This design comes from an exercise in tuning for small area and a short achievable clock period on the open sky130 flow, not from production work.
Only simulation tests tie the RTL to the original design; equivalence was not proved.
Some runs may be left out. An edit can pass the tests and still lose a function that they never use.

--- flow/design.v: outline only ---
// module ntt4point: 1566 lines
// module ntt_fa: 4 lines
module ntt4point(
    input clk, rst,
    input [15:0] in0, in1, in2, in3,
    output [15:0] out0, out1, out2, out3
);
  // ...
==> flow/flow/run.sh <==
#!/bin/bash
set -euo pipefail
cd "$(dirname "$0")/.."
cat >> config.mk <<'EOC'
export SYNTH_ARGS = -noabc
export SYNTH_KEEP_MODULES = ntt_fa
export DONT_USE_CELLS += sky130_fd_sc_hd__ha_1
export BUFFER_PORTS_ARGS = -buffer_cell sky130_fd_sc_hd__buf_1
export CTS_BUF_LIST = sky130_fd_sc_hd__clkbuf_8
export SETUP_SLACK_MARGIN = 40.2
EOC
bash standard.sh > standard_flow.log 2>&1
==> flow/standard.sh <==
#!/bin/bash
# synth_recipe.tcl (not shown) runs the flow's synth.tcl, then flattens the netlist and writes it again
# the make line also repeats each setting of config.mk as NAME=value (left out here)
make -C /OpenROAD-flow-scripts/flow DESIGN_CONFIG=/design/flow/config.mk WORK_HOME=/design/flow/orfs CLKGATE_MAP_FILE= SYNTH_SCRIPT=/design/flow/synth_recipe.tcl "${@:-finish}"
==> flow/config.mk <==
export PLATFORM = sky130hd
export DESIGN_NAME = ntt4point
export DESIGN_NICKNAME = ntt4point
export VERILOG_FILES = /design/flow/design.v
export SDC_FILE = /design/flow/constraint.sdc
export NUM_CORES = 4
export LEC_CHECK = 0
export CAP_MARGIN = 20
export CORE_MARGIN = 2
export CORE_UTILIZATION = 40
export SLEW_MARGIN = 20
export SYNTH_ARGS = -noabc
export SYNTH_KEEP_MODULES = ntt_fa
export DONT_USE_CELLS += sky130_fd_sc_hd__ha_1
export BUFFER_PORTS_ARGS = -buffer_cell sky130_fd_sc_hd__buf_1
export CTS_BUF_LIST = sky130_fd_sc_hd__clkbuf_8
export SETUP_SLACK_MARGIN = 40.2
==> flow/constraint.sdc <==
create_clock -name core_clock -period 60.0 [get_ports {clk}]
set_input_delay 12.0000 -clock core_clock [delete_from_list [all_inputs] [get_ports {clk}]]
set_output_delay 12.0000 -clock core_clock [all_outputs]
set_load 0.01 [all_outputs]
Fig. 1: run 1, wire density map
Scale: 2 px per um. 35 x 35 tiles, from white (low) to dark blue (high), scaled to the fullest tile. Values are wire area over tile area, all layers added.
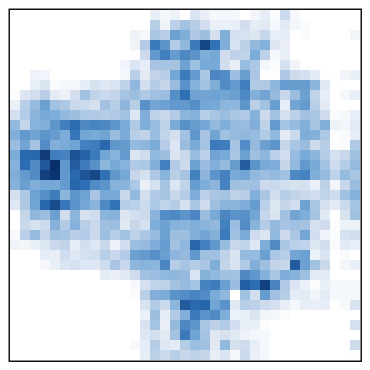
nearly empty tiles = 25%
mean over tiles = 0.15
fullest tile = 0.55
densest ninth of the die = middle left
tiles over half the peak = 18%
via count: 8073
Routed wire per std cell: 18.51 um
total routing usage reported by global routing: 19.61%

Fig. 2: run 1, routing congestion map
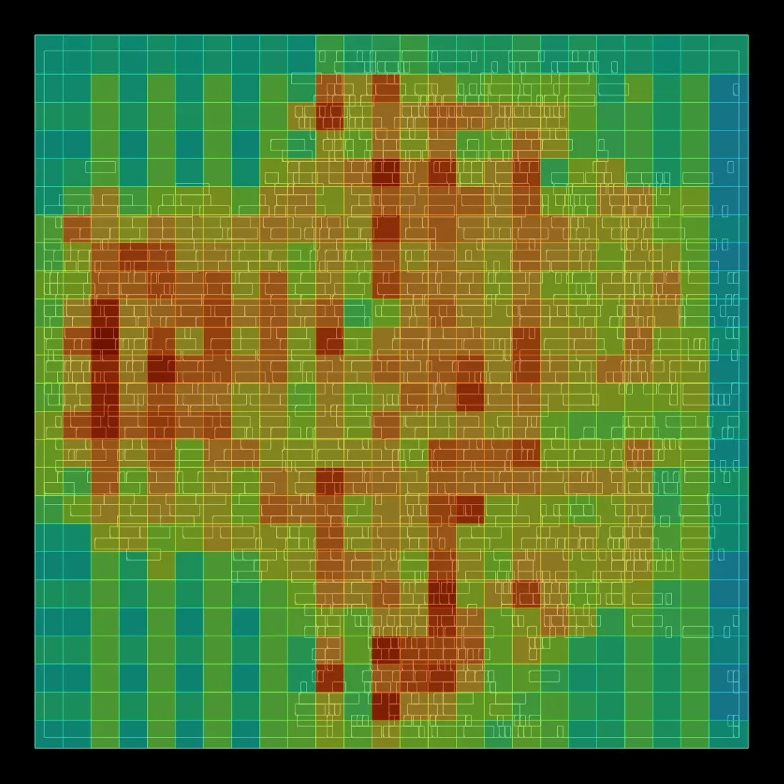
GR met2 Demand/Resource: 29.77%
Core Util, Final: 46.68%
gr busiest metal: met2

Fig. 3: run 1, wires at chosen ports, followed through buffers
Scale: 3 px per um.
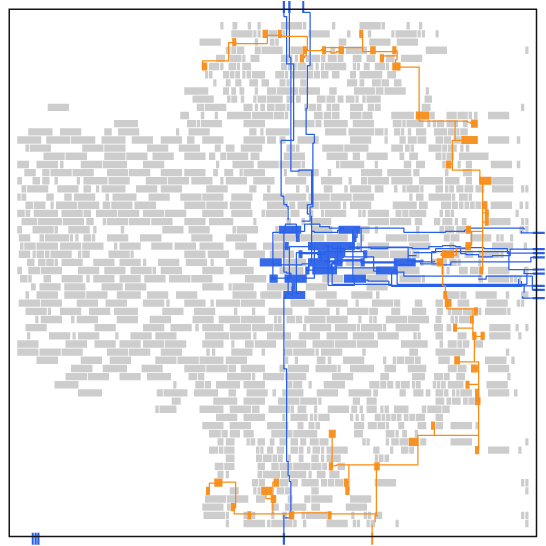
blue -> `in2`  # bits 16, direction input, edge 9 right, 4 bottom, 3 top, end cells 26, buffers 13, wire 1280 um
orange -> `rst`  # bits 1, direction input, edge bottom, end cells 59, buffers 2, wire 551 um

==> results.txt, run 1 <==
Detailed routing:
- The final routed DRC violation total is 0.
- The antenna violation net count after detailed routing is 0.
- The routed design has 28.78 mm of wire.
- The met2 wirelength from detailed routing is 13.11 mm.

CTS:
- The number of clock buffers added by TritonCTS is 5.
- Clock-pin slew was measured on the worst setup and hold paths at about 0.09 ns.
- The H-tree depth reported by CTS is 2.
- The root buffer cell chosen for the clock tree is clkbuf_8.
- The TritonCTS clock tree is done.

Timing:
- The worst-case setup margin in the final layout is just over 40 ns.
- Setup repair after global routing left no endpoint under its margin.
- The share of the clock period used by the worst path is between 30% and 40%.
- For the pin with the worst max-slew slack, the measured transition is 0.6496 ns.
- The number of endpoints with negative hold slack in the final report is 0.
- The count of final max-slew check failures is 0.
- Setup violations remaining at the end of the flow were counted as 0.
- Headroom to the max-slew limit came out at between 50% and 60%.

Placement:
- The number of placed instances, taps included is 1499.
- Timing analysis after detailed placement gives a worst setup slack of between 30 and 40 ns.
- The congestion estimate from routability-driven global placement came to a little over 0.9.
- Buffers placed on the I/O ports in this run total between 100 and 150.
- Detailed placement ended at an HPWL of between 20 and 25 mm.

Critical path:
- The peak per-stage delay on the critical path is roughly 0.62 ns.
- The worst setup path is launched from an input port.
- Together, buffers and inverters on the worst path number 5.
- The element type at the critical path end is a flip-flop.
- Data on the critical path is required at its endpoint by about 60 ns.
- At the worst endpoint, the arrival time is 19.79 ns.
- The slowest cell on the critical path is fa_2.
- Broken down by cell family, the worst path's largest delay share belongs to adder cells.
- The classification of the worst setup path is input port to flip-flop.
- The top fanout value on the critical path is 5.
- The critical path runs through a total of 27 cells.

Final layout:
- The post-route netlist has around a fifth of its cells at a drive strength greater than 1.
- The synthesis-to-layout area growth is 14.54%.

Floorplanning:
- The I/O pin count is between 100 and 150.
- The initial core utilization is ~41%.
- After floorplanning, the core was divided into between 60 and 70 placement rows.
- The area of the core region is 28780 sq um.
- In this run the horizontal extent of the chip is roughly 180 um.
- The floorplan step set the die height to roughly 180 um.

Logic synthesis:
- For this run, the number of Yosys warnings is 1.
- The cell with the most instances after synthesis is fa_1.
- The share of the synthesized area in the top cell type is between 50 and 60%.
- The number of enable flip-flop cells after synthesis is 0.
- The mean cell area of the mapped netlist is between 10 and 15 sq um.
- The fraction of synthesis flops using an asynchronous set or reset pin is 0%.
- Summed over all instances, the cell type with the most area after synthesis is fa_1.
- Of the synthesized area, sequential elements account for 8.875%.
- The count of mapped cells out of synthesis is 1028.
- In the synthesized netlist the dominant register cell turns out to be dfxtp_1.
- Counting flops and latches in the post-synthesis netlist gives between 50 and 60.
- In the post-synthesis netlist, the biggest area contributors are fa_1, dfxtp_1, inv_1.
- By count the netlist is led by fa_1, inv_1, nor2_1.

Outcome:
- The run finished with no timing, DRC or antenna violations.

Hold path:
- The path type of the worst min-delay path is input port to flip-flop.
- The worst hold path was traced through 3 stages.

Global route:
- The initial antenna violation count was 0.
- After global routing the overflow that remains totals 0.
- The first global-routing pass estimated around 46 mm of wire.
- Entering global routing, the biggest net connects 60 pins.
run 1: cells by family after synthesis:
logic type	Yosys count	synth area share (%)
multiplexers	16	1.419
buffers and inverters	156	5.451
adder cells (fa/ha/maj)	354	59.78
XOR/XNOR	72	5.632
AO/OA/AOI/OAI	148	9.184
other	1	0.03197
AND/OR/NAND/NOR	229	9.632
flip-flops	52	8.875
run 1: repair_timing:
| item | CTS | global route |
|---|---|---|
| hold endpoints to repair | 0 | 0 |
| setup endpoints to repair | 51 | 43 |
| buffers inserted | 18 | 31 |
| gates cloned | 0 | 0 |
| pin swaps | 15 | 42 |
| gates resized for setup | 80 | 97 |
| hold buffers | 0 | 0 |
run 1: routing by layer:
layer / up-vias / GRT usage [%]
li1: 3578 / -
met1: 4222 / 29.33
met2: 256 / 29.77
met3: 17 / 3.438
met4: 0 / 4.722
met5: - / 0
run 1: tightest hold or removal path: stages:
cell and delay, ns:
clkbuf_2 0.08, buf_4 0.30, nor2_1 0.15
run 1: through the flow:
step | hold WS (ns) | area (sq um)
5_1_grt | 12.26 | 13440
3_3_place_gp | 12.39 | 12510
3_5_place_dp | 12.39 | 12510
2_1_floorplan | 12.22 | 11790
6_report | 12.23 | 13440
4_1_cts | 12.23 | 12930
run 1: cells in the final DEF, fill, tap and decap left out, types with 12 or more instances in the layout:
| cell | instances |
|---|---|
| conb_1 | 12 |
| and2_1 | 16 |
| buf_2 | 13 |
| fa_1 | 290 |
| xnor2_1 | 43 |
| o21ai_0 | 23 |
| inv_1 | 115 |
| buf_4 | 54 |
| fa_2 | 56 |
| nor2_1 | 77 |
| nand2_1 | 45 |
| buf_1 | 70 |
| xor2_1 | 23 |
| dfxtp_1 | 52 |
| nor3_1 | 17 |
| a21oi_1 | 31 |
run 1: cell type report:
type,count,area (sq um),area share (%)
clock inverter,2,8.758,0.06519
multi-input combinational,831,10440,77.72
sequential,52,1041,7.748
tap,384,480.5,3.576
clock buffer,5,68.82,0.5122
timing repair buffer,157,917.1,6.826
inverter,124,476.7,3.548
## Run 2: what changed since run 1
--- a/flow/flow/run.sh
+++ b/flow/flow/run.sh
@@ -7,6 +7,6 @@
 export DONT_USE_CELLS += sky130_fd_sc_hd__ha_1
 export BUFFER_PORTS_ARGS = -buffer_cell sky130_fd_sc_hd__buf_1
 export CTS_BUF_LIST = sky130_fd_sc_hd__clkbuf_8
-export SETUP_SLACK_MARGIN = 40.2
+export SETUP_SLACK_MARGIN = 38.6
 EOC
 bash standard.sh > standard_flow.log 2>&1
--- a/flow/config.mk
+++ b/flow/config.mk
@@ -14,4 +14,4 @@
 export DONT_USE_CELLS += sky130_fd_sc_hd__ha_1
 export BUFFER_PORTS_ARGS = -buffer_cell sky130_fd_sc_hd__buf_1
 export CTS_BUF_LIST = sky130_fd_sc_hd__clkbuf_8
-export SETUP_SLACK_MARGIN = 40.2
+export SETUP_SLACK_MARGIN = 38.6
==> results.txt, run 2 <==
Logic synthesis:
- The number of storage elements in the synthesis netlist was 52 (unchanged).
- The number of enable flip-flop cells after synthesis is 0 (unchanged).
- The main flop type after synthesis is dfxtp_1.
- In the post-synthesis netlist, the biggest area contributors are fa_1, dfxtp_1, inv_1.
- The mean cell area of the mapped netlist is 11.41 sq um (unchanged).
- The cell with the most instances after synthesis is fa_1.
- The share of the synthesized area in the top cell type was 59.05% (unchanged).
- The number of warnings printed during yosys synthesis was 1 (unchanged).
- The share of cell area taken by muxes after synthesis is 1.419% (unchanged).
- The count of mapped cells out of synthesis came to 1028 (unchanged).
- The share of synthesized area occupied by flip-flops and latches is 8.875% (unchanged).
- The adder and majority gate portion of the synthesized area is 59.78% (unchanged).
- After synthesis, the most frequently instantiated cells are fa_1, inv_1, nor2_1.
- The main combinational cell family by area after synthesis is adder cells.
- The share of synthesized cell area in and, or, nand and nor gates is 9.632% (unchanged).
- Summed over all instances, the cell type with the most area after synthesis is fa_1.
- In this run, distinct cell masters in the synthesized netlist total between 80 and 90.
- The fraction of synthesis flops using an asynchronous set or reset pin was 0% (unchanged).
- The compound-cell area share of the yosys netlist was 9.184% (unchanged).
- The xor-xnor portion of the synthesized cell area is 5.632% (unchanged).

Final layout:
- The fraction of final layout cells sized beyond drive strength 1 is 4.639% (-14 points).
- The antenna diode count is 0.
- The area growth from synthesis to layout is 7.435%.
- The commonest non-fill, non-tap cell in the layout is fa_1.
- The top cell types in the final layout, fill and taps aside, are fa_1, inv_1, buf_1.
- The finished layout cell area is 12600 sq um (-6.2%).

CTS:
- The clock-pin slew of the registers on the worst-case setup and hold paths came to 0.09 ns (about the same).
- The tree is rooted in a clkbuf_8.
- The number of buffers created by CTS is 5 (unchanged).
- TritonCTS built the clock tree.
- The post-cts sizing count is 0 (-100%).
- The buffers inserted during post-CTS setup optimization is 0 (-18).
- The count of hold-fix buffers inserted at cts is 0 (unchanged).
- The H-tree depth reported by CTS is 2 (unchanged).

Detailed routing:
- The total via count in the routed design is 7794 (-3.5%).
- The antenna violation net count after detailed routing is 0 (unchanged).
- The total wire length was 27.70 mm (-3.7%).
- The final routed DRC violation total is 0 (unchanged).

Global route:
- The total grt overflow is 0 (unchanged).
- The maximum number of pins on one net before global-route repair is 60 (unchanged).
- The initial antenna violation count is 0 (unchanged).
- The first-pass GRT wire length is 45.49 mm (-1.2%).

Placement:
- The HPWL after detailed placement is 24.83 mm (+0.25%).
- The routability congestion estimate is 0.9245 (+1.5%).
- The number of input and output port buffers inserted is 105 (unchanged).
- The post-detailed-placement cell area was 12490 sq um (-0.19%).

Outcome:
- The flow ran to the end and the layout has no timing, DRC or antenna violations.

Critical path:
- The worst endpoint data arrival time is 21.13 ns (+1.34 ns).
- The classification of the worst setup path is input port to flip-flop.
- The top fanout value on the critical path is 13 (+8).
- The required time reported for the critical path endpoint is 60.22 ns (about the same).
- STA classifies the critical path startpoint as an input port.
- STA classifies the critical path endpoint as a flip-flop.

Timing:
- The number of endpoints with negative hold slack in the final report is 0 (unchanged).
- The final number of setup-violating endpoints was 0 (unchanged).
- The share of the clock period used by the worst path was 34.85% (+2.3 points).
- Setup repair after global routing could not meet its margin everywhere.
- The transition at the pin with the smallest max-transition slack is 0.8562 ns (+0.2066 ns).
- The count of final max-slew check failures is 0 (unchanged).
- The relative max-transition margin is 42.92% (-14 points).

Hold path:
- The path type of the worst min-delay path is input port to flip-flop.
- The cell depth of the worst hold path is 3 (unchanged).

Floorplanning:
- The placement row count is 62 (unchanged).
- The initial core utilization came to 40.76% (unchanged).
- The area of the core region was 28780 sq um (unchanged).
- The vertical die dimension is 175.2 um (unchanged).
- The I/O pin count is 130 (unchanged).
- The die width is 175.2 um (unchanged).
run 2: layout make-up:
| cell class | instances | area (sq um) | share of cell area (%) |
|---|---|---|---|
| Inverter | 124 | 465.4 | 3.693 |
| Timing Repair Buffer | 107 | 417.9 | 3.316 |
| Clock buffer | 7 | 96.34 | 0.7645 |
| Multi-Input combinational cell | 831 | 10100 | 80.15 |
| Tap cell | 384 | 480.5 | 3.813 |
| Sequential cell | 52 | 1041 | 8.261 |
run 2: logic make-up after synthesis:
| group | Yosys count |
|---|---|
| DFF | 52 |
| buffers and inverters | 156 |
| other | 1 |
| and+or+nand+nor | 229 |
| muxes | 16 |
| xor gates and xnor gates | 72 |
| adders and majority gates | 354 |
| AOI/OAI and AO/OA | 148 |
run 2: metal layers:
| metal | global-route usage, % | wire (um) | vias to the layer above |
|---|---|---|---|
| met1 | 29.32 | 13210 | 4070 |
| met2 | 28.94 | 12260 | 236 |
| met3 | 4.134 | 1867 | 13 |
| li1 | - | - | 3475 |
| met4 | 4.132 | 361 | 0 |
| met5 | 0 | 0 | - |
run 2: stage by stage:
| stage | utilization [%] | worst slack (ns) | hold slack (ns) | cells |
|---|---|---|---|---|
| floorplan | - | 40.02 | 12.22 | 1039 |
| global placement | 43.39 | 38.51 | 12.39 | 1498 |
| detailed placement | 43.39 | 38.39 | 12.39 | 1498 |
| CTS | 43.73 | 38.69 | 12.22 | 1505 |
| global route | 43.79 | 38.59 | 12.29 | 1505 |
| finish | 43.79 | 39.09 | 12.23 | 1505 |
run 2: worst max-delay path, stage by stage:
cell and delay, ns:
buf_1 0.57, fa_1 0.56, fa_1 0.40, fa_1 0.49, fa_1 0.39, fa_1 0.39
fa_1 0.51, and2_1 0.20, fa_1 0.39, fa_1 0.46, fa_1 0.41, fa_1 0.40
fa_1 0.37, inv_1 0.08, fa_1 0.50, inv_1 0.11, and2_1 0.14, fa_1 0.47
nor3_1 0.55, a41oi_1 0.22, o2111a_1 0.31, o21ai_2 0.51, a41oi_1 0.09, o221ai_1 0.23
mux2_2 0.36
Fig. 4: run 2, a small window of the routed layout
Window x 75 to 100, y 110 to 135 um. Cells in grey, sequential cells in the stronger grey; small squares are vias.
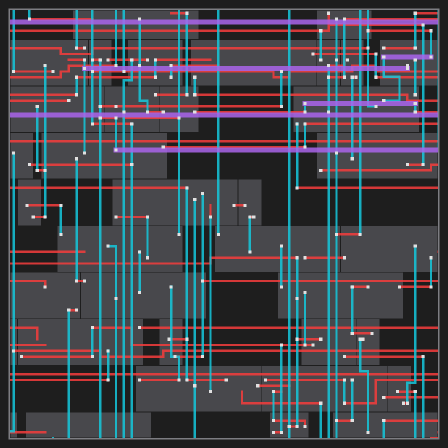
cyan -> M2
purple -> M3
red -> M1
sequential cells in the window = 0
cells with their middle in the window = 33
most frequent = fa_1 (19), inv_1 (6), xnor2_1 (3)

Fig. 5: run 2, wire density map
Scale: 2 px per um. 35 x 35 tiles, from white (low) to dark blue (high), scaled to the fullest tile. Values are wire area over tile area, all layers added.
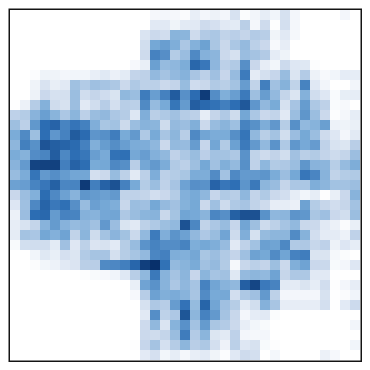
mean over tiles = 0.14
densest ninth of the die = middle left
nearly empty tiles = 24%
fullest tile = 0.51
total routing usage reported by global routing: 19.43%
Routed wire per std cell: 18.40 um

Fig. 6: run 2, routing congestion map
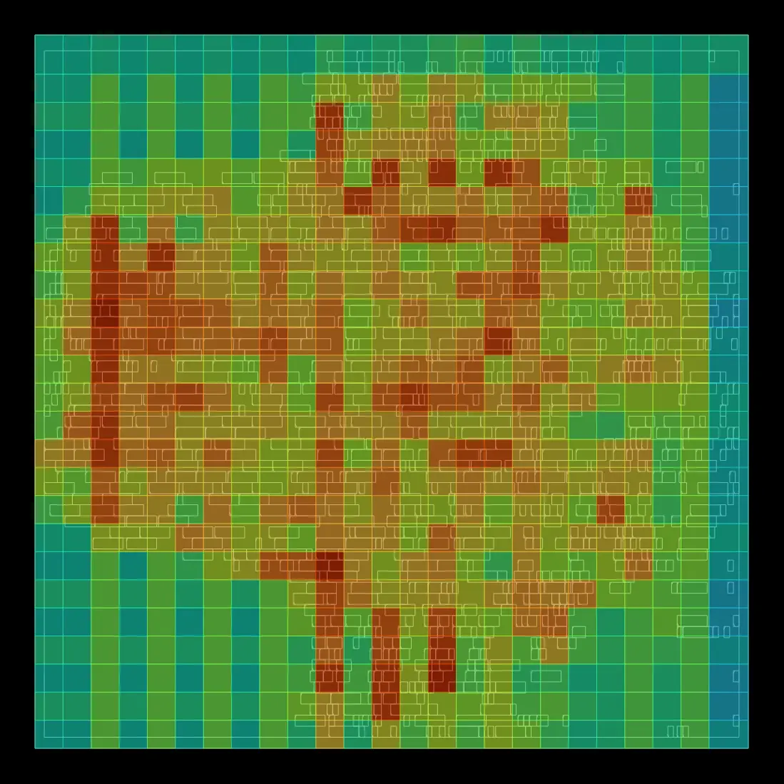
gr busiest metal: met1
GR met2 Demand/Resource: 28.94%
met1 demand-to-capacity share in global routing: 29.32%
Core Util, Final: 43.79%

## Run 3: what changed since run 2
--- a/flow/flow/run.sh
+++ b/flow/flow/run.sh
@@ -7,6 +7,6 @@
 export DONT_USE_CELLS += sky130_fd_sc_hd__ha_1
 export BUFFER_PORTS_ARGS = -buffer_cell sky130_fd_sc_hd__buf_1
 export CTS_BUF_LIST = sky130_fd_sc_hd__clkbuf_8
-export SETUP_SLACK_MARGIN = 38.6
+export SETUP_SLACK_MARGIN = 39.0
 EOC
 bash standard.sh > standard_flow.log 2>&1
--- a/flow/config.mk
+++ b/flow/config.mk
@@ -14,4 +14,4 @@
 export DONT_USE_CELLS += sky130_fd_sc_hd__ha_1
 export BUFFER_PORTS_ARGS = -buffer_cell sky130_fd_sc_hd__buf_1
 export CTS_BUF_LIST = sky130_fd_sc_hd__clkbuf_8
-export SETUP_SLACK_MARGIN = 38.6
+export SETUP_SLACK_MARGIN = 39.0
==> results.txt, run 3 <==
Outcome:
- The run finished with no timing, DRC or antenna violations.

Global route:
- The first-pass GRT wire length came to 45.49 mm (unchanged).
- The global router's overall resource usage is 19.43% (unchanged).
- The total grt overflow is 0 (unchanged).
- The initial antenna violation count came to 0 (unchanged).
- The via count of the first global-routing pass is between 8000 and 9000.
- The maximum number of pins on one net before global-route repair came to 60 (unchanged).

Critical path:
- The top fanout value on the critical path is 10 (-3).
- The slowest cell on the critical path is fa_1.
- The required time reported for the critical path endpoint is 60.25 ns (+0.03 ns).
- The dominant cell type by count on the critical path is fa_1.
- The setup path with the least slack is of type input port to flip-flop.
- The element type at the critical path end is a flip-flop.
- The worst endpoint data arrival time is 20.80 ns (-0.33 ns).
- STA classifies the critical path startpoint as an input port.
- The peak per-stage delay on the critical path was 0.54 ns (-0.03 ns).

Timing:
- The time the final worst path needs with I/O delays and setup is about 21 ns.
- Static timing analysis puts the maximum clock frequency at slightly below 0.05 GHz.
- The number of endpoints with negative hold slack in the final report is 0 (unchanged).
- The final number of setup-violating endpoints came to 0 (unchanged).
- Setup repair after global routing left no endpoint under its margin.
- The count of final max-slew check failures is 0 (unchanged).
- The worst-case setup margin in the final layout was 39.45 ns (+0.3599 ns).
- The transition at the pin with the smallest max-transition slack is 0.8639 ns (+0.007685 ns).
- The total negative slack for setup checks is 0 ns.
- The relative max-transition margin is 42.41% (-0.51 points).
- The share of the clock period used by the worst path is 34.25% (-0.60 points).

Logic synthesis:
- The share of synthesized area occupied by flip-flops and latches is 8.875% (unchanged).
- The share of the synthesized area in the top cell type is 59.05% (unchanged).
- The leading area contributor after synthesis is fa_1.
- The most common cell in the synthesized netlist is fa_1.
- The synthesized netlist occupies a cell area of 11730 sq um.
- By count the netlist is led by fa_1, inv_1, nor2_1.
- The number of enable flip-flop cells after synthesis is 0 (unchanged).
- The number of storage elements in the synthesis netlist is 52 (unchanged).
- The count of unique library cells instantiated by Yosys was 82 (unchanged).
- The main flop type after synthesis is dfxtp_1.
- The mean cell area of the mapped netlist is 11.41 sq um (unchanged).
- The count of mapped cells out of synthesis is 1028 (unchanged).
- The number of warnings printed during yosys synthesis is 1 (unchanged).
- Yosys attributes the largest share of cell area to fa_1, dfxtp_1, inv_1.
- The fraction of synthesis flops using an asynchronous set or reset pin is 0% (unchanged).

Final layout:
- The fraction of final layout cells sized beyond drive strength 1 is 5.531% (+0.89 points).
- The library cell used most frequently in the layout, excluding fill and tap cells, is fa_1.
- The total area of sequential cells came to 1041 sq um (unchanged).
- The synthesis-to-layout area growth is 7.915%.
- The library cells used most frequently in the layout, excluding fill and tap cells, are fa_1, inv_1, buf_1.
- The number of fillers in the final layout is 2728.
- The multi-input logic area is 10140 sq um (+0.42%).
- The finished layout cell area is 12660 sq um (+0.45%).
- The antenna diode count is 0 (unchanged).
- The number of nets at the end of the flow is 1533.

Detailed routing:
- The total wire length is 27.65 mm (-0.16%).
- The antenna violation net count after detailed routing is 0 (unchanged).
- The first detailed-routing pass ran for 5 iterations.
- The ratio of routed vias to standard cells is 5.159.
- The total via count in the routed design came to 7765 (-0.37%).
- The final routed DRC violation total is 0 (unchanged).
- The first routing iteration left just over 500 violations.

CTS:
- The number of buffers created by CTS is 5 (unchanged).
- The buffers inserted during post-CTS setup optimization was 0 (unchanged).
- The count of hold-fix buffers inserted at cts is 0 (unchanged).
- The clock-pin slew of the registers on the worst-case setup and hold paths came to 0.09 ns (about the same).
- The H-tree depth reported by CTS was 2 (unchanged).
- The tree built by TritonCTS fans out to 52 sinks.
- TritonCTS built the clock tree.
- The buffer cell driving the clock tree root is clkbuf_8.
- The maximum buffer depth of the clock tree is 2.

Floorplanning:
- The placement row count came to 62 (unchanged).
- The initial core utilization is 40.76% (unchanged).
- The area of the core region is 28780 sq um (unchanged).
- The die outline area is just over 30000 sq um.

Placement:
- The post-detailed-placement cell area is 12490 sq um (unchanged).
- The routability congestion estimate is 0.9245 (unchanged).
- The HPWL after detailed placement is 24.83 mm (unchanged).
- The setup slack at placement is 38.39 ns (unchanged).

Hold path:
- The tightest min-delay check is of the input port to flip-flop type.
- The cell depth of the worst hold path is 3 (unchanged).

Run:
- The number of violations of the max-capacitance limit is 0.
## run 3: cells by family (layout without fill, tap and decap cells)
group	after synthesis	after routing	synth area share (%)
adder cells (fa/ha/maj)	354	354	59.78
AND/OR/NAND/NOR	229	229	9.632
buffers and inverters	156	238	5.451
AO/OA/AOI/OAI	148	148	9.184
XOR/XNOR	72	72	5.632
flip-flops	52	52	8.875
multiplexers	16	16	1.419
other	1	12	0.03197
## run 3: repair_timing
action | CTS | global route
resized for setup | 7 | 17
cloned | 0 | 0
endpoints found under the setup margin | 12 | 21
## run 3: layout make-up
class                      instances  share of cell area, %
inverter                         124                  3.677
tap                              384                  3.796
multi-input combinational        831                  80.13
timing repair buffer             107                  3.410
clock buffer                       7                 0.7611
sequential                        52                  8.224
## run 3: stage by stage
stage / hold slack [ns] / cells
after CTS: 12.22 / 1505
after global placement: 12.39 / 1498
after floorplan: 12.22 / 1039
after global routing: 12.29 / 1505
final: 12.23 / 1505
after detailed placement: 12.39 / 1498
## run 3: critical path: cells and delay by family
family	cells	cell delay, ns
AND/OR/NAND/NOR	3	0.78
buffers and inverters	3	0.55
AO/OA/AOI/OAI	6	1.57
adder cells (fa/ha/maj)	14	5.89
## run 3: per-layer routing
layer  wire length, um  GRT usage [%]  vias up  share of wire (%)
li1                  -              -     3472                  -
met2             12260          28.94      219                 44
met3              1782          4.134       13                6.4
met1             13250          29.32     4061                 48
met5                 0              0        -                  0
met4               361          4.132        0                1.3
Fig. 7: run 3, routing congestion map
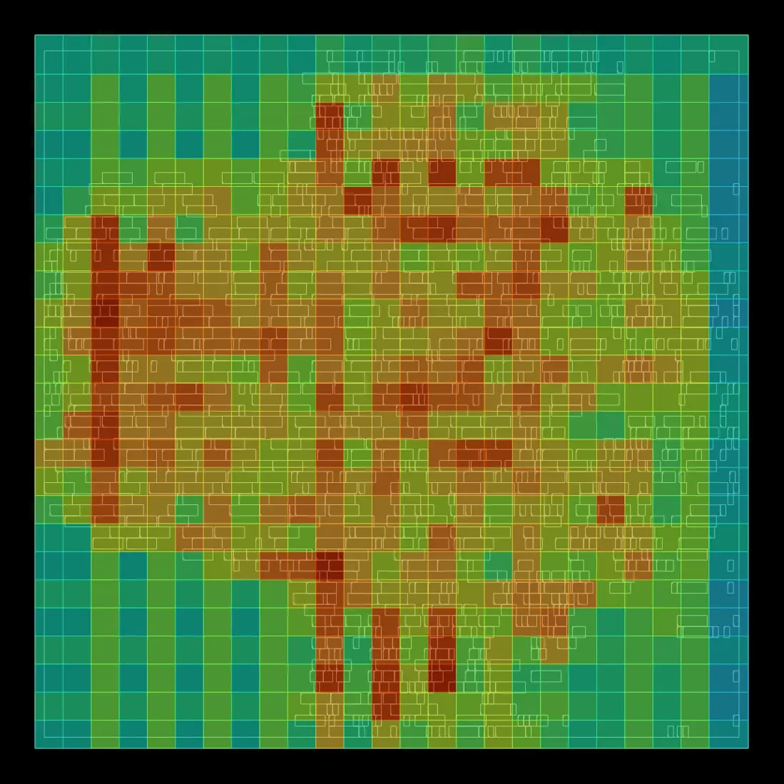
global-route met3 utilization: 4.134%
Core Util, Final: 43.98%
Routed wire per std cell: 18.37 um

Fig. 8: run 3, pin map
Scale: 3 px per um. Pins as bars across the die edge, other pins in grey.
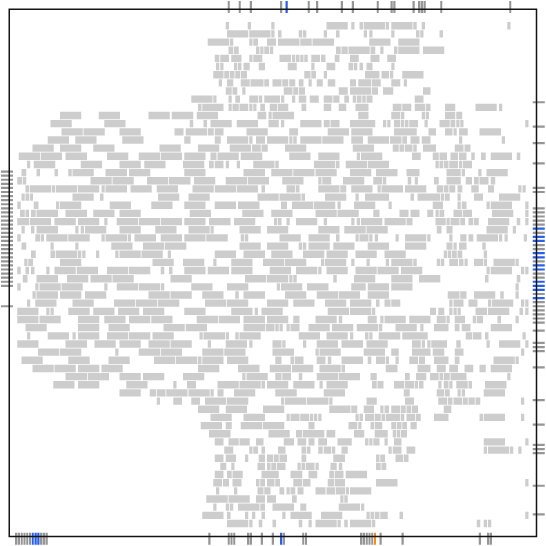
blue -> `in2`  # pins 16, direction input, edge 11 right, 4 bottom, 1 top
orange -> `rst`  # pins 1, direction input, edge bottom
Die Span Y: 175.2 um
die outline width: 175.2 um
number of input and output port buffers inserted: 105

Fig. 9: run 3, wires at chosen ports, followed through buffers
Scale: 3 px per um.
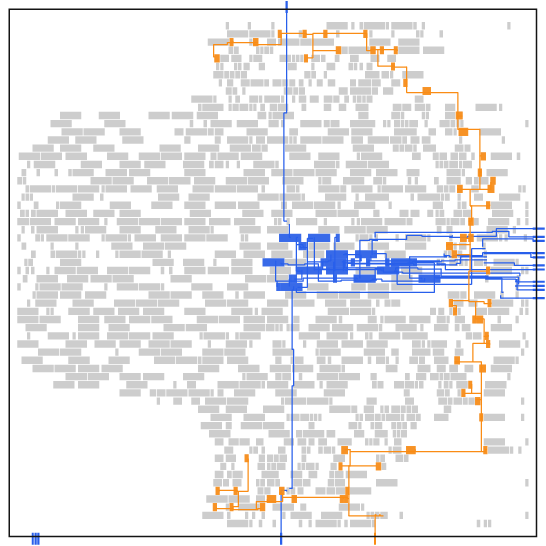
I/O pin count: 130

## Run 4: what changed since run 3
--- a/flow/flow/run.sh
+++ b/flow/flow/run.sh
@@ -7,6 +7,6 @@
 export DONT_USE_CELLS += sky130_fd_sc_hd__ha_1
 export BUFFER_PORTS_ARGS = -buffer_cell sky130_fd_sc_hd__buf_1
 export CTS_BUF_LIST = sky130_fd_sc_hd__clkbuf_8
-export SETUP_SLACK_MARGIN = 39.0
+export SETUP_SLACK_MARGIN = 39.4
 EOC
 bash standard.sh > standard_flow.log 2>&1
--- a/flow/config.mk
+++ b/flow/config.mk
@@ -14,4 +14,4 @@
 export DONT_USE_CELLS += sky130_fd_sc_hd__ha_1
 export BUFFER_PORTS_ARGS = -buffer_cell sky130_fd_sc_hd__buf_1
 export CTS_BUF_LIST = sky130_fd_sc_hd__clkbuf_8
-export SETUP_SLACK_MARGIN = 39.0
+export SETUP_SLACK_MARGIN = 39.4
==> results.txt, run 4 <==
Critical path:
- The critical path is of the input port to flip-flop type.
- The category of the worst setup path launch point is an input port.
- The top fanout value on the critical path is 13 (+3).
- The worst endpoint data arrival time is 20.50 ns (-0.30 ns).
- In this design, the critical path's most frequently occurring cell is fa_1.
- The cell count along the critical path is 25 (-3.8%).
- The peak per-stage delay on the critical path is 0.51 ns (-0.03 ns).
- The family of cells with the greatest summed delay on the critical path is adder cells.
- The element type at the critical path end is a flip-flop.
- The total buffers and inverters traversed by the critical path was 3 (unchanged).
- The required time reported for the critical path endpoint is 60.22 ns (-0.03 ns).
- The slowest stage of the critical path is the fa_1 cell.

CTS:
- The clock-pin slew of the registers on the worst-case setup and hold paths came to 0.09 ns (about the same).
- The number of buffers created by CTS is 5 (unchanged).
- The buffer cell driving the clock tree root is clkbuf_8.
- The maximum buffer depth of the clock tree came to 2 (unchanged).
- The number of sinks handled by clock tree synthesis is 52 (unchanged).
- The TritonCTS clock tree is done.
- The count of hold-fix buffers inserted at cts is 0 (unchanged).
- The H-tree depth reported by CTS came to 2 (unchanged).

Detailed routing:
- The total via count in the routed design is 7773 (+0.10%).
- The wire length per cell came to 18.36 um (about the same).
- The iteration-0 DRC count of the detailed router is 541 (+5.3%).
- The number of optimization iterations in the first detailed-route pass was 5 (unchanged).
- The final routed DRC violation total is 0 (unchanged).
- The ratio of routed vias to standard cells is 5.141 (-0.36%).
- The total wire length is 27.76 mm (+0.37%).
- The antenna violation net count after detailed routing is 0 (unchanged).

Logic synthesis:
- The netlist area before placement is 11730 sq um (unchanged).
- The mean cell area of the mapped netlist is 11.41 sq um (unchanged).
- Among all flip-flop cells after synthesis, the most frequent one is dfxtp_1.
- The leading area contributor after synthesis is fa_1.
- The number of storage elements in the synthesis netlist came to 52 (unchanged).
- The cell with the most instances after synthesis is fa_1.
- The share of the synthesized area in the top cell type is 59.05% (unchanged).
- The share of synthesized area occupied by flip-flops and latches is 8.875% (unchanged).
- The number of enable flip-flop cells after synthesis is 0 (unchanged).
- The fraction of synthesis flops using an asynchronous set or reset pin is 0% (unchanged).
- The count of mapped cells out of synthesis came to 1028 (unchanged).
- By count the netlist is led by fa_1, inv_1, nor2_1.
- The number of warnings printed during yosys synthesis came to 1 (unchanged).
- The count of unique library cells instantiated by Yosys came to 82 (unchanged).
- By area the synthesized netlist is led by fa_1, dfxtp_1, inv_1.

Timing:
- The transition at the pin with the smallest max-transition slack came to 0.7776 ns (-0.08626 ns).
- The final number of setup-violating endpoints is 0 (unchanged).
- The number of endpoints with negative hold slack in the final report is 0 (unchanged).
- The maximum clock frequency is 0.04930 GHz (+1.3%).
- The relative max-transition margin is 48.16% (+5.8 points).
- The time the final worst path needs with I/O delays and setup is 20.28 ns (-0.2694 ns).
- The share of the clock period used by the worst path is 33.80% (-0.45 points).
- The count of final max-slew check failures is 0 (unchanged).
- The total negative slack for setup checks is 0 ns (unchanged).
- Setup repair after global routing left no endpoint under its margin.

Floorplanning:
- The die outline area is 30710 sq um (unchanged).
- The die width is 175.2 um (unchanged).
- The placement row count was 62 (unchanged).
- The I/O pin count is 130 (unchanged).
- The vertical die dimension was 175.2 um (unchanged).
- The area of the core region is 28780 sq um (unchanged).
- The initial core utilization is 40.76% (unchanged).

Global route:
- The initial antenna violation count is 0 (unchanged).
- The maximum number of pins on one net before global-route repair is 60 (unchanged).
- The via count of the first global-routing pass is 8385 (+0.095%).
- The global router's overall resource usage is 19.44% (about the same).
- The first-pass GRT wire length is 45.50 mm (about the same).
- The total grt overflow is 0 (unchanged).

Placement:
- The number of input and output port buffers inserted is 105 (unchanged).
- The post-detailed-placement cell area was 12490 sq um (unchanged).
- The routability congestion estimate came to 0.9245 (unchanged).
- The HPWL after detailed placement is 24.83 mm (unchanged).

Final layout:
- The end-of-flow core utilization was 44.40% (+0.41 points).
- In the layout the commonest cells are fa_1, inv_1, nor2_1, buf_1, dfxtp_1.
- The finished layout cell area is 12780 sq um (+0.94%).
- The commonest non-fill, non-tap cell in the layout is fa_1.
- The fraction of final layout cells sized beyond drive strength 1 is 7.979% (+2.4 points).
- Relative to the synthesized area, the layout overhead comes to 8.928%.
- The antenna diode count was 0 (unchanged).
- The number of nets at the end of the flow is 1540 (+0.46%).

Outcome:
- The flow ran to the end and the layout has no timing, DRC or antenna violations.

Hold path:
- The tightest min-delay check is of the input port to flip-flop type.
- The cell depth of the worst hold path is 3 (unchanged).

Run:
- The number of violations of the max-capacitance limit is 0 (unchanged).
run 4: tightest hold or removal path: stages:
cell	delay, ns
clkbuf_2	0.08
buf_4	0.29
nor2_1	0.15
run 4: repair_timing:
action | in CTS | in global routing
setup buffers | 0 | 7
hold endpoints to repair | 0 | 0
setup endpoints to repair | 22 | 37
gates resized for setup | 18 | 35
pin swaps | 0 | 5
run 4: per-stage QoR:
| stage | instances | worst slack [ns] | hold WS (ns) |
|---|---|---|---|
| floorplan | 1039 | 40.02 | 12.22 |
| global placement | 1498 | 38.51 | 12.39 |
| detailed placement | 1498 | 38.39 | 12.39 |
| CTS | 1505 | 39.42 | 12.22 |
| global route | 1512 | 39.39 | 12.29 |
| finish | 1512 | 39.72 | 12.23 |
run 4: cell type report:
class / count / area, sq um
Clock buffer: 7 / 96.34
Timing Repair Buffer: 114 / 496.7
Tap cell: 384 / 480.5
Inverter: 124 / 473.0
Fill cell: 2726 / 16000
Sequential cell: 52 / 1041
Multi-Input combinational cell: 831 / 10190
run 4: kinds of logic after synthesis:
family	synth area share [%]
flip-flops	8.875
XOR/XNOR	5.632
AO/OA/AOI/OAI	9.184
AND/OR/NAND/NOR	9.632
buffers and inverters	5.451
other	0.03197
multiplexers	1.419
adder cells (fa/ha/maj)	59.78
run 4: routing by layer:
layer	wire length [um]	vias up	track usage [%]
met3	1767	11	4.091
li1	-	3481	-
met1	13310	4062	29.31
met2	12390	219	29.17
met4	297	0	3.785
met5	0	-	0
Fig. 10: run 4, a small window of the routed layout
Window x 75 to 100, y 110 to 135 um. Cells in grey, sequential cells in the stronger grey; small squares are vias.
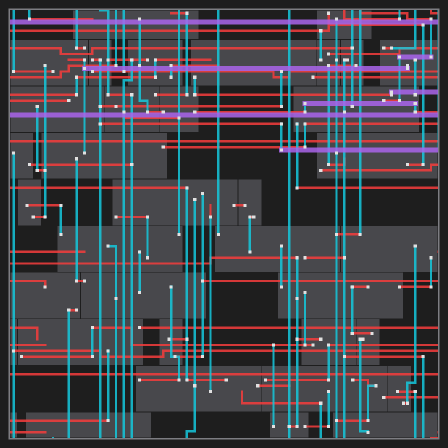
purple -> M3
cyan -> M2
red -> M1
cells with their middle in the window = 33
most frequent = fa_1 (19), inv_1 (6), xnor2_1 (3)
sequential cells in the window = 0

Fig. 11: run 4, wire density map
Scale: 2 px per um. 35 x 35 tiles, from white (low) to dark blue (high), scaled to the fullest tile. Values are wire area over tile area, all layers added.
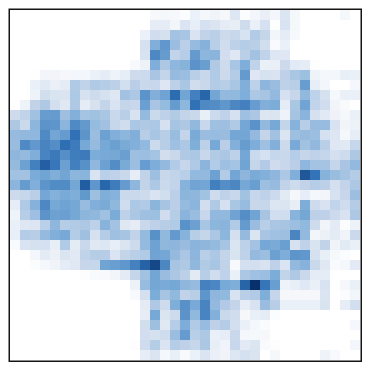
emptiest ninth of the die = lower left
densest ninth of the die = middle left
tiles over half the peak = 12%
nearly empty tiles = 24%
fullest tile = 0.59

Fig. 12: run 4, wires at chosen ports, followed through buffers
Scale: 3 px per um.
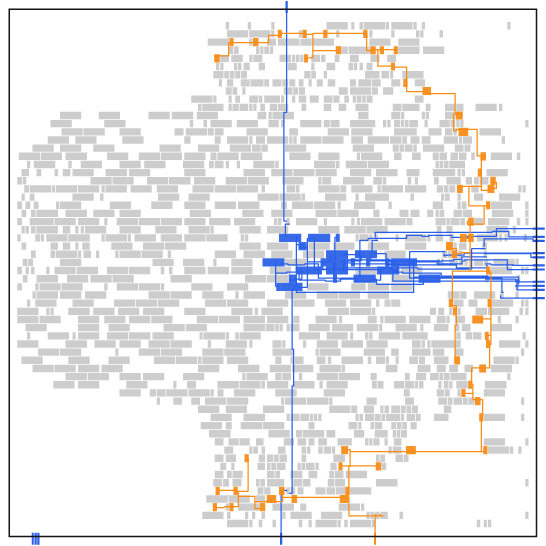
orange -> `rst`  # bits 1, direction input, edge bottom, end cells 59, buffers 2, wire 561 um
blue -> `in2`  # bits 16, direction input, edge 11 right, 4 bottom, 1 top, end cells 26, buffers 13, wire 1130 um

==> run 5: too many edits to list; what changed since run 4 <==
flow/design.v: 1570 -> 1478 lines; modules unchanged: 1
  ntt4point: edited, 1566 -> 1474 lines
==> results.txt, run 5 <==
Outcome:
- The flow ran to the end and the layout has no timing, DRC or antenna violations.

Floorplanning:
- The area of the core region is 27860 sq um (-3.2%).
- The die outline area is 29710 sq um (-3.3%).
- The I/O pin count is 130 (unchanged).
- The placement row count is 61 (-1.6%).
- The initial core utilization came to 40.70% (-0.061 points).

Timing:
- The final number of setup-violating endpoints is 0 (unchanged).
- The worst-case setup margin in the final layout is 39.72 ns (+0.002400 ns).
- The relative max-transition margin came to 57.68% (+9.5 points).
- The share of the clock period used by the worst path is 33.80% (about the same).
- The number of endpoints with negative hold slack in the final report is 0 (unchanged).
- The count of final max-slew check failures is 0 (unchanged).
- The total negative slack for setup checks is 0 ns (unchanged).
- The transition at the pin with the smallest max-transition slack was 0.6327 ns (-0.1450 ns).
- The maximum clock frequency is 0.04931 GHz (about the same).
- The time the final worst path needs with I/O delays and setup is 20.28 ns (-0.002400 ns).
- Setup repair after global routing left no endpoint under its margin.

Detailed routing:
- The uppermost metal layer occupied by signal nets is met4.
- The wire length per cell is 18.01 um (-1.9%).
- The ratio of routed vias to standard cells is 4.896 (-4.8%).
- The met2 wirelength from detailed routing is 12.26 mm (-1.0%).
- The total via count in the routed design came to 7104 (-8.6%).
- The number of optimization iterations in the first detailed-route pass is 4 (-1).
- The antenna violation net count after detailed routing is 0 (unchanged).
- The iteration-0 DRC count of the detailed router is 345 (-36%).
- The detailed-routing wirelength on met1 came to 12.42 mm (-6.7%).
- The final routed DRC violation total is 0 (unchanged).
- The detailed route wirelength on metal3 is 1.153 mm (-35%).
- The total wire length is 26.13 mm (-5.9%).

Critical path:
- The critical path is of the input port to flip-flop type.
- The cell count along the critical path was 30 (+20%).
- The peak per-stage delay on the critical path was 0.52 ns (about the same).
- The category of the worst setup path launch point is an input port.
- The top fanout value on the critical path is 6 (-7).
- The element type at the critical path end is a flip-flop.
- The largest individual stage delay along the critical path comes from the cell fa_1.
- Counting stages on the worst path, the most repeated cell is fa_1.
- The total buffers and inverters traversed by the critical path is 3 (unchanged).
- The required time reported for the critical path endpoint was 60.19 ns (-0.03 ns).
- The worst endpoint data arrival time is 20.47 ns (-0.03 ns).
- The family of cells with the greatest summed delay on the critical path is adder cells.

Placement:
- The post-detailed-placement cell area is 12120 sq um (-3.0%).
- The HPWL after detailed placement is 23.28 mm (-6.2%).
- The routability congestion estimate was 0.9339 (+1.0%).
- The setup slack at placement is 38.30 ns (-0.09030 ns).
- The number of input and output port buffers inserted is 105 (unchanged).

CTS:
- The number of buffers created by CTS is 5 (unchanged).
- The clock-pin slew of the registers on the worst-case setup and hold paths is 0.09 ns (about the same).
- The number of sinks handled by clock tree synthesis came to 52 (unchanged).
- The TritonCTS clock tree is done.
- The buffer cell driving the clock tree root is clkbuf_8.
- The maximum buffer depth of the clock tree came to 2 (unchanged).
- The count of hold-fix buffers inserted at cts was 0 (unchanged).
- The H-tree depth reported by CTS is 2 (unchanged).

Final layout:
- The finished layout cell area is 12580 sq um (-1.5%).
- The number of fillers in the final layout was 2647 (-2.9%).
- In the layout the commonest cells are fa_1, inv_1, nor2_1.
- The multi-input logic area is 9781 sq um (-4.0%).
- The number of nets at the end of the flow is 1492 (-3.1%).
- The fraction of final layout cells sized beyond drive strength 1 is 11.67% (+3.7 points).
- The library cell used most frequently in the layout, excluding fill and tap cells, is fa_1.
- The total area of sequential cells is 1041 sq um (unchanged).
- The area growth from synthesis to layout is 10.96%.

Logic synthesis:
- The main flop type after synthesis is dfxtp_1.
- The mean cell area of the mapped netlist is 11.96 sq um (+4.8%).
- The number of storage elements in the synthesis netlist is 52 (unchanged).
- The number of enable flip-flop cells after synthesis is 0 (unchanged).
- The fraction of synthesis flops using an asynchronous set or reset pin is 0% (unchanged).
- Sorting the synthesized cells by area gives the leading types as fa_1, dfxtp_1, inv_1.
- The largest total area in the synthesized netlist belongs to fa_1.
- The cell with the most instances after synthesis is fa_1.
- The count of unique library cells instantiated by Yosys is 72 (-12%).
- After synthesis, the most frequently instantiated cells are fa_1, inv_1, nor2_1.
- The number of warnings printed during yosys synthesis came to 1 (unchanged).
- The count of mapped cells out of synthesis is 948 (-7.8%).
- The netlist area before placement is 11340 sq um (-3.3%).
- The share of the synthesized area in the top cell type is 62.86% (+3.8 points).
- The share of synthesized area occupied by flip-flops and latches is 9.182% (+0.31 points).

Hold path:
- The cell depth of the worst hold path is 3 (unchanged).
- The path type of the worst min-delay path is input port to flip-flop.

Global route:
- The initial antenna violation count came to 2 (+2).
- The via count of the first global-routing pass is 7619 (-9.1%).
- The total grt overflow is 0 (unchanged).
- The global router's overall resource usage was 18.91% (-0.53 points).
- The maximum number of pins on one net before global-route repair is 56 (-6.7%).
- The first-pass GRT wire length is 41.70 mm (-8.4%).

Run:
- The number of violations of the max-capacitance limit is 0 (unchanged).
[run 5: kinds of logic (layout without fill, tap and decap cells)]
group | Yosys count | count (layout) | share of synthesized area, %
DFF | 52 | 52 | 9.182
xor gates and xnor gates | 73 | 73 | 6.147
muxes | 6 | 6 | 0.5408
and+or+nand+nor | 199 | 199 | 8.730
AOI/OAI and AO/OA | 98 | 98 | 6.346
buffers and inverters | 157 | 269 | 5.595
adders and majority gates | 362 | 362 | 63.43
other | 1 | 14 | 0.03308
[run 5: what timing repair did]
item,4_1_cts,5_1_grt
cloned,0,0
buffers inserted,1,23
hold endpoints to repair,0,0
endpoints found under the setup margin,17,30
resized for setup,28,56
pin swaps,1,11
[run 5: metal layers]
layer	vias to the layer above	GRT usage (%)
met5	-	0
met2	157	30.02
met1	3751	28.32
met3	11	2.243
met4	0	3.654
li1	3185	-
[run 5: area by class of cell]
class | count | share of cell area, %
clock inverters | 3 | 0.3083
repair buffers | 131 | 5.381
inverters | 130 | 3.939
well taps | 378 | 3.760
diodes | 2 | 0.03979
clock buffers | 5 | 0.5470
flip-flops and latches | 52 | 8.275
multi-input cells | 750 | 77.75
[run 5: per-stage QoR]
| step | utilization (%) | hold WS [ns] | instances |
|---|---|---|---|
| final | 45.16 | 12.24 | 1451 |
| after global routing | 45.15 | 12.28 | 1450 |
| after CTS | 44.13 | 12.23 | 1426 |
| after detailed placement | 43.49 | 12.39 | 1417 |
| after global placement | 43.49 | 12.39 | 1417 |
| after floorplan | - | 12.30 | 959 |
Fig. 13: run 5, a small window of the routed layout
Window x 74 to 99, y 108 to 133 um. Cells in grey, sequential cells in the stronger grey; small squares are vias.
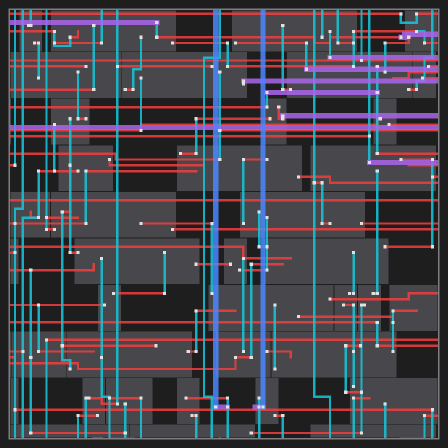
purple -> M3
red -> M1
cyan -> M2
blue -> M4
most frequent = fa_1 (15), inv_1 (10), xnor2_1 (2)
cells with their middle in the window = 31
sequential cells in the window = 0

Fig. 14: run 5, pin map
Scale: 3 px per um. Pins as bars across the die edge, other pins in grey.
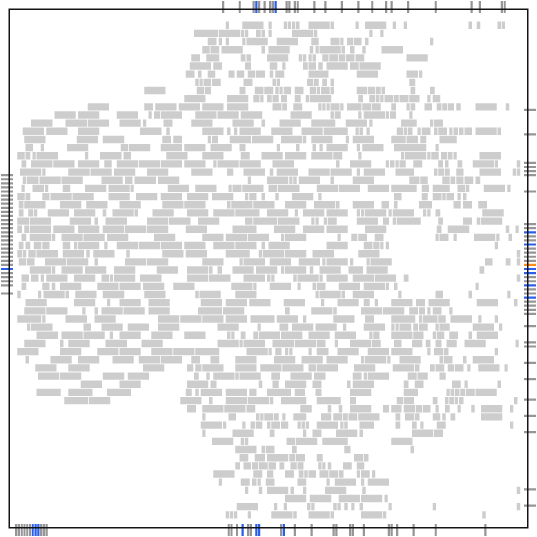
die outline width: 172.4 um
Die Span Y: 172.4 um

Fig. 15: run 5, wires at chosen ports, followed through buffers
Scale: 3 px per um.
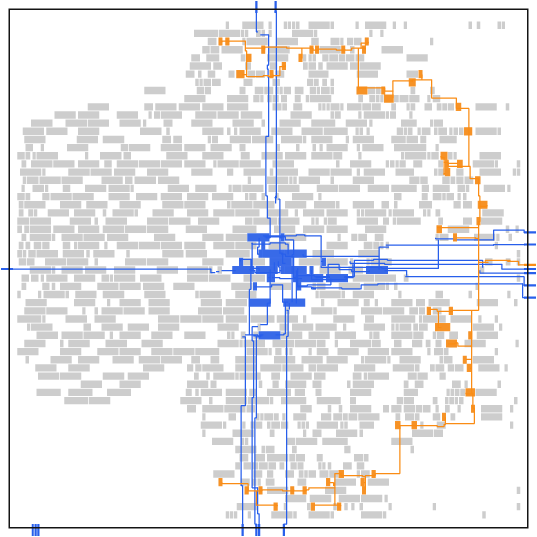
blue -> `in2`  # bits 16, direction input, edge 7 bottom, 6 right, 2 top, 1 left, end cells 26, buffers 13, wire 1280 um
orange -> `rst`  # bits 1, direction input, edge right, end cells 55, buffers 2, wire 522 um

## Run 6: what changed since run 5
--- a/flow/flow/run.sh
+++ b/flow/flow/run.sh
@@ -7,6 +7,7 @@
 export DONT_USE_CELLS += sky130_fd_sc_hd__ha_1
 export BUFFER_PORTS_ARGS = -buffer_cell sky130_fd_sc_hd__buf_1
 export CTS_BUF_LIST = sky130_fd_sc_hd__clkbuf_8
-export SETUP_SLACK_MARGIN = 39.4
+export SETUP_SLACK_MARGIN = 39.0
+export GPL_TIMING_DRIVEN = 1
 EOC
 bash standard.sh > standard_flow.log 2>&1
--- a/flow/config.mk
+++ b/flow/config.mk
@@ -14,4 +14,5 @@
 export DONT_USE_CELLS += sky130_fd_sc_hd__ha_1
 export BUFFER_PORTS_ARGS = -buffer_cell sky130_fd_sc_hd__buf_1
 export CTS_BUF_LIST = sky130_fd_sc_hd__clkbuf_8
-export SETUP_SLACK_MARGIN = 39.4
+export SETUP_SLACK_MARGIN = 39.0
+export GPL_TIMING_DRIVEN = 1
==> results.txt, run 6 <==
Logic synthesis:
- The share of synthesized area occupied by flip-flops and latches was 9.182% (unchanged).
- The most used flip-flop cell after synthesis is dfxtp_1.
- The count of unique library cells instantiated by Yosys was 72 (unchanged).
- The fraction of synthesis flops using an asynchronous set or reset pin came to 0% (unchanged).
- Ranked by total cell area, the synthesized netlist is headed by fa_1, dfxtp_1, inv_1.
- The mean cell area of the mapped netlist is 11.96 sq um (unchanged).
- The number of warnings printed during yosys synthesis is 1 (unchanged).
- The leading area contributor after synthesis is fa_1.
- The number of enable flip-flop cells after synthesis is 0 (unchanged).
- The cell with the most instances after synthesis is fa_1.
- The share of the synthesized area in the top cell type is 62.86% (unchanged).
- The count of mapped cells out of synthesis is 948 (unchanged).
- The number of storage elements in the synthesis netlist is 52 (unchanged).
- The netlist area before placement is 11340 sq um (unchanged).

Critical path:
- The worst endpoint data arrival time is 20.80 ns (+0.33 ns).
- The element type at the critical path end is a flip-flop.
- The most numerous cell type found on the critical path is fa_1.
- The required time reported for the critical path endpoint is 60.19 ns (about the same).
- The peak per-stage delay on the critical path was 0.48 ns (-0.04 ns).
- The slowest cell on the critical path is fa_1.
- The classification of the worst setup path is input port to flip-flop.
- The category of the worst setup path launch point is an input port.

Timing:
- Setup repair after global routing left no endpoint under its margin.
- The final number of setup-violating endpoints is 0 (unchanged).
- The relative max-transition margin was 44.69% (-13 points).
- The time the final worst path needs with I/O delays and setup came to 20.61 ns (+0.3278 ns).
- The total negative slack for setup checks is 0 ns (unchanged).
- The number of endpoints with negative hold slack in the final report is 0 (unchanged).
- The maximum clock frequency is 0.04853 GHz (-1.6%).
- The transition at the pin with the smallest max-transition slack is 0.8297 ns (+0.1970 ns).
- The share of the clock period used by the worst path came to 34.35% (+0.55 points).

Detailed routing:
- The ratio of routed vias to standard cells is 4.884 (-0.24%).
- The detailed-routing wirelength on met1 is 12.00 mm (-3.4%).
- The number of optimization iterations in the first detailed-route pass is 4 (unchanged).
- The final routed DRC violation total is 0 (unchanged).
- The detailed route wirelength on metal3 was 1.397 mm (+21%).
- The iteration-0 DRC count of the detailed router was 383 (+11%).
- The met2 wirelength from detailed routing is 12.01 mm (-2.1%).

Final layout:
- In the layout the commonest cells are fa_1, inv_1, buf_1.
- The number of nets at the end of the flow came to 1475 (-1.1%).
- The fraction of final layout cells sized beyond drive strength 1 is 7.685% (-4.0 points).
- The finished layout cell area is 12360 sq um (-1.8%).

Run:
- The number of violations of the max-capacitance limit is 0 (unchanged).

Global route:
- The first-pass GRT wire length is 41.54 mm (-0.38%).
- The total grt overflow was 0 (unchanged).
- The maximum number of pins on one net before global-route repair is 56 (unchanged).
- The via count of the first global-routing pass was 7601 (-0.24%).
- The initial antenna violation count is 2 (unchanged).

Hold path:
- The path type of the worst min-delay path is input port to flip-flop.
- The cell depth of the worst hold path is 3 (unchanged).

CTS:
- The number of buffers created by CTS was 5 (unchanged).
- The H-tree depth reported by CTS was 2 (unchanged).
- The clock-pin slew of the registers on the worst-case setup and hold paths came to 0.09 ns (about the same).
- TritonCTS built the clock tree.
- The number of sinks handled by clock tree synthesis is 52 (unchanged).

Floorplanning:
- The placement row count is 61 (unchanged).
- The die outline area is 29710 sq um (unchanged).
- The die width is 172.4 um (unchanged).
- The vertical die dimension came to 172.4 um (unchanged).
- The initial core utilization is 40.70% (unchanged).
- The I/O pin count is 130 (unchanged).
- The area of the core region is 27860 sq um (unchanged).

Outcome:
- The run finished with no timing, DRC or antenna violations.

Placement:
- The post-detailed-placement cell area is 12120 sq um (unchanged).
- The HPWL after detailed placement was 23.28 mm (unchanged).
- The routability congestion estimate is 0.9339 (unchanged).
- The number of input and output port buffers inserted is 105 (unchanged).
## run 6: changes by cell type in the layout (fill, tap and decap cells not counted), moves of 6 or more
cell and change:
buf_1 +11, fa_1 +11, fa_2 -11, buf_4 -18, buf_2 -6
## run 6: cell families (layout without fill, tap and decap cells)
| logic type | count (synthesis) | in the layout | share of synthesized area, % |
|---|---|---|---|
| adder cells (fa/ha/maj) | 362 | 362 | 63.43 |
| AND/OR/NAND/NOR | 199 | 199 | 8.730 |
| buffers and inverters | 157 | 252 | 5.595 |
| AO/OA/AOI/OAI | 98 | 98 | 6.346 |
| XOR/XNOR | 73 | 73 | 6.147 |
| flip-flops | 52 | 52 | 9.182 |
| multiplexers | 6 | 6 | 0.5408 |
| other | 1 | 14 | 0.03308 |
## run 6: timing repair
item                       in CTS  in global routing
resized for setup               7                 32
hold endpoints to repair        0                  0
hold buffers                    0                  0
pin swaps                       0                  1
setup endpoints to repair      14                 15
setup buffers                   0                  7
## run 6: per-stage QoR
| stage | instances | worst slack [ns] | hold WS, ns | util (%) |
|---|---|---|---|---|
| 5_1_grt | 1433 | 38.99 | 12.28 | 44.35 |
| 3_3_place_gp | 1417 | 38.31 | 12.39 | 43.49 |
| 2_1_floorplan | 959 | 39.65 | 12.30 | - |
| 3_5_place_dp | 1417 | 38.30 | 12.39 | 43.49 |
| 4_1_cts | 1425 | 38.97 | 12.23 | 43.92 |
| 6_report | 1434 | 39.39 | 12.24 | 44.36 |
## run 6: worst max-delay path, delay by kind of cell
family,cells,cell delay [ns]
buffers and inverters,3,0.36
XOR/XNOR,1,0.16
multiplexers,1,0.23
AO/OA/AOI/OAI,1,0.13
adder cells (fa/ha/maj),19,6.97
AND/OR/NAND/NOR,5,0.93
## run 6: final cells by class
cell class                      count  area (sq um)
Clock buffer                        5         68.82
Sequential cell                    52          1041
Clock inverter                      3         38.79
Fill cell                        2666         15500
Inverter                          130         495.5
Tap cell                          378         473.0
Antenna cell                        2         5.005
Timing Repair Buffer              114         491.7
Multi-Input combinational cell    750          9744
Fig. 16: run 6, wire density map
Scale: 2 px per um. 34 x 34 tiles, from white (low) to dark blue (high), scaled to the fullest tile. Values are wire area over tile area, all layers added.
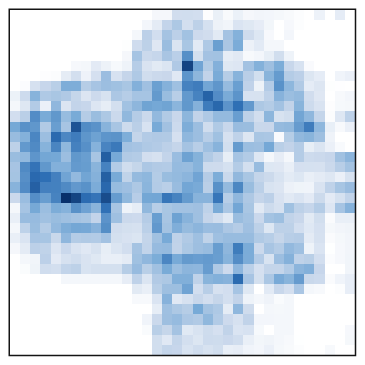
nearly empty tiles = 23%
mean over tiles = 0.14
emptiest ninth of the die = lower left
tiles over half the peak = 12%
total routing usage reported by global routing: 18.82%
Routed wire per std cell: 17.95 um
detailed-route wire length: 25.74 mm
via count: 7004

Fig. 17: run 6, pin map
Scale: 3 px per um. Pins as bars across the die edge, other pins in grey.
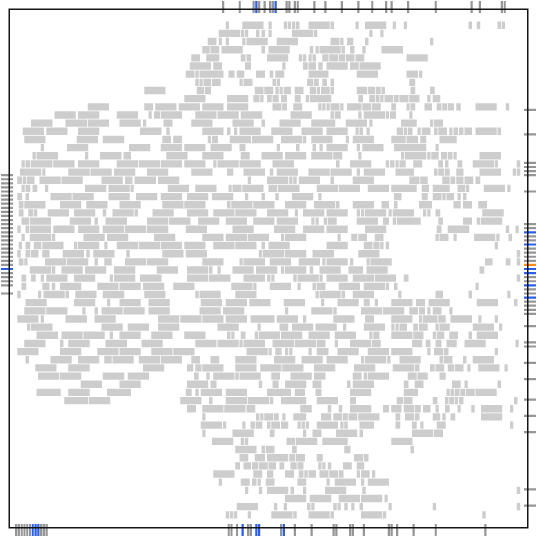
orange -> `rst`  # pins 1, direction input, edge right
blue -> `in2`  # pins 16, direction input, edge 7 bottom, 6 right, 2 top, 1 left
all pins by edge = 40 right, 35 bottom, 29 left, 26 top

Fig. 18: run 6, routing congestion map
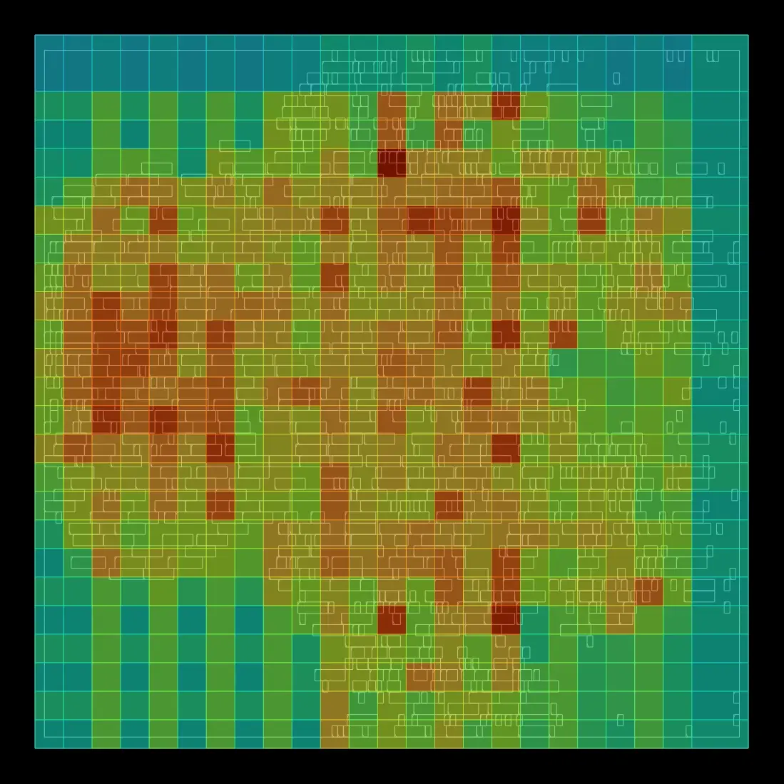
gr busiest metal: met2
Core Util, Final: 44.36%
global-route met3 utilization: 2.312%
met1 demand-to-capacity share in global routing: 28.19%

## Run 7: what changed since run 6
--- a/flow/flow/run.sh
+++ b/flow/flow/run.sh
@@ -8,6 +8,6 @@
 export BUFFER_PORTS_ARGS = -buffer_cell sky130_fd_sc_hd__buf_1
 export CTS_BUF_LIST = sky130_fd_sc_hd__clkbuf_8
 export SETUP_SLACK_MARGIN = 39.0
-export GPL_TIMING_DRIVEN = 1
+export TNS_END_PERCENT = 20
 EOC
 bash standard.sh > standard_flow.log 2>&1
--- a/flow/config.mk
+++ b/flow/config.mk
@@ -15,4 +15,4 @@
 export BUFFER_PORTS_ARGS = -buffer_cell sky130_fd_sc_hd__buf_1
 export CTS_BUF_LIST = sky130_fd_sc_hd__clkbuf_8
 export SETUP_SLACK_MARGIN = 39.0
-export GPL_TIMING_DRIVEN = 1
+export TNS_END_PERCENT = 20
==> results.txt, run 7 <==
Outcome:
- The flow ran to the end and the layout has no timing, DRC or antenna violations.

Detailed routing:
- The wire length per cell came to 17.95 um (unchanged).
- The final routed DRC violation total is 0 (unchanged).
- The total via count in the routed design was 7004 (unchanged).
- The total wire length is 25.74 mm (unchanged).

Run:
- The number of violations of the max-capacitance limit came to 0 (unchanged).

Floorplanning:
- The die outline area came to 29710 sq um (unchanged).
- The area of the core region is 27860 sq um (unchanged).
- The initial core utilization came to 40.70% (unchanged).
- The I/O pin count is 130 (unchanged).
- The placement row count is 61 (unchanged).
- The vertical die dimension came to 172.4 um (unchanged).
- The die width is 172.4 um (unchanged).

Critical path:
- By instance count, the cell type seen most on the critical path is fa_1.
- The slowest stage of the critical path is the fa_1 cell.
- The worst setup path is captured at a flip-flop.
- The required time reported for the critical path endpoint is 60.19 ns (about the same).
- By startpoint and endpoint, the worst setup path is classified as input port to flip-flop.
- The worst endpoint data arrival time was 20.80 ns (about the same).
- The category of the worst setup path launch point is an input port.

CTS:
- The TritonCTS clock tree is done.
- The H-tree depth reported by CTS is 2 (unchanged).
- The count of hold-fix buffers inserted at cts is 0 (unchanged).
- The number of buffers created by CTS is 5 (unchanged).

Global route:
- The via count of the first global-routing pass is 7601 (unchanged).
- The total grt overflow is 0 (unchanged).
- The initial antenna violation count came to 2 (unchanged).
- The global router's overall resource usage is 18.82% (unchanged).
- The first-pass GRT wire length is 41.54 mm (unchanged).

Logic synthesis:
- The share of the synthesized area in the top cell type is 62.86% (unchanged).
- The mean cell area of the mapped netlist was 11.96 sq um (unchanged).
- After synthesis, the cell types taking the most area are fa_1, dfxtp_1, inv_1.
- The share of synthesized area occupied by flip-flops and latches was 9.182% (unchanged).
- The number of storage elements in the synthesis netlist came to 52 (unchanged).
- The fraction of synthesis flops using an asynchronous set or reset pin was 0% (unchanged).
- The leading area contributor after synthesis is fa_1.
- The number of warnings printed during yosys synthesis was 1 (unchanged).
- The count of unique library cells instantiated by Yosys came to 72 (unchanged).
- The cell with the most instances after synthesis is fa_1.
- The number of enable flip-flop cells after synthesis is 0 (unchanged).
- The count of mapped cells out of synthesis was 948 (unchanged).
- The netlist area before placement came to 11340 sq um (unchanged).
- Among all flip-flop cells after synthesis, the most frequent one is dfxtp_1.

Final layout:
- In the layout the commonest cells are fa_1, inv_1, buf_1.
- The fraction of final layout cells sized beyond drive strength 1 is 7.685% (unchanged).
- The final cell count without fillers was 1434 (unchanged).
- The number of nets at the end of the flow is 1475 (unchanged).

Timing:
- The relative max-transition margin is 44.69% (unchanged).
- The total negative slack for setup checks came to 0 ns (unchanged).
- The transition at the pin with the smallest max-transition slack came to 0.8297 ns (unchanged).
- The share of the clock period used by the worst path is 34.35% (unchanged).
- The time the final worst path needs with I/O delays and setup is 20.61 ns (unchanged).
- The final number of setup-violating endpoints is 0 (unchanged).
- The maximum clock frequency is 0.04853 GHz (unchanged).
- The number of endpoints with negative hold slack in the final report is 0 (unchanged).

Placement:
- The post-detailed-placement cell area is 12120 sq um (unchanged).
- The routability congestion estimate came to 0.9339 (unchanged).

Hold path:
- The path type of the worst min-delay path is input port to flip-flop.
[run 7: cell counts after synthesis]
Identical to the previous run, type by type.
[run 7: timing repair]
action                     in CTS  in global routing
pin swaps                       0                  1
setup endpoints to repair      14                 15
setup buffers                   0                  7
gates cloned                    0                  0
resized for setup               7                 32
[run 7: cell families after synthesis]
group	Yosys count	share of synthesized area [%]
compound gates	98	6.346
xor+xnor	73	6.147
fa+ha+maj	362	63.43
buf+inv	157	5.595
flops	52	9.182
mux	6	0.5408
other cells	1	0.03308
simple gates	199	8.730
[run 7: final cells by class]
cell class | instances | area (sq um)
Sequential cell | 52 | 1041
Inverter | 130 | 495.5
Tap cell | 378 | 473.0
Clock buffer | 5 | 68.82
Antenna cell | 2 | 5.005
Fill cell | 2666 | 15500
Timing Repair Buffer | 114 | 491.7
Clock inverter | 3 | 38.79
Multi-Input combinational cell | 750 | 9744
[run 7: worst max-delay path, delay by kind of cell]
| kind | cells | cell delay (ns) |
|---|---|---|
| adders and majority gates | 19 | 6.97 |
| and+or+nand+nor | 5 | 0.93 |
| buffers and inverters | 3 | 0.36 |
| muxes | 1 | 0.23 |
| xor gates and xnor gates | 1 | 0.16 |
| AOI/OAI and AO/OA | 1 | 0.13 |
[run 7: through the flow]
step | util [%] | hold slack (ns) | setup WS (ns)
2_1_floorplan | - | 12.30 | 39.65
3_3_place_gp | 43.49 | 12.39 | 38.31
3_5_place_dp | 43.49 | 12.39 | 38.30
4_1_cts | 43.92 | 12.23 | 38.97
5_1_grt | 44.35 | 12.28 | 38.99
6_report | 44.36 | 12.24 | 39.39
[run 7: per-layer routing]
metal  up-vias  track usage (%)  part of all wire, %  wire (um)
li1       3150                -                    -          -
met1      3666            28.19                   47      12000
met2       175            29.81                   47      12010
met3        13            2.312                  5.4       1397
met4         0            3.654                  1.3        336
met5         -                0                    0          0
Fig. 19: run 7, a small window of the routed layout
Window x 74 to 99, y 108 to 133 um. Cells in grey, sequential cells in the stronger grey; small squares are vias.
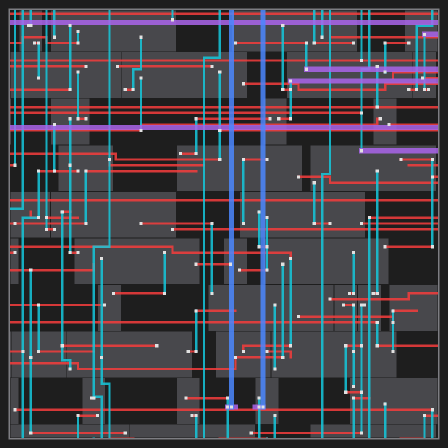
red -> M1
blue -> M4
purple -> M3
cyan -> M2
most frequent = fa_1 (15), inv_1 (10), xnor2_1 (2)
sequential cells in the window = 0
cells with their middle in the window = 30

Fig. 20: run 7, wires at chosen ports, followed through buffers
Scale: 3 px per um.
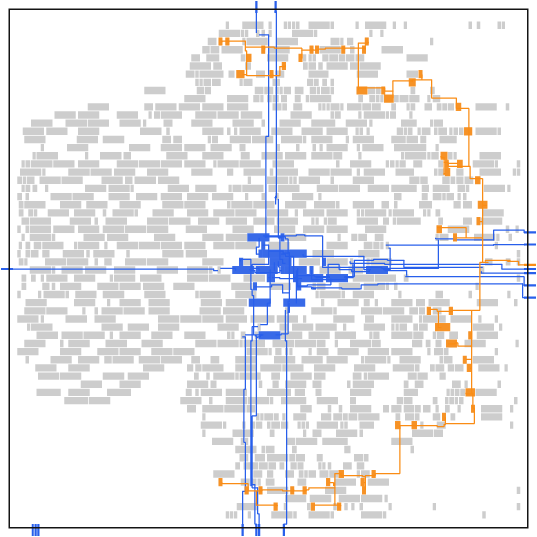

## Run 8: what changed since run 7
--- a/flow/flow/run.sh
+++ b/flow/flow/run.sh
@@ -8,6 +8,5 @@
 export BUFFER_PORTS_ARGS = -buffer_cell sky130_fd_sc_hd__buf_1
 export CTS_BUF_LIST = sky130_fd_sc_hd__clkbuf_8
 export SETUP_SLACK_MARGIN = 39.0
-export TNS_END_PERCENT = 20
 EOC
 bash standard.sh > standard_flow.log 2>&1
--- a/flow/config.mk
+++ b/flow/config.mk
@@ -15,4 +15,3 @@
 export BUFFER_PORTS_ARGS = -buffer_cell sky130_fd_sc_hd__buf_1
 export CTS_BUF_LIST = sky130_fd_sc_hd__clkbuf_8
 export SETUP_SLACK_MARGIN = 39.0
-export TNS_END_PERCENT = 20
==> results.txt, run 8 <==
CTS:
- The H-tree depth reported by CTS is 2 (unchanged).
- The count of hold-fix buffers inserted at cts is 0 (unchanged).
- Clock-pin slew was measured on the worst setup and hold paths at about 0.09 ns.
- The maximum buffer depth of the clock tree is 2.
- TritonCTS built the clock tree.
- The buffer cell driving the clock tree root is clkbuf_8.
- The number of buffers created by CTS is 5 (unchanged).
- For this design, the sink count on the clock tree is 52.

Final layout:
- The synthesis-to-layout area growth is 9.006%.
- The fraction of final layout cells sized beyond drive strength 1 is 7.685% (unchanged).
- The total area of sequential cells is 1041 sq um (unchanged).
- The number of nets at the end of the flow is 1475 (unchanged).
- The number of fillers in the final layout is 2666 (unchanged).
- The end-of-flow core utilization is 44.36% (unchanged).
- The multi-input logic area is 9744 sq um (unchanged).
- The commonest non-fill, non-tap cell in the layout is fa_1.
- In the layout the commonest cells are fa_1, inv_1, buf_1.

Timing:
- The relative max-transition margin is 44.69% (unchanged).
- The final number of setup-violating endpoints is 0 (unchanged).
- The maximum clock frequency is 0.04853 GHz (unchanged).
- The count of final max-slew check failures came to 0.
- The total negative slack for setup checks is 0 ns (unchanged).
- The time the final worst path needs with I/O delays and setup was 20.61 ns (unchanged).
- The share of the clock period used by the worst path is 34.35% (unchanged).
- The transition at the pin with the smallest max-transition slack is 0.8297 ns (unchanged).
- The number of endpoints with negative hold slack in the final report is 0 (unchanged).
- Setup repair after global routing left no endpoint under its margin.

Critical path:
- The dominant cell type by count on the critical path is fa_1.
- The worst endpoint data arrival time is 20.80 ns (about the same).
- Along the worst path, the maximum fanout reaches 5.
- The element type at the critical path end is a flip-flop.
- The required time reported for the critical path endpoint came to 60.19 ns (about the same).
- The peak per-stage delay on the critical path is 0.48 ns.
- STA classifies the critical path startpoint as an input port.
- The classification of the worst setup path is input port to flip-flop.
- The slowest stage of the critical path belongs to the cell fa_1.

Logic synthesis:
- The mean cell area of the mapped netlist is 11.96 sq um (unchanged).
- In the post-synthesis netlist, the biggest area contributors are fa_1, dfxtp_1, inv_1.
- The main flop type after synthesis is dfxtp_1.
- The number of storage elements in the synthesis netlist came to 52 (unchanged).
- The number of enable flip-flop cells after synthesis is 0 (unchanged).
- The count of unique library cells instantiated by Yosys is 72 (unchanged).
- The cell with the most instances after synthesis is fa_1.
- The fraction of synthesis flops using an asynchronous set or reset pin came to 0% (unchanged).
- Of all cell types, the one taking the most synthesized area is fa_1.
- By count the netlist is led by fa_1, inv_1, nor2_1.
- The share of the synthesized area in the top cell type is 62.86% (unchanged).
- The share of synthesized area occupied by flip-flops and latches was 9.182% (unchanged).
- The number of warnings printed during yosys synthesis is 1 (unchanged).
- The netlist area before placement is 11340 sq um (unchanged).
- The count of mapped cells out of synthesis is 948 (unchanged).

Global route:
- The via count of the first global-routing pass is 7601 (unchanged).
- The total grt overflow is 0 (unchanged).
- The initial antenna violation count came to 2 (unchanged).
- The global router's overall resource usage is 18.82% (unchanged).
- The first-pass GRT wire length came to 41.54 mm (unchanged).
- Entering global routing, the biggest net connects 56 pins.

Floorplanning:
- The die width is 172.4 um (unchanged).
- The placement row count came to 61 (unchanged).
- The initial core utilization came to 40.70% (unchanged).
- The area of the core region is 27860 sq um (unchanged).
- The vertical die dimension was 172.4 um (unchanged).
- The die outline area came to 29710 sq um (unchanged).
- The I/O pin count is 130 (unchanged).

Detailed routing:
- The wire length per cell is 17.95 um (unchanged).
- The total wire length is 25.74 mm (unchanged).
- The total via count in the routed design is 7004 (unchanged).
- The antenna violation net count after detailed routing is 0.
- The final routed DRC violation total is 0 (unchanged).
- The ratio of routed vias to standard cells is 4.884.
- The number of optimization iterations in the first detailed-route pass is 4.
- The iteration-0 DRC count of the detailed router is 383.

Hold path:
- The cell depth of the worst hold path is 3.
- The tightest min-delay check is of the input port to flip-flop type.

Placement:
- The routability congestion estimate is 0.9339 (unchanged).
- During placement, the flow inserted port buffers numbering ~110.
- The HPWL after detailed placement is 23.28 mm.

Run:
- The number of violations of the max-capacitance limit is 0 (unchanged).

Outcome:
- The run finished with no timing, DRC or antenna violations.
==> run 8: cell counts after synthesis <==
Identical to the previous run, type by type.
==> run 8: repair_timing <==
| action | 4_1_cts | 5_1_grt |
|---|---|---|
| pin swaps | 0 | 1 |
| setup endpoints to repair | 14 | 15 |
| hold endpoints to repair | 0 | 0 |
| buffers inserted | 0 | 7 |
| resized for setup | 7 | 32 |
==> run 8: per-stage QoR <==
stage                     area, sq um  setup WS [ns]  instances  hold slack, ns
after CTS                       12240          38.97       1425           12.23
after global routing            12360          38.99       1433           12.28
after floorplan                 11380          39.65        959           12.30
after global placement          12120          38.31       1417           12.39
after detailed placement        12120          38.30       1417           12.39
final                           12360          39.39       1434           12.24
==> run 8: area by class of cell <==
type,instances,share of cell area (%)
timing repair buffer,114,3.979
multi-input combinational,750,78.85
clock inverter,3,0.3139
inverter,130,4.009
sequential,52,8.424
clock buffer,5,0.5568
antenna,2,0.04050
tap,378,3.827
==> run 8: worst max-delay path, delay by kind of cell <==
kind / cells / cell delay (ns)
AO/OA/AOI/OAI: 1 / 0.13
adder cells (fa/ha/maj): 19 / 6.97
AND/OR/NAND/NOR: 5 / 0.93
multiplexers: 1 / 0.23
buffers and inverters: 3 / 0.36
XOR/XNOR: 1 / 0.16
==> run 8: cell families (layout without fill, tap and decap cells) <==
family	Yosys count	after routing	share of synthesized area, %
compound gates	98	98	6.346
xor+xnor	73	73	6.147
fa+ha+maj	362	362	63.43
buf+inv	157	252	5.595
flops	52	52	9.182
mux	6	6	0.5408
other cells	1	14	0.03308
simple gates	199	199	8.730
==> run 8: routing by layer <==
layer	GRT usage [%]	routed length, um
met1	28.19	12000
met4	3.654	336
met3	2.312	1397
met2	29.81	12010
met5	0	0
## Run 9: what changed since run 8
--- a/flow/flow/run.sh
+++ b/flow/flow/run.sh
@@ -8,5 +8,6 @@
 export BUFFER_PORTS_ARGS = -buffer_cell sky130_fd_sc_hd__buf_1
 export CTS_BUF_LIST = sky130_fd_sc_hd__clkbuf_8
 export SETUP_SLACK_MARGIN = 39.0
+export SKIP_GATE_CLONING = 1
 EOC
 bash standard.sh > standard_flow.log 2>&1
--- a/flow/config.mk
+++ b/flow/config.mk
@@ -15,3 +15,4 @@
 export BUFFER_PORTS_ARGS = -buffer_cell sky130_fd_sc_hd__buf_1
 export CTS_BUF_LIST = sky130_fd_sc_hd__clkbuf_8
 export SETUP_SLACK_MARGIN = 39.0
+export SKIP_GATE_CLONING = 1
==> results.txt, run 9 <==
Timing:
- Setup repair after global routing left no endpoint under its margin.
- The relative max-transition margin is 44.69% (unchanged).
- The transition at the pin with the smallest max-transition slack was 0.8297 ns (unchanged).
- The time the final worst path needs with I/O delays and setup is 20.61 ns (unchanged).
- The count of final max-slew check failures came to 0 (unchanged).
- The share of the clock period used by the worst path was 34.35% (unchanged).
- The smallest hold slack is 12.24 ns (unchanged).
- The final number of setup-violating endpoints is 0 (unchanged).
- The number of endpoints with negative hold slack in the final report was 0 (unchanged).
- The total negative slack for setup checks was 0 ns (unchanged).
- The maximum clock frequency is 0.04853 GHz (unchanged).
- The worst-case setup margin in the final layout is 39.39 ns (unchanged).

Floorplanning:
- The I/O pin count is 130 (unchanged).
- The initial core utilization is 40.70% (unchanged).
- The die outline area is 29710 sq um (unchanged).
- The vertical die dimension is 172.4 um (unchanged).
- The area of the core region came to 27860 sq um (unchanged).
- The die width is 172.4 um (unchanged).
- The placement row count is 61 (unchanged).

Logic synthesis:
- The count of unique library cells instantiated by Yosys came to 72 (unchanged).
- The share of synthesized area occupied by flip-flops and latches is 9.182% (unchanged).
- The fraction of synthesis flops using an asynchronous set or reset pin is 0% (unchanged).
- The netlist area before placement is 11340 sq um (unchanged).
- The share of the synthesized area in the top cell type is 62.86% (unchanged).
- The synthesized design spends more area on one cell type than any other, namely fa_1.
- The mean cell area of the mapped netlist came to 11.96 sq um (unchanged).
- The number of warnings printed during yosys synthesis is 1 (unchanged).
- Sorting the synthesized cells by how often they occur yields fa_1, inv_1, nor2_1.
- The count of mapped cells out of synthesis was 948 (unchanged).
- The number of enable flip-flop cells after synthesis came to 0 (unchanged).
- The number of storage elements in the synthesis netlist came to 52 (unchanged).
- The cell with the most instances after synthesis is fa_1.
- In the post-synthesis netlist, the biggest area contributors are fa_1, dfxtp_1, inv_1.
- The main flop type after synthesis is dfxtp_1.

Detailed routing:
- The ratio of routed vias to standard cells is 4.884 (unchanged).
- The antenna violation net count after detailed routing is 0 (unchanged).
- The total via count in the routed design is 7004 (unchanged).
- The wire length per cell was 17.95 um (unchanged).
- The number of optimization iterations in the first detailed-route pass came to 4 (unchanged).
- The final routed DRC violation total is 0 (unchanged).
- The iteration-0 DRC count of the detailed router came to 383 (unchanged).
- The total wire length came to 25.74 mm (unchanged).

Critical path:
- The peak per-stage delay on the critical path is 0.48 ns (about the same).
- The worst endpoint data arrival time is 20.80 ns (about the same).
- The element type at the critical path end is a flip-flop.
- The slowest cell on the critical path is fa_1.
- Among the stages of the critical path, the cell type that occurs most often is fa_1.
- The worst setup path is launched from an input port.
- The top fanout value on the critical path is 5 (unchanged).
- The classification of the worst setup path is input port to flip-flop.
- The required time reported for the critical path endpoint was 60.19 ns (about the same).

Run:
- The number of violations of the max-capacitance limit is 0 (unchanged).

CTS:
- The number of sinks handled by clock tree synthesis is 52 (unchanged).
- The TritonCTS clock tree is done.
- The count of hold-fix buffers inserted at cts is 0 (unchanged).
- The clock-pin slew of the registers on the worst-case setup and hold paths was 0.09 ns (about the same).
- The root buffer cell chosen for the clock tree is clkbuf_8.
- The maximum buffer depth of the clock tree is 2 (unchanged).
- The number of buffers created by CTS is 5 (unchanged).
- The H-tree depth reported by CTS is 2 (unchanged).

Global route:
- The total grt overflow is 0 (unchanged).
- The global router's overall resource usage is 18.82% (unchanged).
- The maximum number of pins on one net before global-route repair is 56 (unchanged).
- The first-pass GRT wire length was 41.54 mm (unchanged).
- The via count of the first global-routing pass is 7601 (unchanged).
- The initial antenna violation count is 2 (unchanged).

Hold path:
- In this run the worst hold path is classified as input port to flip-flop.
- The cell depth of the worst hold path came to 3 (unchanged).

Placement:
- The HPWL after detailed placement is 23.28 mm (unchanged).
- The routability congestion estimate is 0.9339 (unchanged).
- The setup slack at placement is 38.30 ns (unchanged).
- The post-detailed-placement cell area was 12120 sq um (unchanged).
- The number of input and output port buffers inserted is 105 (unchanged).

Outcome:
- The run finished with no timing, DRC or antenna violations.

Final layout:
- The synthesis-to-layout area growth is 9.006% (unchanged).
- In the layout the commonest cells are fa_1, inv_1, buf_1.
- The finished layout cell area is 12360 sq um (unchanged).
- The number of nets at the end of the flow is 1475 (unchanged).
- The number of fillers in the final layout came to 2666 (unchanged).
- The fraction of final layout cells sized beyond drive strength 1 is 7.685% (unchanged).
- Leaving out fill and tap cells, the most frequent cell in the layout is fa_1.
run 9: cell counts after synthesis:
Identical to the previous run, type by type.
run 9: worst max-delay path, delay by kind of cell:
kind,cells,cell delay [ns]
compound gates,1,0.13
xor+xnor,1,0.16
fa+ha+maj,19,6.97
buf+inv,3,0.36
mux,1,0.23
simple gates,5,0.93
run 9: cells by family (layout without fill, tap and decap cells):
logic type                 after synthesis  count (layout)  synth area share (%)
AOI/OAI and AO/OA                       98              98                 6.346
xor gates and xnor gates                73              73                 6.147
adders and majority gates              362             362                 63.43
buffers and inverters                  157             252                 5.595
DFF                                     52              52                 9.182
muxes                                    6               6                0.5408
other                                    1              14               0.03308
and+or+nand+nor                        199             199                 8.730
run 9: final cells by class:
| cell class | count | area [sq um] | area share (%) |
|---|---|---|---|
| Multi-Input combinational cell | 750 | 9744 | 78.85 |
| Sequential cell | 52 | 1041 | 8.424 |
| Inverter | 130 | 495.5 | 4.009 |
| Timing Repair Buffer | 114 | 491.7 | 3.979 |
| Tap cell | 378 | 473.0 | 3.827 |
| Clock buffer | 5 | 68.82 | 0.5568 |
| Clock inverter | 3 | 38.79 | 0.3139 |
| Antenna cell | 2 | 5.005 | 0.04050 |
run 9: layer usage:
layer,global-route usage [%],up-vias,wire length [um]
met5,0,-,0
li1,-,3150,-
met2,29.81,175,12010
met3,2.312,13,1397
met4,3.654,0,336
met1,28.19,3666,12000
run 9: repair_timing:
item                                   4_1_cts  5_1_grt
buffers inserted                             0        7
setup endpoints to repair                   14       15
gates cloned                                 0        0
gates resized for setup                      7       32
endpoints found under the hold margin        0        0
pin swaps                                    0        1
run 9: metrics by stage:
step           util (%)  cells
4_1_cts           43.92   1425
5_1_grt           44.35   1433
3_5_place_dp      43.49   1417
2_1_floorplan         -    959
3_3_place_gp      43.49   1417
6_report          44.36   1434
## Run 10: what changed since run 9
--- a/flow/flow/run.sh
+++ b/flow/flow/run.sh
@@ -8,6 +8,6 @@
 export BUFFER_PORTS_ARGS = -buffer_cell sky130_fd_sc_hd__buf_1
 export CTS_BUF_LIST = sky130_fd_sc_hd__clkbuf_8
 export SETUP_SLACK_MARGIN = 39.0
-export SKIP_GATE_CLONING = 1
+export TNS_END_PERCENT = 0
 EOC
 bash standard.sh > standard_flow.log 2>&1
--- a/flow/config.mk
+++ b/flow/config.mk
@@ -15,4 +15,4 @@
 export BUFFER_PORTS_ARGS = -buffer_cell sky130_fd_sc_hd__buf_1
 export CTS_BUF_LIST = sky130_fd_sc_hd__clkbuf_8
 export SETUP_SLACK_MARGIN = 39.0
-export SKIP_GATE_CLONING = 1
+export TNS_END_PERCENT = 0
==> results.txt, run 10 <==
Outcome:
- The flow ran to the end and the layout has no timing, DRC or antenna violations.

Global route:
- The total grt overflow is 0 (unchanged).
- The maximum number of pins on one net before global-route repair is 56 (unchanged).
- The first-pass GRT wire length is 41.54 mm (unchanged).
- The initial antenna violation count is 2 (unchanged).
- The via count of the first global-routing pass is 7601 (unchanged).
- The global router's overall resource usage is 18.82% (unchanged).

Floorplanning:
- The initial core utilization is 40.70% (unchanged).
- The area of the core region is 27860 sq um (unchanged).
- The vertical die dimension came to 172.4 um (unchanged).
- The die outline area was 29710 sq um (unchanged).
- The placement row count is 61 (unchanged).
- The I/O pin count is 130 (unchanged).
- The die width came to 172.4 um (unchanged).

Timing:
- The number of endpoints with negative hold slack in the final report is 0 (unchanged).
- The time the final worst path needs with I/O delays and setup is 20.68 ns (+0.06770 ns).
- Setup repair after global routing could not meet its margin everywhere.
- The count of final max-slew check failures is 0 (unchanged).
- The total negative slack for setup checks is 0 ns (unchanged).
- The worst-case setup margin in the final layout came to 39.32 ns (-0.06770 ns).
- The maximum clock frequency is 0.04837 GHz (-0.33%).
- The final number of setup-violating endpoints is 0 (unchanged).
- The transition at the pin with the smallest max-transition slack is 0.8430 ns (+0.01326 ns).
- The share of the clock period used by the worst path was 34.46% (+0.11 points).
- The relative max-transition margin came to 43.80% (-0.88 points).
- The smallest hold slack was 12.24 ns (-0.0002000 ns).

Logic synthesis:
- The cell with the most instances after synthesis is fa_1.
- The leading area contributor after synthesis is fa_1.
- Among all flip-flop cells after synthesis, the most frequent one is dfxtp_1.
- The share of the synthesized area in the top cell type was 62.86% (unchanged).
- The fraction of synthesis flops using an asynchronous set or reset pin is 0% (unchanged).
- The number of enable flip-flop cells after synthesis is 0 (unchanged).
- By count the netlist is led by fa_1, inv_1, nor2_1.
- The mean cell area of the mapped netlist is 11.96 sq um (unchanged).
- The netlist area before placement came to 11340 sq um (unchanged).
- The number of storage elements in the synthesis netlist is 52 (unchanged).
- The share of synthesized area occupied by flip-flops and latches came to 9.182% (unchanged).
- The count of mapped cells out of synthesis was 948 (unchanged).
- The count of unique library cells instantiated by Yosys is 72 (unchanged).
- Ranked by total cell area, the synthesized netlist is headed by fa_1, dfxtp_1, inv_1.
- The number of warnings printed during yosys synthesis was 1 (unchanged).

Critical path:
- The element type at the critical path end is a flip-flop.
- The critical path in this run is classified as input port to flip-flop.
- The slowest cell on the critical path is fa_1.
- The peak per-stage delay on the critical path was 0.48 ns (about the same).
- STA classifies the critical path startpoint as an input port.
- The required time reported for the critical path endpoint came to 60.19 ns (about the same).
- The worst endpoint data arrival time is 20.87 ns (+0.07 ns).
- The cell that appears most often on the critical path is fa_1.
- The top fanout value on the critical path was 5 (unchanged).

Hold path:
- The path class of the tightest hold or removal check is input port to flip-flop.
- The cell depth of the worst hold path came to 3 (unchanged).

CTS:
- The clock-pin slew of the registers on the worst-case setup and hold paths is 0.09 ns (about the same).
- The H-tree depth reported by CTS is 2 (unchanged).
- The number of buffers created by CTS is 5 (unchanged).
- Clock tree synthesis selected as its root buffer the cell clkbuf_8.
- The number of sinks handled by clock tree synthesis was 52 (unchanged).
- The maximum buffer depth of the clock tree is 2 (unchanged).
- TritonCTS built the clock tree.
- The count of hold-fix buffers inserted at cts is 0 (unchanged).

Placement:
- The number of input and output port buffers inserted is 105 (unchanged).
- The HPWL after detailed placement is 23.28 mm (unchanged).
- The routability congestion estimate is 0.9339 (unchanged).
- The setup slack at placement is 38.30 ns (unchanged).

Detailed routing:
- The total wire length was 25.79 mm (+0.20%).
- The iteration-0 DRC count of the detailed router was 396 (+3.4%).
- The number of optimization iterations in the first detailed-route pass is 4 (unchanged).
- The ratio of routed vias to standard cells is 4.900 (+0.33%).
- The antenna violation net count after detailed routing is 0 (unchanged).
- The final routed DRC violation total was 0 (unchanged).
- The total via count in the routed design came to 7017 (+0.19%).

Final layout:
- The fraction of final layout cells sized beyond drive strength 1 is 6.939% (-0.75 points).
- Leaving out fill and tap cells, the most frequent cells in the layout are fa_1, inv_1, buf_1.
- The synthesis-to-layout area growth is 8.752%.
- The number of nets at the end of the flow is 1473 (-0.14%).
- The commonest non-fill, non-tap cell in the layout is fa_1.

Run:
- The number of violations of the max-capacitance limit was 0 (unchanged).
run 10: cell counts after synthesis:
No cell type changed its count.
run 10: what timing repair did:
item | 4_1_cts | 5_1_grt
endpoints found under the setup margin | 14 | 16
pin swaps | 0 | 1
buffers inserted | 0 | 5
gates resized for setup | 5 | 27
run 10: cells by family (layout without fill, tap and decap cells):
group / after synthesis / in the layout / synth area share [%]
fa+ha+maj: 362 / 362 / 63.43
simple gates: 199 / 199 / 8.730
buf+inv: 157 / 250 / 5.595
compound gates: 98 / 98 / 6.346
xor+xnor: 73 / 73 / 6.147
flops: 52 / 52 / 9.182
mux: 6 / 6 / 0.5408
other cells: 1 / 14 / 0.03308
run 10: stage by stage:
stage / instance area (sq um) / cells / util [%]
after floorplan: 11380 / 959 / -
after detailed placement: 12120 / 1417 / 43.49
after CTS: 12230 / 1425 / 43.91
final: 12330 / 1432 / 44.26
after global placement: 12120 / 1417 / 43.49
after global routing: 12330 / 1431 / 44.25
run 10: worst max-delay path, delay by kind of cell:
| family | cells | cell delay, ns |
|---|---|---|
| buffers and inverters | 3 | 0.42 |
| XOR/XNOR | 1 | 0.16 |
| AO/OA/AOI/OAI | 1 | 0.13 |
| AND/OR/NAND/NOR | 5 | 0.93 |
| adder cells (fa/ha/maj) | 19 | 6.98 |
| multiplexers | 1 | 0.23 |
run 10: final cells by class:
cell class | instances | area, sq um
Antenna cell | 2 | 5.005
Clock inverter | 3 | 38.79
Fill cell | 2667 | 15530
Tap cell | 378 | 473.0
Timing Repair Buffer | 112 | 471.7
Clock buffer | 5 | 68.82
Inverter | 130 | 491.7
Multi-Input combinational cell | 750 | 9739
Sequential cell | 52 | 1041
run 10: metal layers:
layer,GRT usage (%),share of wire (%),vias to the layer above
li1,-,-,3149
met1,28.19,47,3690
met2,29.81,46,167
met3,2.312,5.1,11
met4,3.654,1.2,0
met5,0,0,-
Fig. 21: run 10, wires at chosen ports, followed through buffers
Scale: 3 px per um.
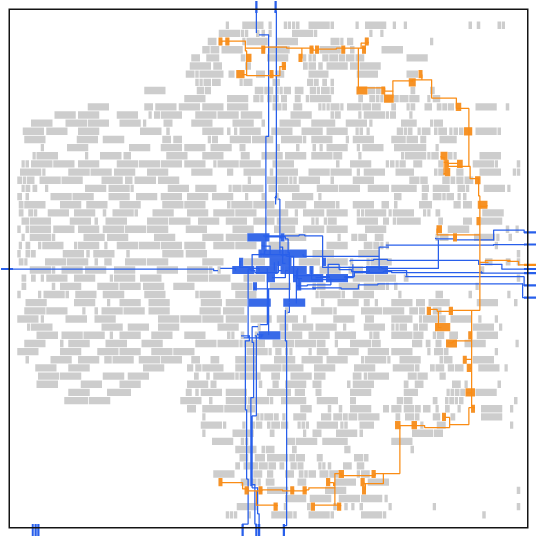
blue -> `in2`  # bits 16, direction input, edge 7 bottom, 6 right, 2 top, 1 left, end cells 26, buffers 13, wire 1270 um
orange -> `rst`  # bits 1, direction input, edge right, end cells 55, buffers 2, wire 523 um

Fig. 22: run 10, a small window of the routed layout
Window x 74 to 99, y 108 to 133 um. Cells in grey, sequential cells in the stronger grey; small squares are vias.
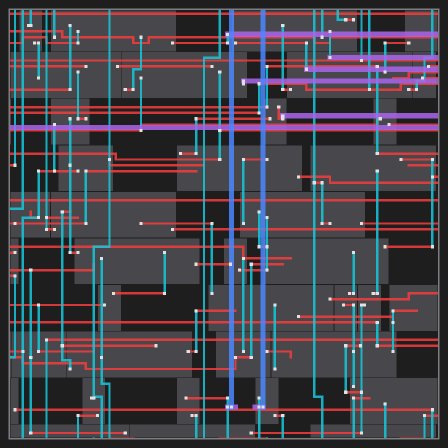
red -> M1
cyan -> M2
blue -> M4
purple -> M3
sequential cells in the window = 0
most frequent = fa_1 (15), inv_1 (10), xnor2_1 (2)
cells with their middle in the window = 30

Fig. 23: run 10, routing congestion map
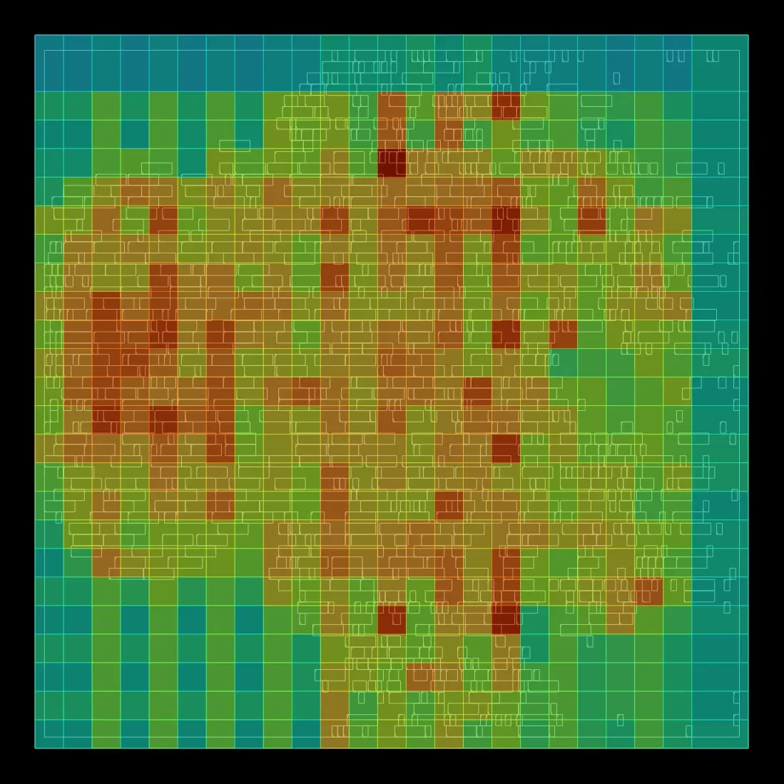
Routed wire per std cell: 18.01 um
GR met2 Demand/Resource: 29.81%
Core Util, Final: 44.26%

## Run 11: what changed since run 10
--- a/flow/flow/run.sh
+++ b/flow/flow/run.sh
@@ -8,6 +8,5 @@
 export BUFFER_PORTS_ARGS = -buffer_cell sky130_fd_sc_hd__buf_1
 export CTS_BUF_LIST = sky130_fd_sc_hd__clkbuf_8
 export SETUP_SLACK_MARGIN = 39.0
-export TNS_END_PERCENT = 0
 EOC
 bash standard.sh > standard_flow.log 2>&1
==> flow/config.mk (replaced) <==
export PLATFORM = sky130hd
export DESIGN_NAME = ntt4point
export DESIGN_NICKNAME = ntt4point
export VERILOG_FILES = /design/flow/design.v
export SDC_FILE = /design/flow/constraint.sdc
export NUM_CORES = 4
export LEC_CHECK = 0
export CAP_MARGIN = 0
export CORE_MARGIN = 2
export CORE_UTILIZATION = 60
export PLACE_DENSITY = 0.8
export SLEW_MARGIN = 0
export SYNTH_ARGS = -noabc
export SYNTH_KEEP_MODULES = ntt_fa
export DONT_USE_CELLS += sky130_fd_sc_hd__ha_1
export BUFFER_PORTS_ARGS = -buffer_cell sky130_fd_sc_hd__buf_1
export CTS_BUF_LIST = sky130_fd_sc_hd__clkbuf_8
export SETUP_SLACK_MARGIN = 39.0
==> results.txt, run 11 <==
Outcome:
- The run finished with no timing, DRC or antenna violations.

Critical path:
- On the critical path the largest part of the delay comes from adder cells.
- The worst setup path is launched from an input port.
- The slowest cell on the critical path is fa_2.
- The required time reported for the critical path endpoint was 60.16 ns (-0.03 ns).
- By instance count, the cell type seen most on the critical path is fa_1.
- The peak per-stage delay on the critical path is 0.60 ns (+0.12 ns).
- The cell count along the critical path is 30 (unchanged).
- The total buffers and inverters traversed by the critical path was 3 (unchanged).
- The top fanout value on the critical path came to 6 (+1).
- STA classifies the critical path endpoint as a flip-flop.
- The classification of the worst setup path is input port to flip-flop.
- The worst endpoint data arrival time was 20.83 ns (-0.04 ns).

Logic synthesis:
- The number of warnings printed during yosys synthesis is 1 (unchanged).
- The leading area contributor after synthesis is fa_1.
- The share of synthesized area occupied by flip-flops and latches is 9.182% (unchanged).
- The mean cell area of the mapped netlist came to 11.96 sq um (unchanged).
- By count the netlist is led by fa_1, inv_1, nor2_1.
- Yosys attributes the largest share of cell area to fa_1, dfxtp_1, inv_1.
- The netlist area before placement came to 11340 sq um (unchanged).
- The cell with the most instances after synthesis is fa_1.
- The share of the synthesized area in the top cell type is 62.86% (unchanged).
- The number of storage elements in the synthesis netlist is 52 (unchanged).
- The count of unique library cells instantiated by Yosys was 72 (unchanged).
- The fraction of synthesis flops using an asynchronous set or reset pin was 0% (unchanged).
- The most used flip-flop cell after synthesis is dfxtp_1.

Floorplanning:
- The die width is 141.5 um (-18%).
- The area of the core region is 18640 sq um (-33%).
- The die outline area is 20010 sq um (-33%).
- The placement row count was 50 (-18%).
- The vertical die dimension came to 141.5 um (-18%).

Global route:
- The via count of the first global-routing pass came to 8066 (+6.1%).
- The maximum number of pins on one net before global-route repair is 56 (unchanged).
- The first-pass GRT wire length is 40.91 mm (-1.5%).
- The initial antenna violation count came to 0 (-2).

Timing:
- The final number of setup-violating endpoints is 0 (unchanged).
- The total negative slack for setup checks is 0 ns (unchanged).
- The transition at the pin with the smallest max-transition slack is 1.050 ns (+0.2072 ns).
- The share of the clock period used by the worst path was 34.44% (about the same).
- The number of endpoints with negative hold slack in the final report is 0 (unchanged).
- The maximum clock frequency is 0.04839 GHz (about the same).
- The relative max-transition margin is 29.99% (-14 points).
- The count of final max-slew check failures is 0 (unchanged).
- Setup repair after global routing could not meet its margin everywhere.

Placement:
- The number of placed instances, taps included is 1272 (-10%).
- The number of input and output port buffers inserted is 105 (unchanged).
- The routability congestion estimate is 0.9636 (+3.2%).
- The HPWL after detailed placement is 22.55 mm (-3.1%).

Final layout:
- The multi-input logic area is 9739 sq um (unchanged).
- The final cell count without fillers is 1284 (-10%).
- The number of fillers in the final layout was 1453 (-46%).
- The total area of sequential cells is 1041 sq um (unchanged).
- The number of nets at the end of the flow is 1471 (-0.14%).
- The fraction of final layout cells sized beyond drive strength 1 came to 7.238% (+0.30 points).
- The commonest non-fill, non-tap cell in the layout is fa_1.
- The antenna diode count is 0 (-2).
- Leaving out fill and tap cells, the most frequent cells in the layout are fa_1, inv_1, buf_1.
- The area growth from synthesis to layout is 6.920%.

Run:
- The number of violations of the max-capacitance limit is 0 (unchanged).

CTS:
- The TritonCTS clock tree is done.
- The clock-pin slew of the registers on the worst-case setup and hold paths is 0.10 ns (about the same).
- The buffer cell driving the clock tree root is clkbuf_8.
- The count of hold-fix buffers inserted at cts was 0 (unchanged).
- The H-tree depth reported by CTS is 2 (unchanged).
- The maximum buffer depth of the clock tree was 2 (unchanged).

Detailed routing:
- The iteration-0 DRC count of the detailed router was 351 (-11%).
- The antenna violation net count after detailed routing is 0 (unchanged).
- The final routed DRC violation total is 0 (unchanged).
- The ratio of routed vias to standard cells is 5.645 (+15%).
- The number of optimization iterations in the first detailed-route pass came to 5 (+1).

Hold path:
- The path type of the worst min-delay path is input port to flip-flop.
## run 11: cell counts after synthesis
No cell type changed its count.
## run 11: cell families after synthesis
group | share of synthesized area [%]
flops | 9.182
simple gates | 8.730
xor+xnor | 6.147
other cells | 0.03308
mux | 0.5408
buf+inv | 5.595
fa+ha+maj | 63.43
compound gates | 6.346
## run 11: routing by layer
metal	track usage, %	wire, um
met5	0	0
met4	8.211	782
met3	7.425	2421
met2	44.10	12190
met1	37.01	9757
## run 11: final cells by class
| cell class | count | share of cell area (%) |
|---|---|---|
| multi-input combinational | 750 | 80.35 |
| tap | 234 | 2.415 |
| clock buffer | 6 | 0.6813 |
| timing repair buffer | 110 | 3.788 |
| inverter | 130 | 4.088 |
| sequential | 52 | 8.588 |
| clock inverter | 2 | 0.09290 |
## run 11: per-stage QoR
step	hold slack (ns)	area, sq um	worst slack (ns)	util [%]
5_1_grt	12.62	12120	38.97	65.02
2_1_floorplan	12.30	11380	39.65	-
4_1_cts	12.52	12050	39.02	64.64
3_5_place_dp	12.38	11930	38.28	63.98
6_report	12.52	12120	39.34	65.02
3_3_place_gp	12.39	11930	38.41	63.98
## run 11: timing repair
item                                   CTS  global route
setup buffers                            1             3
gates resized for setup                 12            23
endpoints found under the hold margin    0             0
setup endpoints to repair               14            15
Fig. 24: run 11, wires at chosen ports, followed through buffers
Scale: 3 px per um.
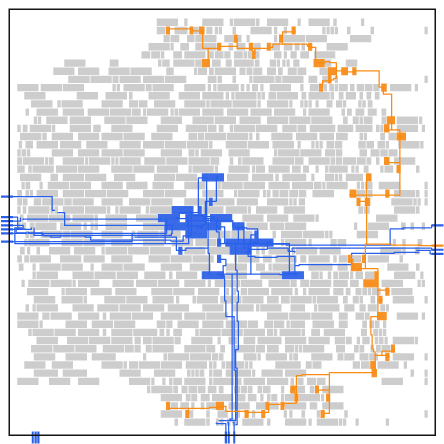

Fig. 25: run 11, wire density map
Scale: 3 px per um. 28 x 28 tiles, from white (low) to dark blue (high), scaled to the fullest tile. Values are wire area over tile area, all layers added.
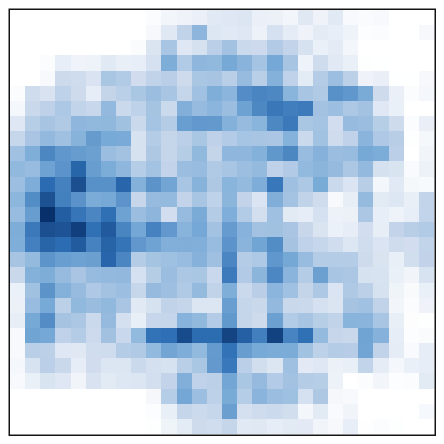
mean over tiles = 0.21
tiles over half the peak = 15%
densest ninth of the die = middle left
nearly empty tiles = 13%
fullest tile = 0.73
total routing usage reported by global routing: 27.32%
detailed-route wire length: 25.15 mm
via count: 7248
Routed wire per std cell: 19.58 um

Fig. 26: run 11, a small window of the routed layout
Window x 58 to 83, y 87 to 112 um. Cells in grey, sequential cells in the stronger grey; small squares are vias.
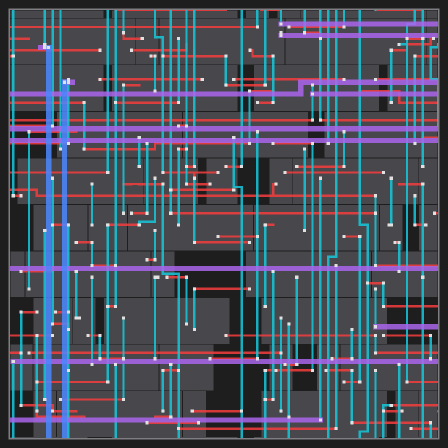
red -> M1
cyan -> M2
purple -> M3
blue -> M4
most frequent = fa_1 (21), inv_1 (10), xnor2_1 (2)
sequential cells in the window = 0
cells with their middle in the window = 39

## Run 12: what changed since run 11
--- a/flow/config.mk
+++ b/flow/config.mk
@@ -5,11 +5,11 @@
 export SDC_FILE = /design/flow/constraint.sdc
 export NUM_CORES = 4
 export LEC_CHECK = 0
-export CAP_MARGIN = 0
+export CAP_MARGIN = 10
 export CORE_MARGIN = 2
 export CORE_UTILIZATION = 60
 export PLACE_DENSITY = 0.8
-export SLEW_MARGIN = 0
+export SLEW_MARGIN = 10
 export SYNTH_ARGS = -noabc
 export SYNTH_KEEP_MODULES = ntt_fa
 export DONT_USE_CELLS += sky130_fd_sc_hd__ha_1
==> results.txt, run 12 <==
Outcome:
- The flow ran to the end and the layout has no timing, DRC or antenna violations.

Logic synthesis:
- The share of synthesized cell area in and, or, nand and nor gates was 8.730% (unchanged).
- The share of cell area taken by muxes after synthesis is 0.5408% (unchanged).
- The compound-cell area share of the yosys netlist is 6.346% (unchanged).
- The share of the synthesized area in the top cell type is 62.86% (unchanged).
- The share of synthesized area occupied by flip-flops and latches is 9.182% (unchanged).
- The cell with the most instances after synthesis is fa_1.
- The number of storage elements in the synthesis netlist is 52 (unchanged).
- Yosys attributes the largest share of cell area to fa_1, dfxtp_1, inv_1.
- The count of unique library cells instantiated by Yosys came to 72 (unchanged).
- The xor-xnor portion of the synthesized cell area was 6.147% (unchanged).
- The mean cell area of the mapped netlist is 11.96 sq um (unchanged).
- The number of warnings printed during yosys synthesis came to 1 (unchanged).
- The main combinational cell family by area after synthesis is adder cells.
- After synthesis, the most frequently instantiated cells are fa_1, inv_1, nor2_1.
- The leading area contributor after synthesis is fa_1.
- The fraction of synthesis flops using an asynchronous set or reset pin is 0% (unchanged).
- The netlist area before placement is 11340 sq um (unchanged).
- The adder and majority gate portion of the synthesized area is 63.43% (unchanged).
- The most used flip-flop cell after synthesis is dfxtp_1.

Global route:
- The maximum number of pins on one net before global-route repair is 56 (unchanged).
- The via count of the first global-routing pass was 8066 (unchanged).
- The initial antenna violation count is 0 (unchanged).
- The first-pass GRT wire length is 40.91 mm (unchanged).
- The global router's overall resource usage came to 27.32% (unchanged).

Floorplanning:
- The die width was 141.5 um (unchanged).
- The vertical die dimension is 141.5 um (unchanged).
- The area of the core region is 18640 sq um (unchanged).
- The die outline area is 20010 sq um (unchanged).
- The placement row count is 50 (unchanged).
- The initial utilization of the core area, before any placement, comes to 60.81%.

Critical path:
- The required time reported for the critical path endpoint is 60.16 ns (about the same).
- The classification of the worst setup path is input port to flip-flop.
- STA classifies the critical path endpoint as a flip-flop.
- The category of the worst setup path launch point is an input port.
- The dominant cell type by count on the critical path is fa_1.
- The total buffers and inverters traversed by the critical path is 3 (unchanged).
- The slowest stage of the critical path belongs to the cell fa_2.
- The worst endpoint data arrival time is 20.83 ns (about the same).
- The top fanout value on the critical path was 6 (unchanged).
- In this design, the largest share of critical-path delay is due to adder cells.
- The cell count along the critical path was 30 (unchanged).
- The peak per-stage delay on the critical path is 0.60 ns (about the same).

Run:
- The number of violations of the max-capacitance limit is 0 (unchanged).

Placement:
- The number of placed instances, taps included is 1272 (unchanged).
- The HPWL after detailed placement was 22.55 mm (unchanged).
- The routability congestion estimate is 0.9636 (unchanged).
- The number of input and output port buffers inserted was 105 (unchanged).

Timing:
- The number of endpoints with negative hold slack in the final report is 0 (unchanged).
- The final number of setup-violating endpoints is 0 (unchanged).
- The maximum clock frequency is 0.04839 GHz (unchanged).
- The relative max-transition margin came to 29.99% (unchanged).
- The count of final max-slew check failures was 0 (unchanged).
- Setup repair after global routing could not meet its margin everywhere.
- The total negative slack for setup checks is 0 ns (unchanged).
- The share of the clock period used by the worst path is 34.44% (unchanged).
- The transition at the pin with the smallest max-transition slack is 1.050 ns (unchanged).

CTS:
- The clock-pin slew of the registers on the worst-case setup and hold paths is 0.10 ns (about the same).
- Counting the buffers created by CTS gives 5.
- The TritonCTS clock tree is done.
- The H-tree depth reported by CTS is 2 (unchanged).
- CTS placed an instance of clkbuf_8 at the clock tree root.
- The maximum buffer depth of the clock tree is 2 (unchanged).

Detailed routing:
- The total via count in the routed design is 7248 (unchanged).
- The number of optimization iterations in the first detailed-route pass was 5 (unchanged).
- The ratio of routed vias to standard cells is 5.645 (unchanged).
- The antenna violation net count after detailed routing is 0 (unchanged).
- The wire length per cell is 19.58 um (unchanged).
- The total wire length was 25.15 mm (unchanged).
- The final routed DRC violation total is 0 (unchanged).
- The iteration-0 DRC count of the detailed router was 351 (unchanged).

Final layout:
- The number of fillers in the final layout is 1453 (unchanged).
- The antenna diode count is 0 (unchanged).
- In the layout the commonest cells are fa_1, inv_1, buf_1.
- The final cell count without fillers is 1284 (unchanged).
- Leaving out fill and tap cells, the most frequent cell in the layout is fa_1.
- The synthesis-to-layout area growth is 6.920% (unchanged).
- The number of nets at the end of the flow is 1471 (unchanged).
- The fraction of final layout cells sized beyond drive strength 1 is 7.238% (unchanged).

Hold path:
- The path type of the worst min-delay path is input port to flip-flop.
## run 12: through the flow
| step | setup WS (ns) | area, sq um | hold slack [ns] | utilization, % |
|---|---|---|---|---|
| after floorplan | 39.65 | 11380 | 12.30 | - |
| after global placement | 38.41 | 11930 | 12.39 | 63.98 |
| after detailed placement | 38.28 | 11930 | 12.38 | 63.98 |
| after CTS | 39.02 | 12050 | 12.52 | 64.64 |
| after global routing | 38.97 | 12120 | 12.62 | 65.02 |
| final | 39.34 | 12120 | 12.52 | 65.02 |
## run 12: cells by family (layout without fill, tap and decap cells)
group,Yosys count,count (layout)
multiplexers,6,6
XOR/XNOR,73,73
buffers and inverters,157,248
AO/OA/AOI/OAI,98,98
flip-flops,52,52
AND/OR/NAND/NOR,199,199
other,1,12
adder cells (fa/ha/maj),362,362
## run 12: what timing repair did
item,in CTS,in global routing
gates resized for setup,12,23
endpoints found under the setup margin,14,15
setup buffers,1,3
hold buffers,0,0
gates cloned,0,0
## run 12: cell type report
type | instances | area, sq um | share of cell area, %
Clock buffer | 6 | 82.58 | 0.6813
Clock inverter | 2 | 11.26 | 0.09290
Inverter | 130 | 495.5 | 4.088
Multi-Input combinational cell | 750 | 9739 | 80.35
Sequential cell | 52 | 1041 | 8.588
Tap cell | 234 | 292.8 | 2.415
Timing Repair Buffer | 110 | 459.2 | 3.788
## run 12: layer usage
layer  global-route usage (%)  wire, um
met3                    7.425      2421
met2                    44.10     12190
met5                        0         0
met4                    8.211       782
met1                    37.01      9757
Fig. 27: run 12, routing congestion map
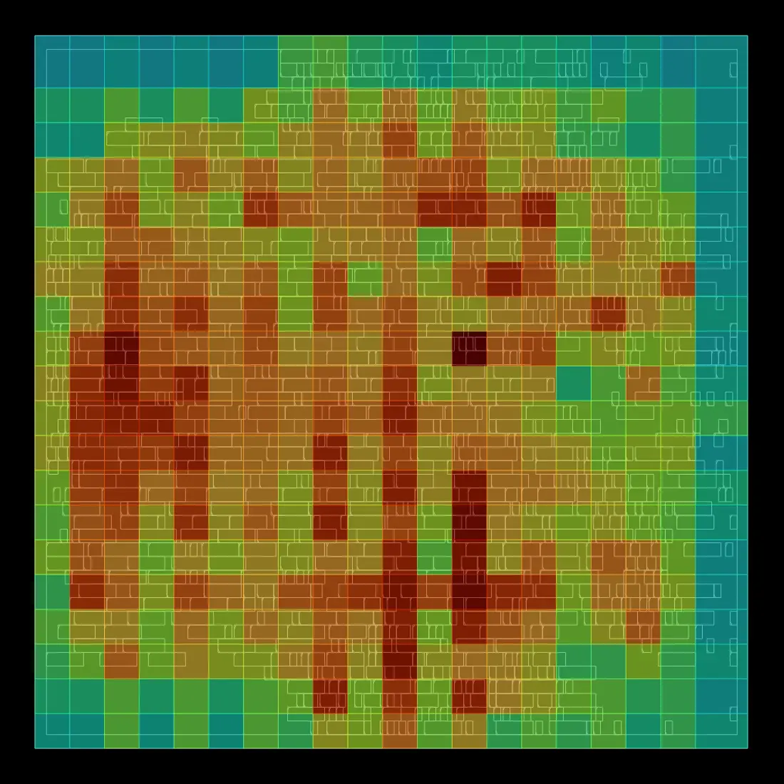
Core Util, Final: 65.02%
global-route met3 utilization: 7.425%
met1 demand-to-capacity share in global routing: 37.01%
GR met2 Demand/Resource: 44.10%

Fig. 28: run 12, pin map
Scale: 3 px per um. Pins as bars across the die edge, other pins in grey.
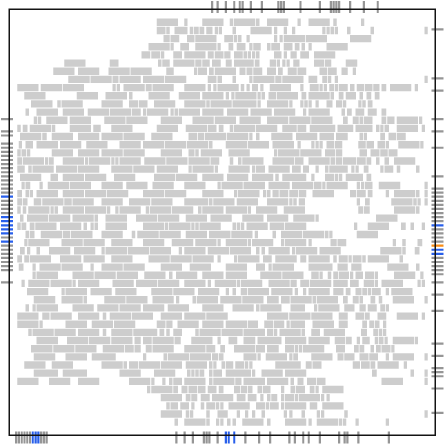
orange -> `rst`  # pins 1, direction input, edge right
blue -> `in2`  # pins 16, direction input, edge 7 left, 6 bottom, 3 right

[port drivers added, routing unchanged]
The flow's constraints put no driver on any port. The routed layouts listed below were extracted and timed again, unchanged, in two steps. Step 1, drivers: a clkbuf_16 drives clk and a buf_2 each remaining input, both assumed. Step 2 times the ports against the registers' clock, not the clock port: input delays grow and output delays shrink by t, the midpoint of the rising clock arrivals with the driver on. a / b / c = ideal / step 1 / step 2; a / b = the first two.
| run | t, ns | slack for setup (ns) | hold slack, ns | worst setup path at the end |
|---|---|---|---|---|
| run 1 | 0.369 | 40.442 / 40.453 / 40.084 | 12.229 / 12.211 / 12.410 | input to register |
| run 2 | 0.367 | 39.089 / 39.105 / 38.738 | 12.225 / 12.206 / 12.414 | input to register |
| run 3 | 0.366 | 39.449 / 39.469 / 39.102 | 12.227 / 12.208 / 12.413 | input to register |
| run 4 | 0.365 | 39.718 / 39.739 / 39.373 | 12.226 / 12.207 / 12.413 | input to register |
| run 5 | 0.353 | 39.720 / 39.689 / 39.336 | 12.240 / 12.226 / 12.415 | input to register |
| run 6 | 0.354 | 39.393 / 39.375 / 39.021 | 12.238 / 12.224 / 12.414 | input to register |
| run 7 | 0.354 | 39.393 / 39.375 / 39.021 | 12.238 / 12.224 / 12.414 | input to register |
| run 8 | 0.354 | 39.393 / 39.375 / 39.021 | 12.238 / 12.224 / 12.414 | input to register |
| run 9 | 0.354 | 39.393 / 39.375 / 39.021 | 12.238 / 12.224 / 12.414 | input to register |
| run 10 | 0.353 | 39.325 / 39.316 / 38.962 | 12.238 / 12.224 / 12.415 | input to register |
| run 11 | 0.344 | 39.336 / 39.348 / 39.004 | 12.516 / 12.505 / 12.410 | input to register |
| run 12 | 0.344 | 39.336 / 39.348 / 39.004 | 12.516 / 12.505 / 12.410 | input to register |
After both steps every run listed still meets setup and hold. The setup slack of run 5, which loses most, moves by -0.031 ns with the drivers and by -0.384 ns with both steps.
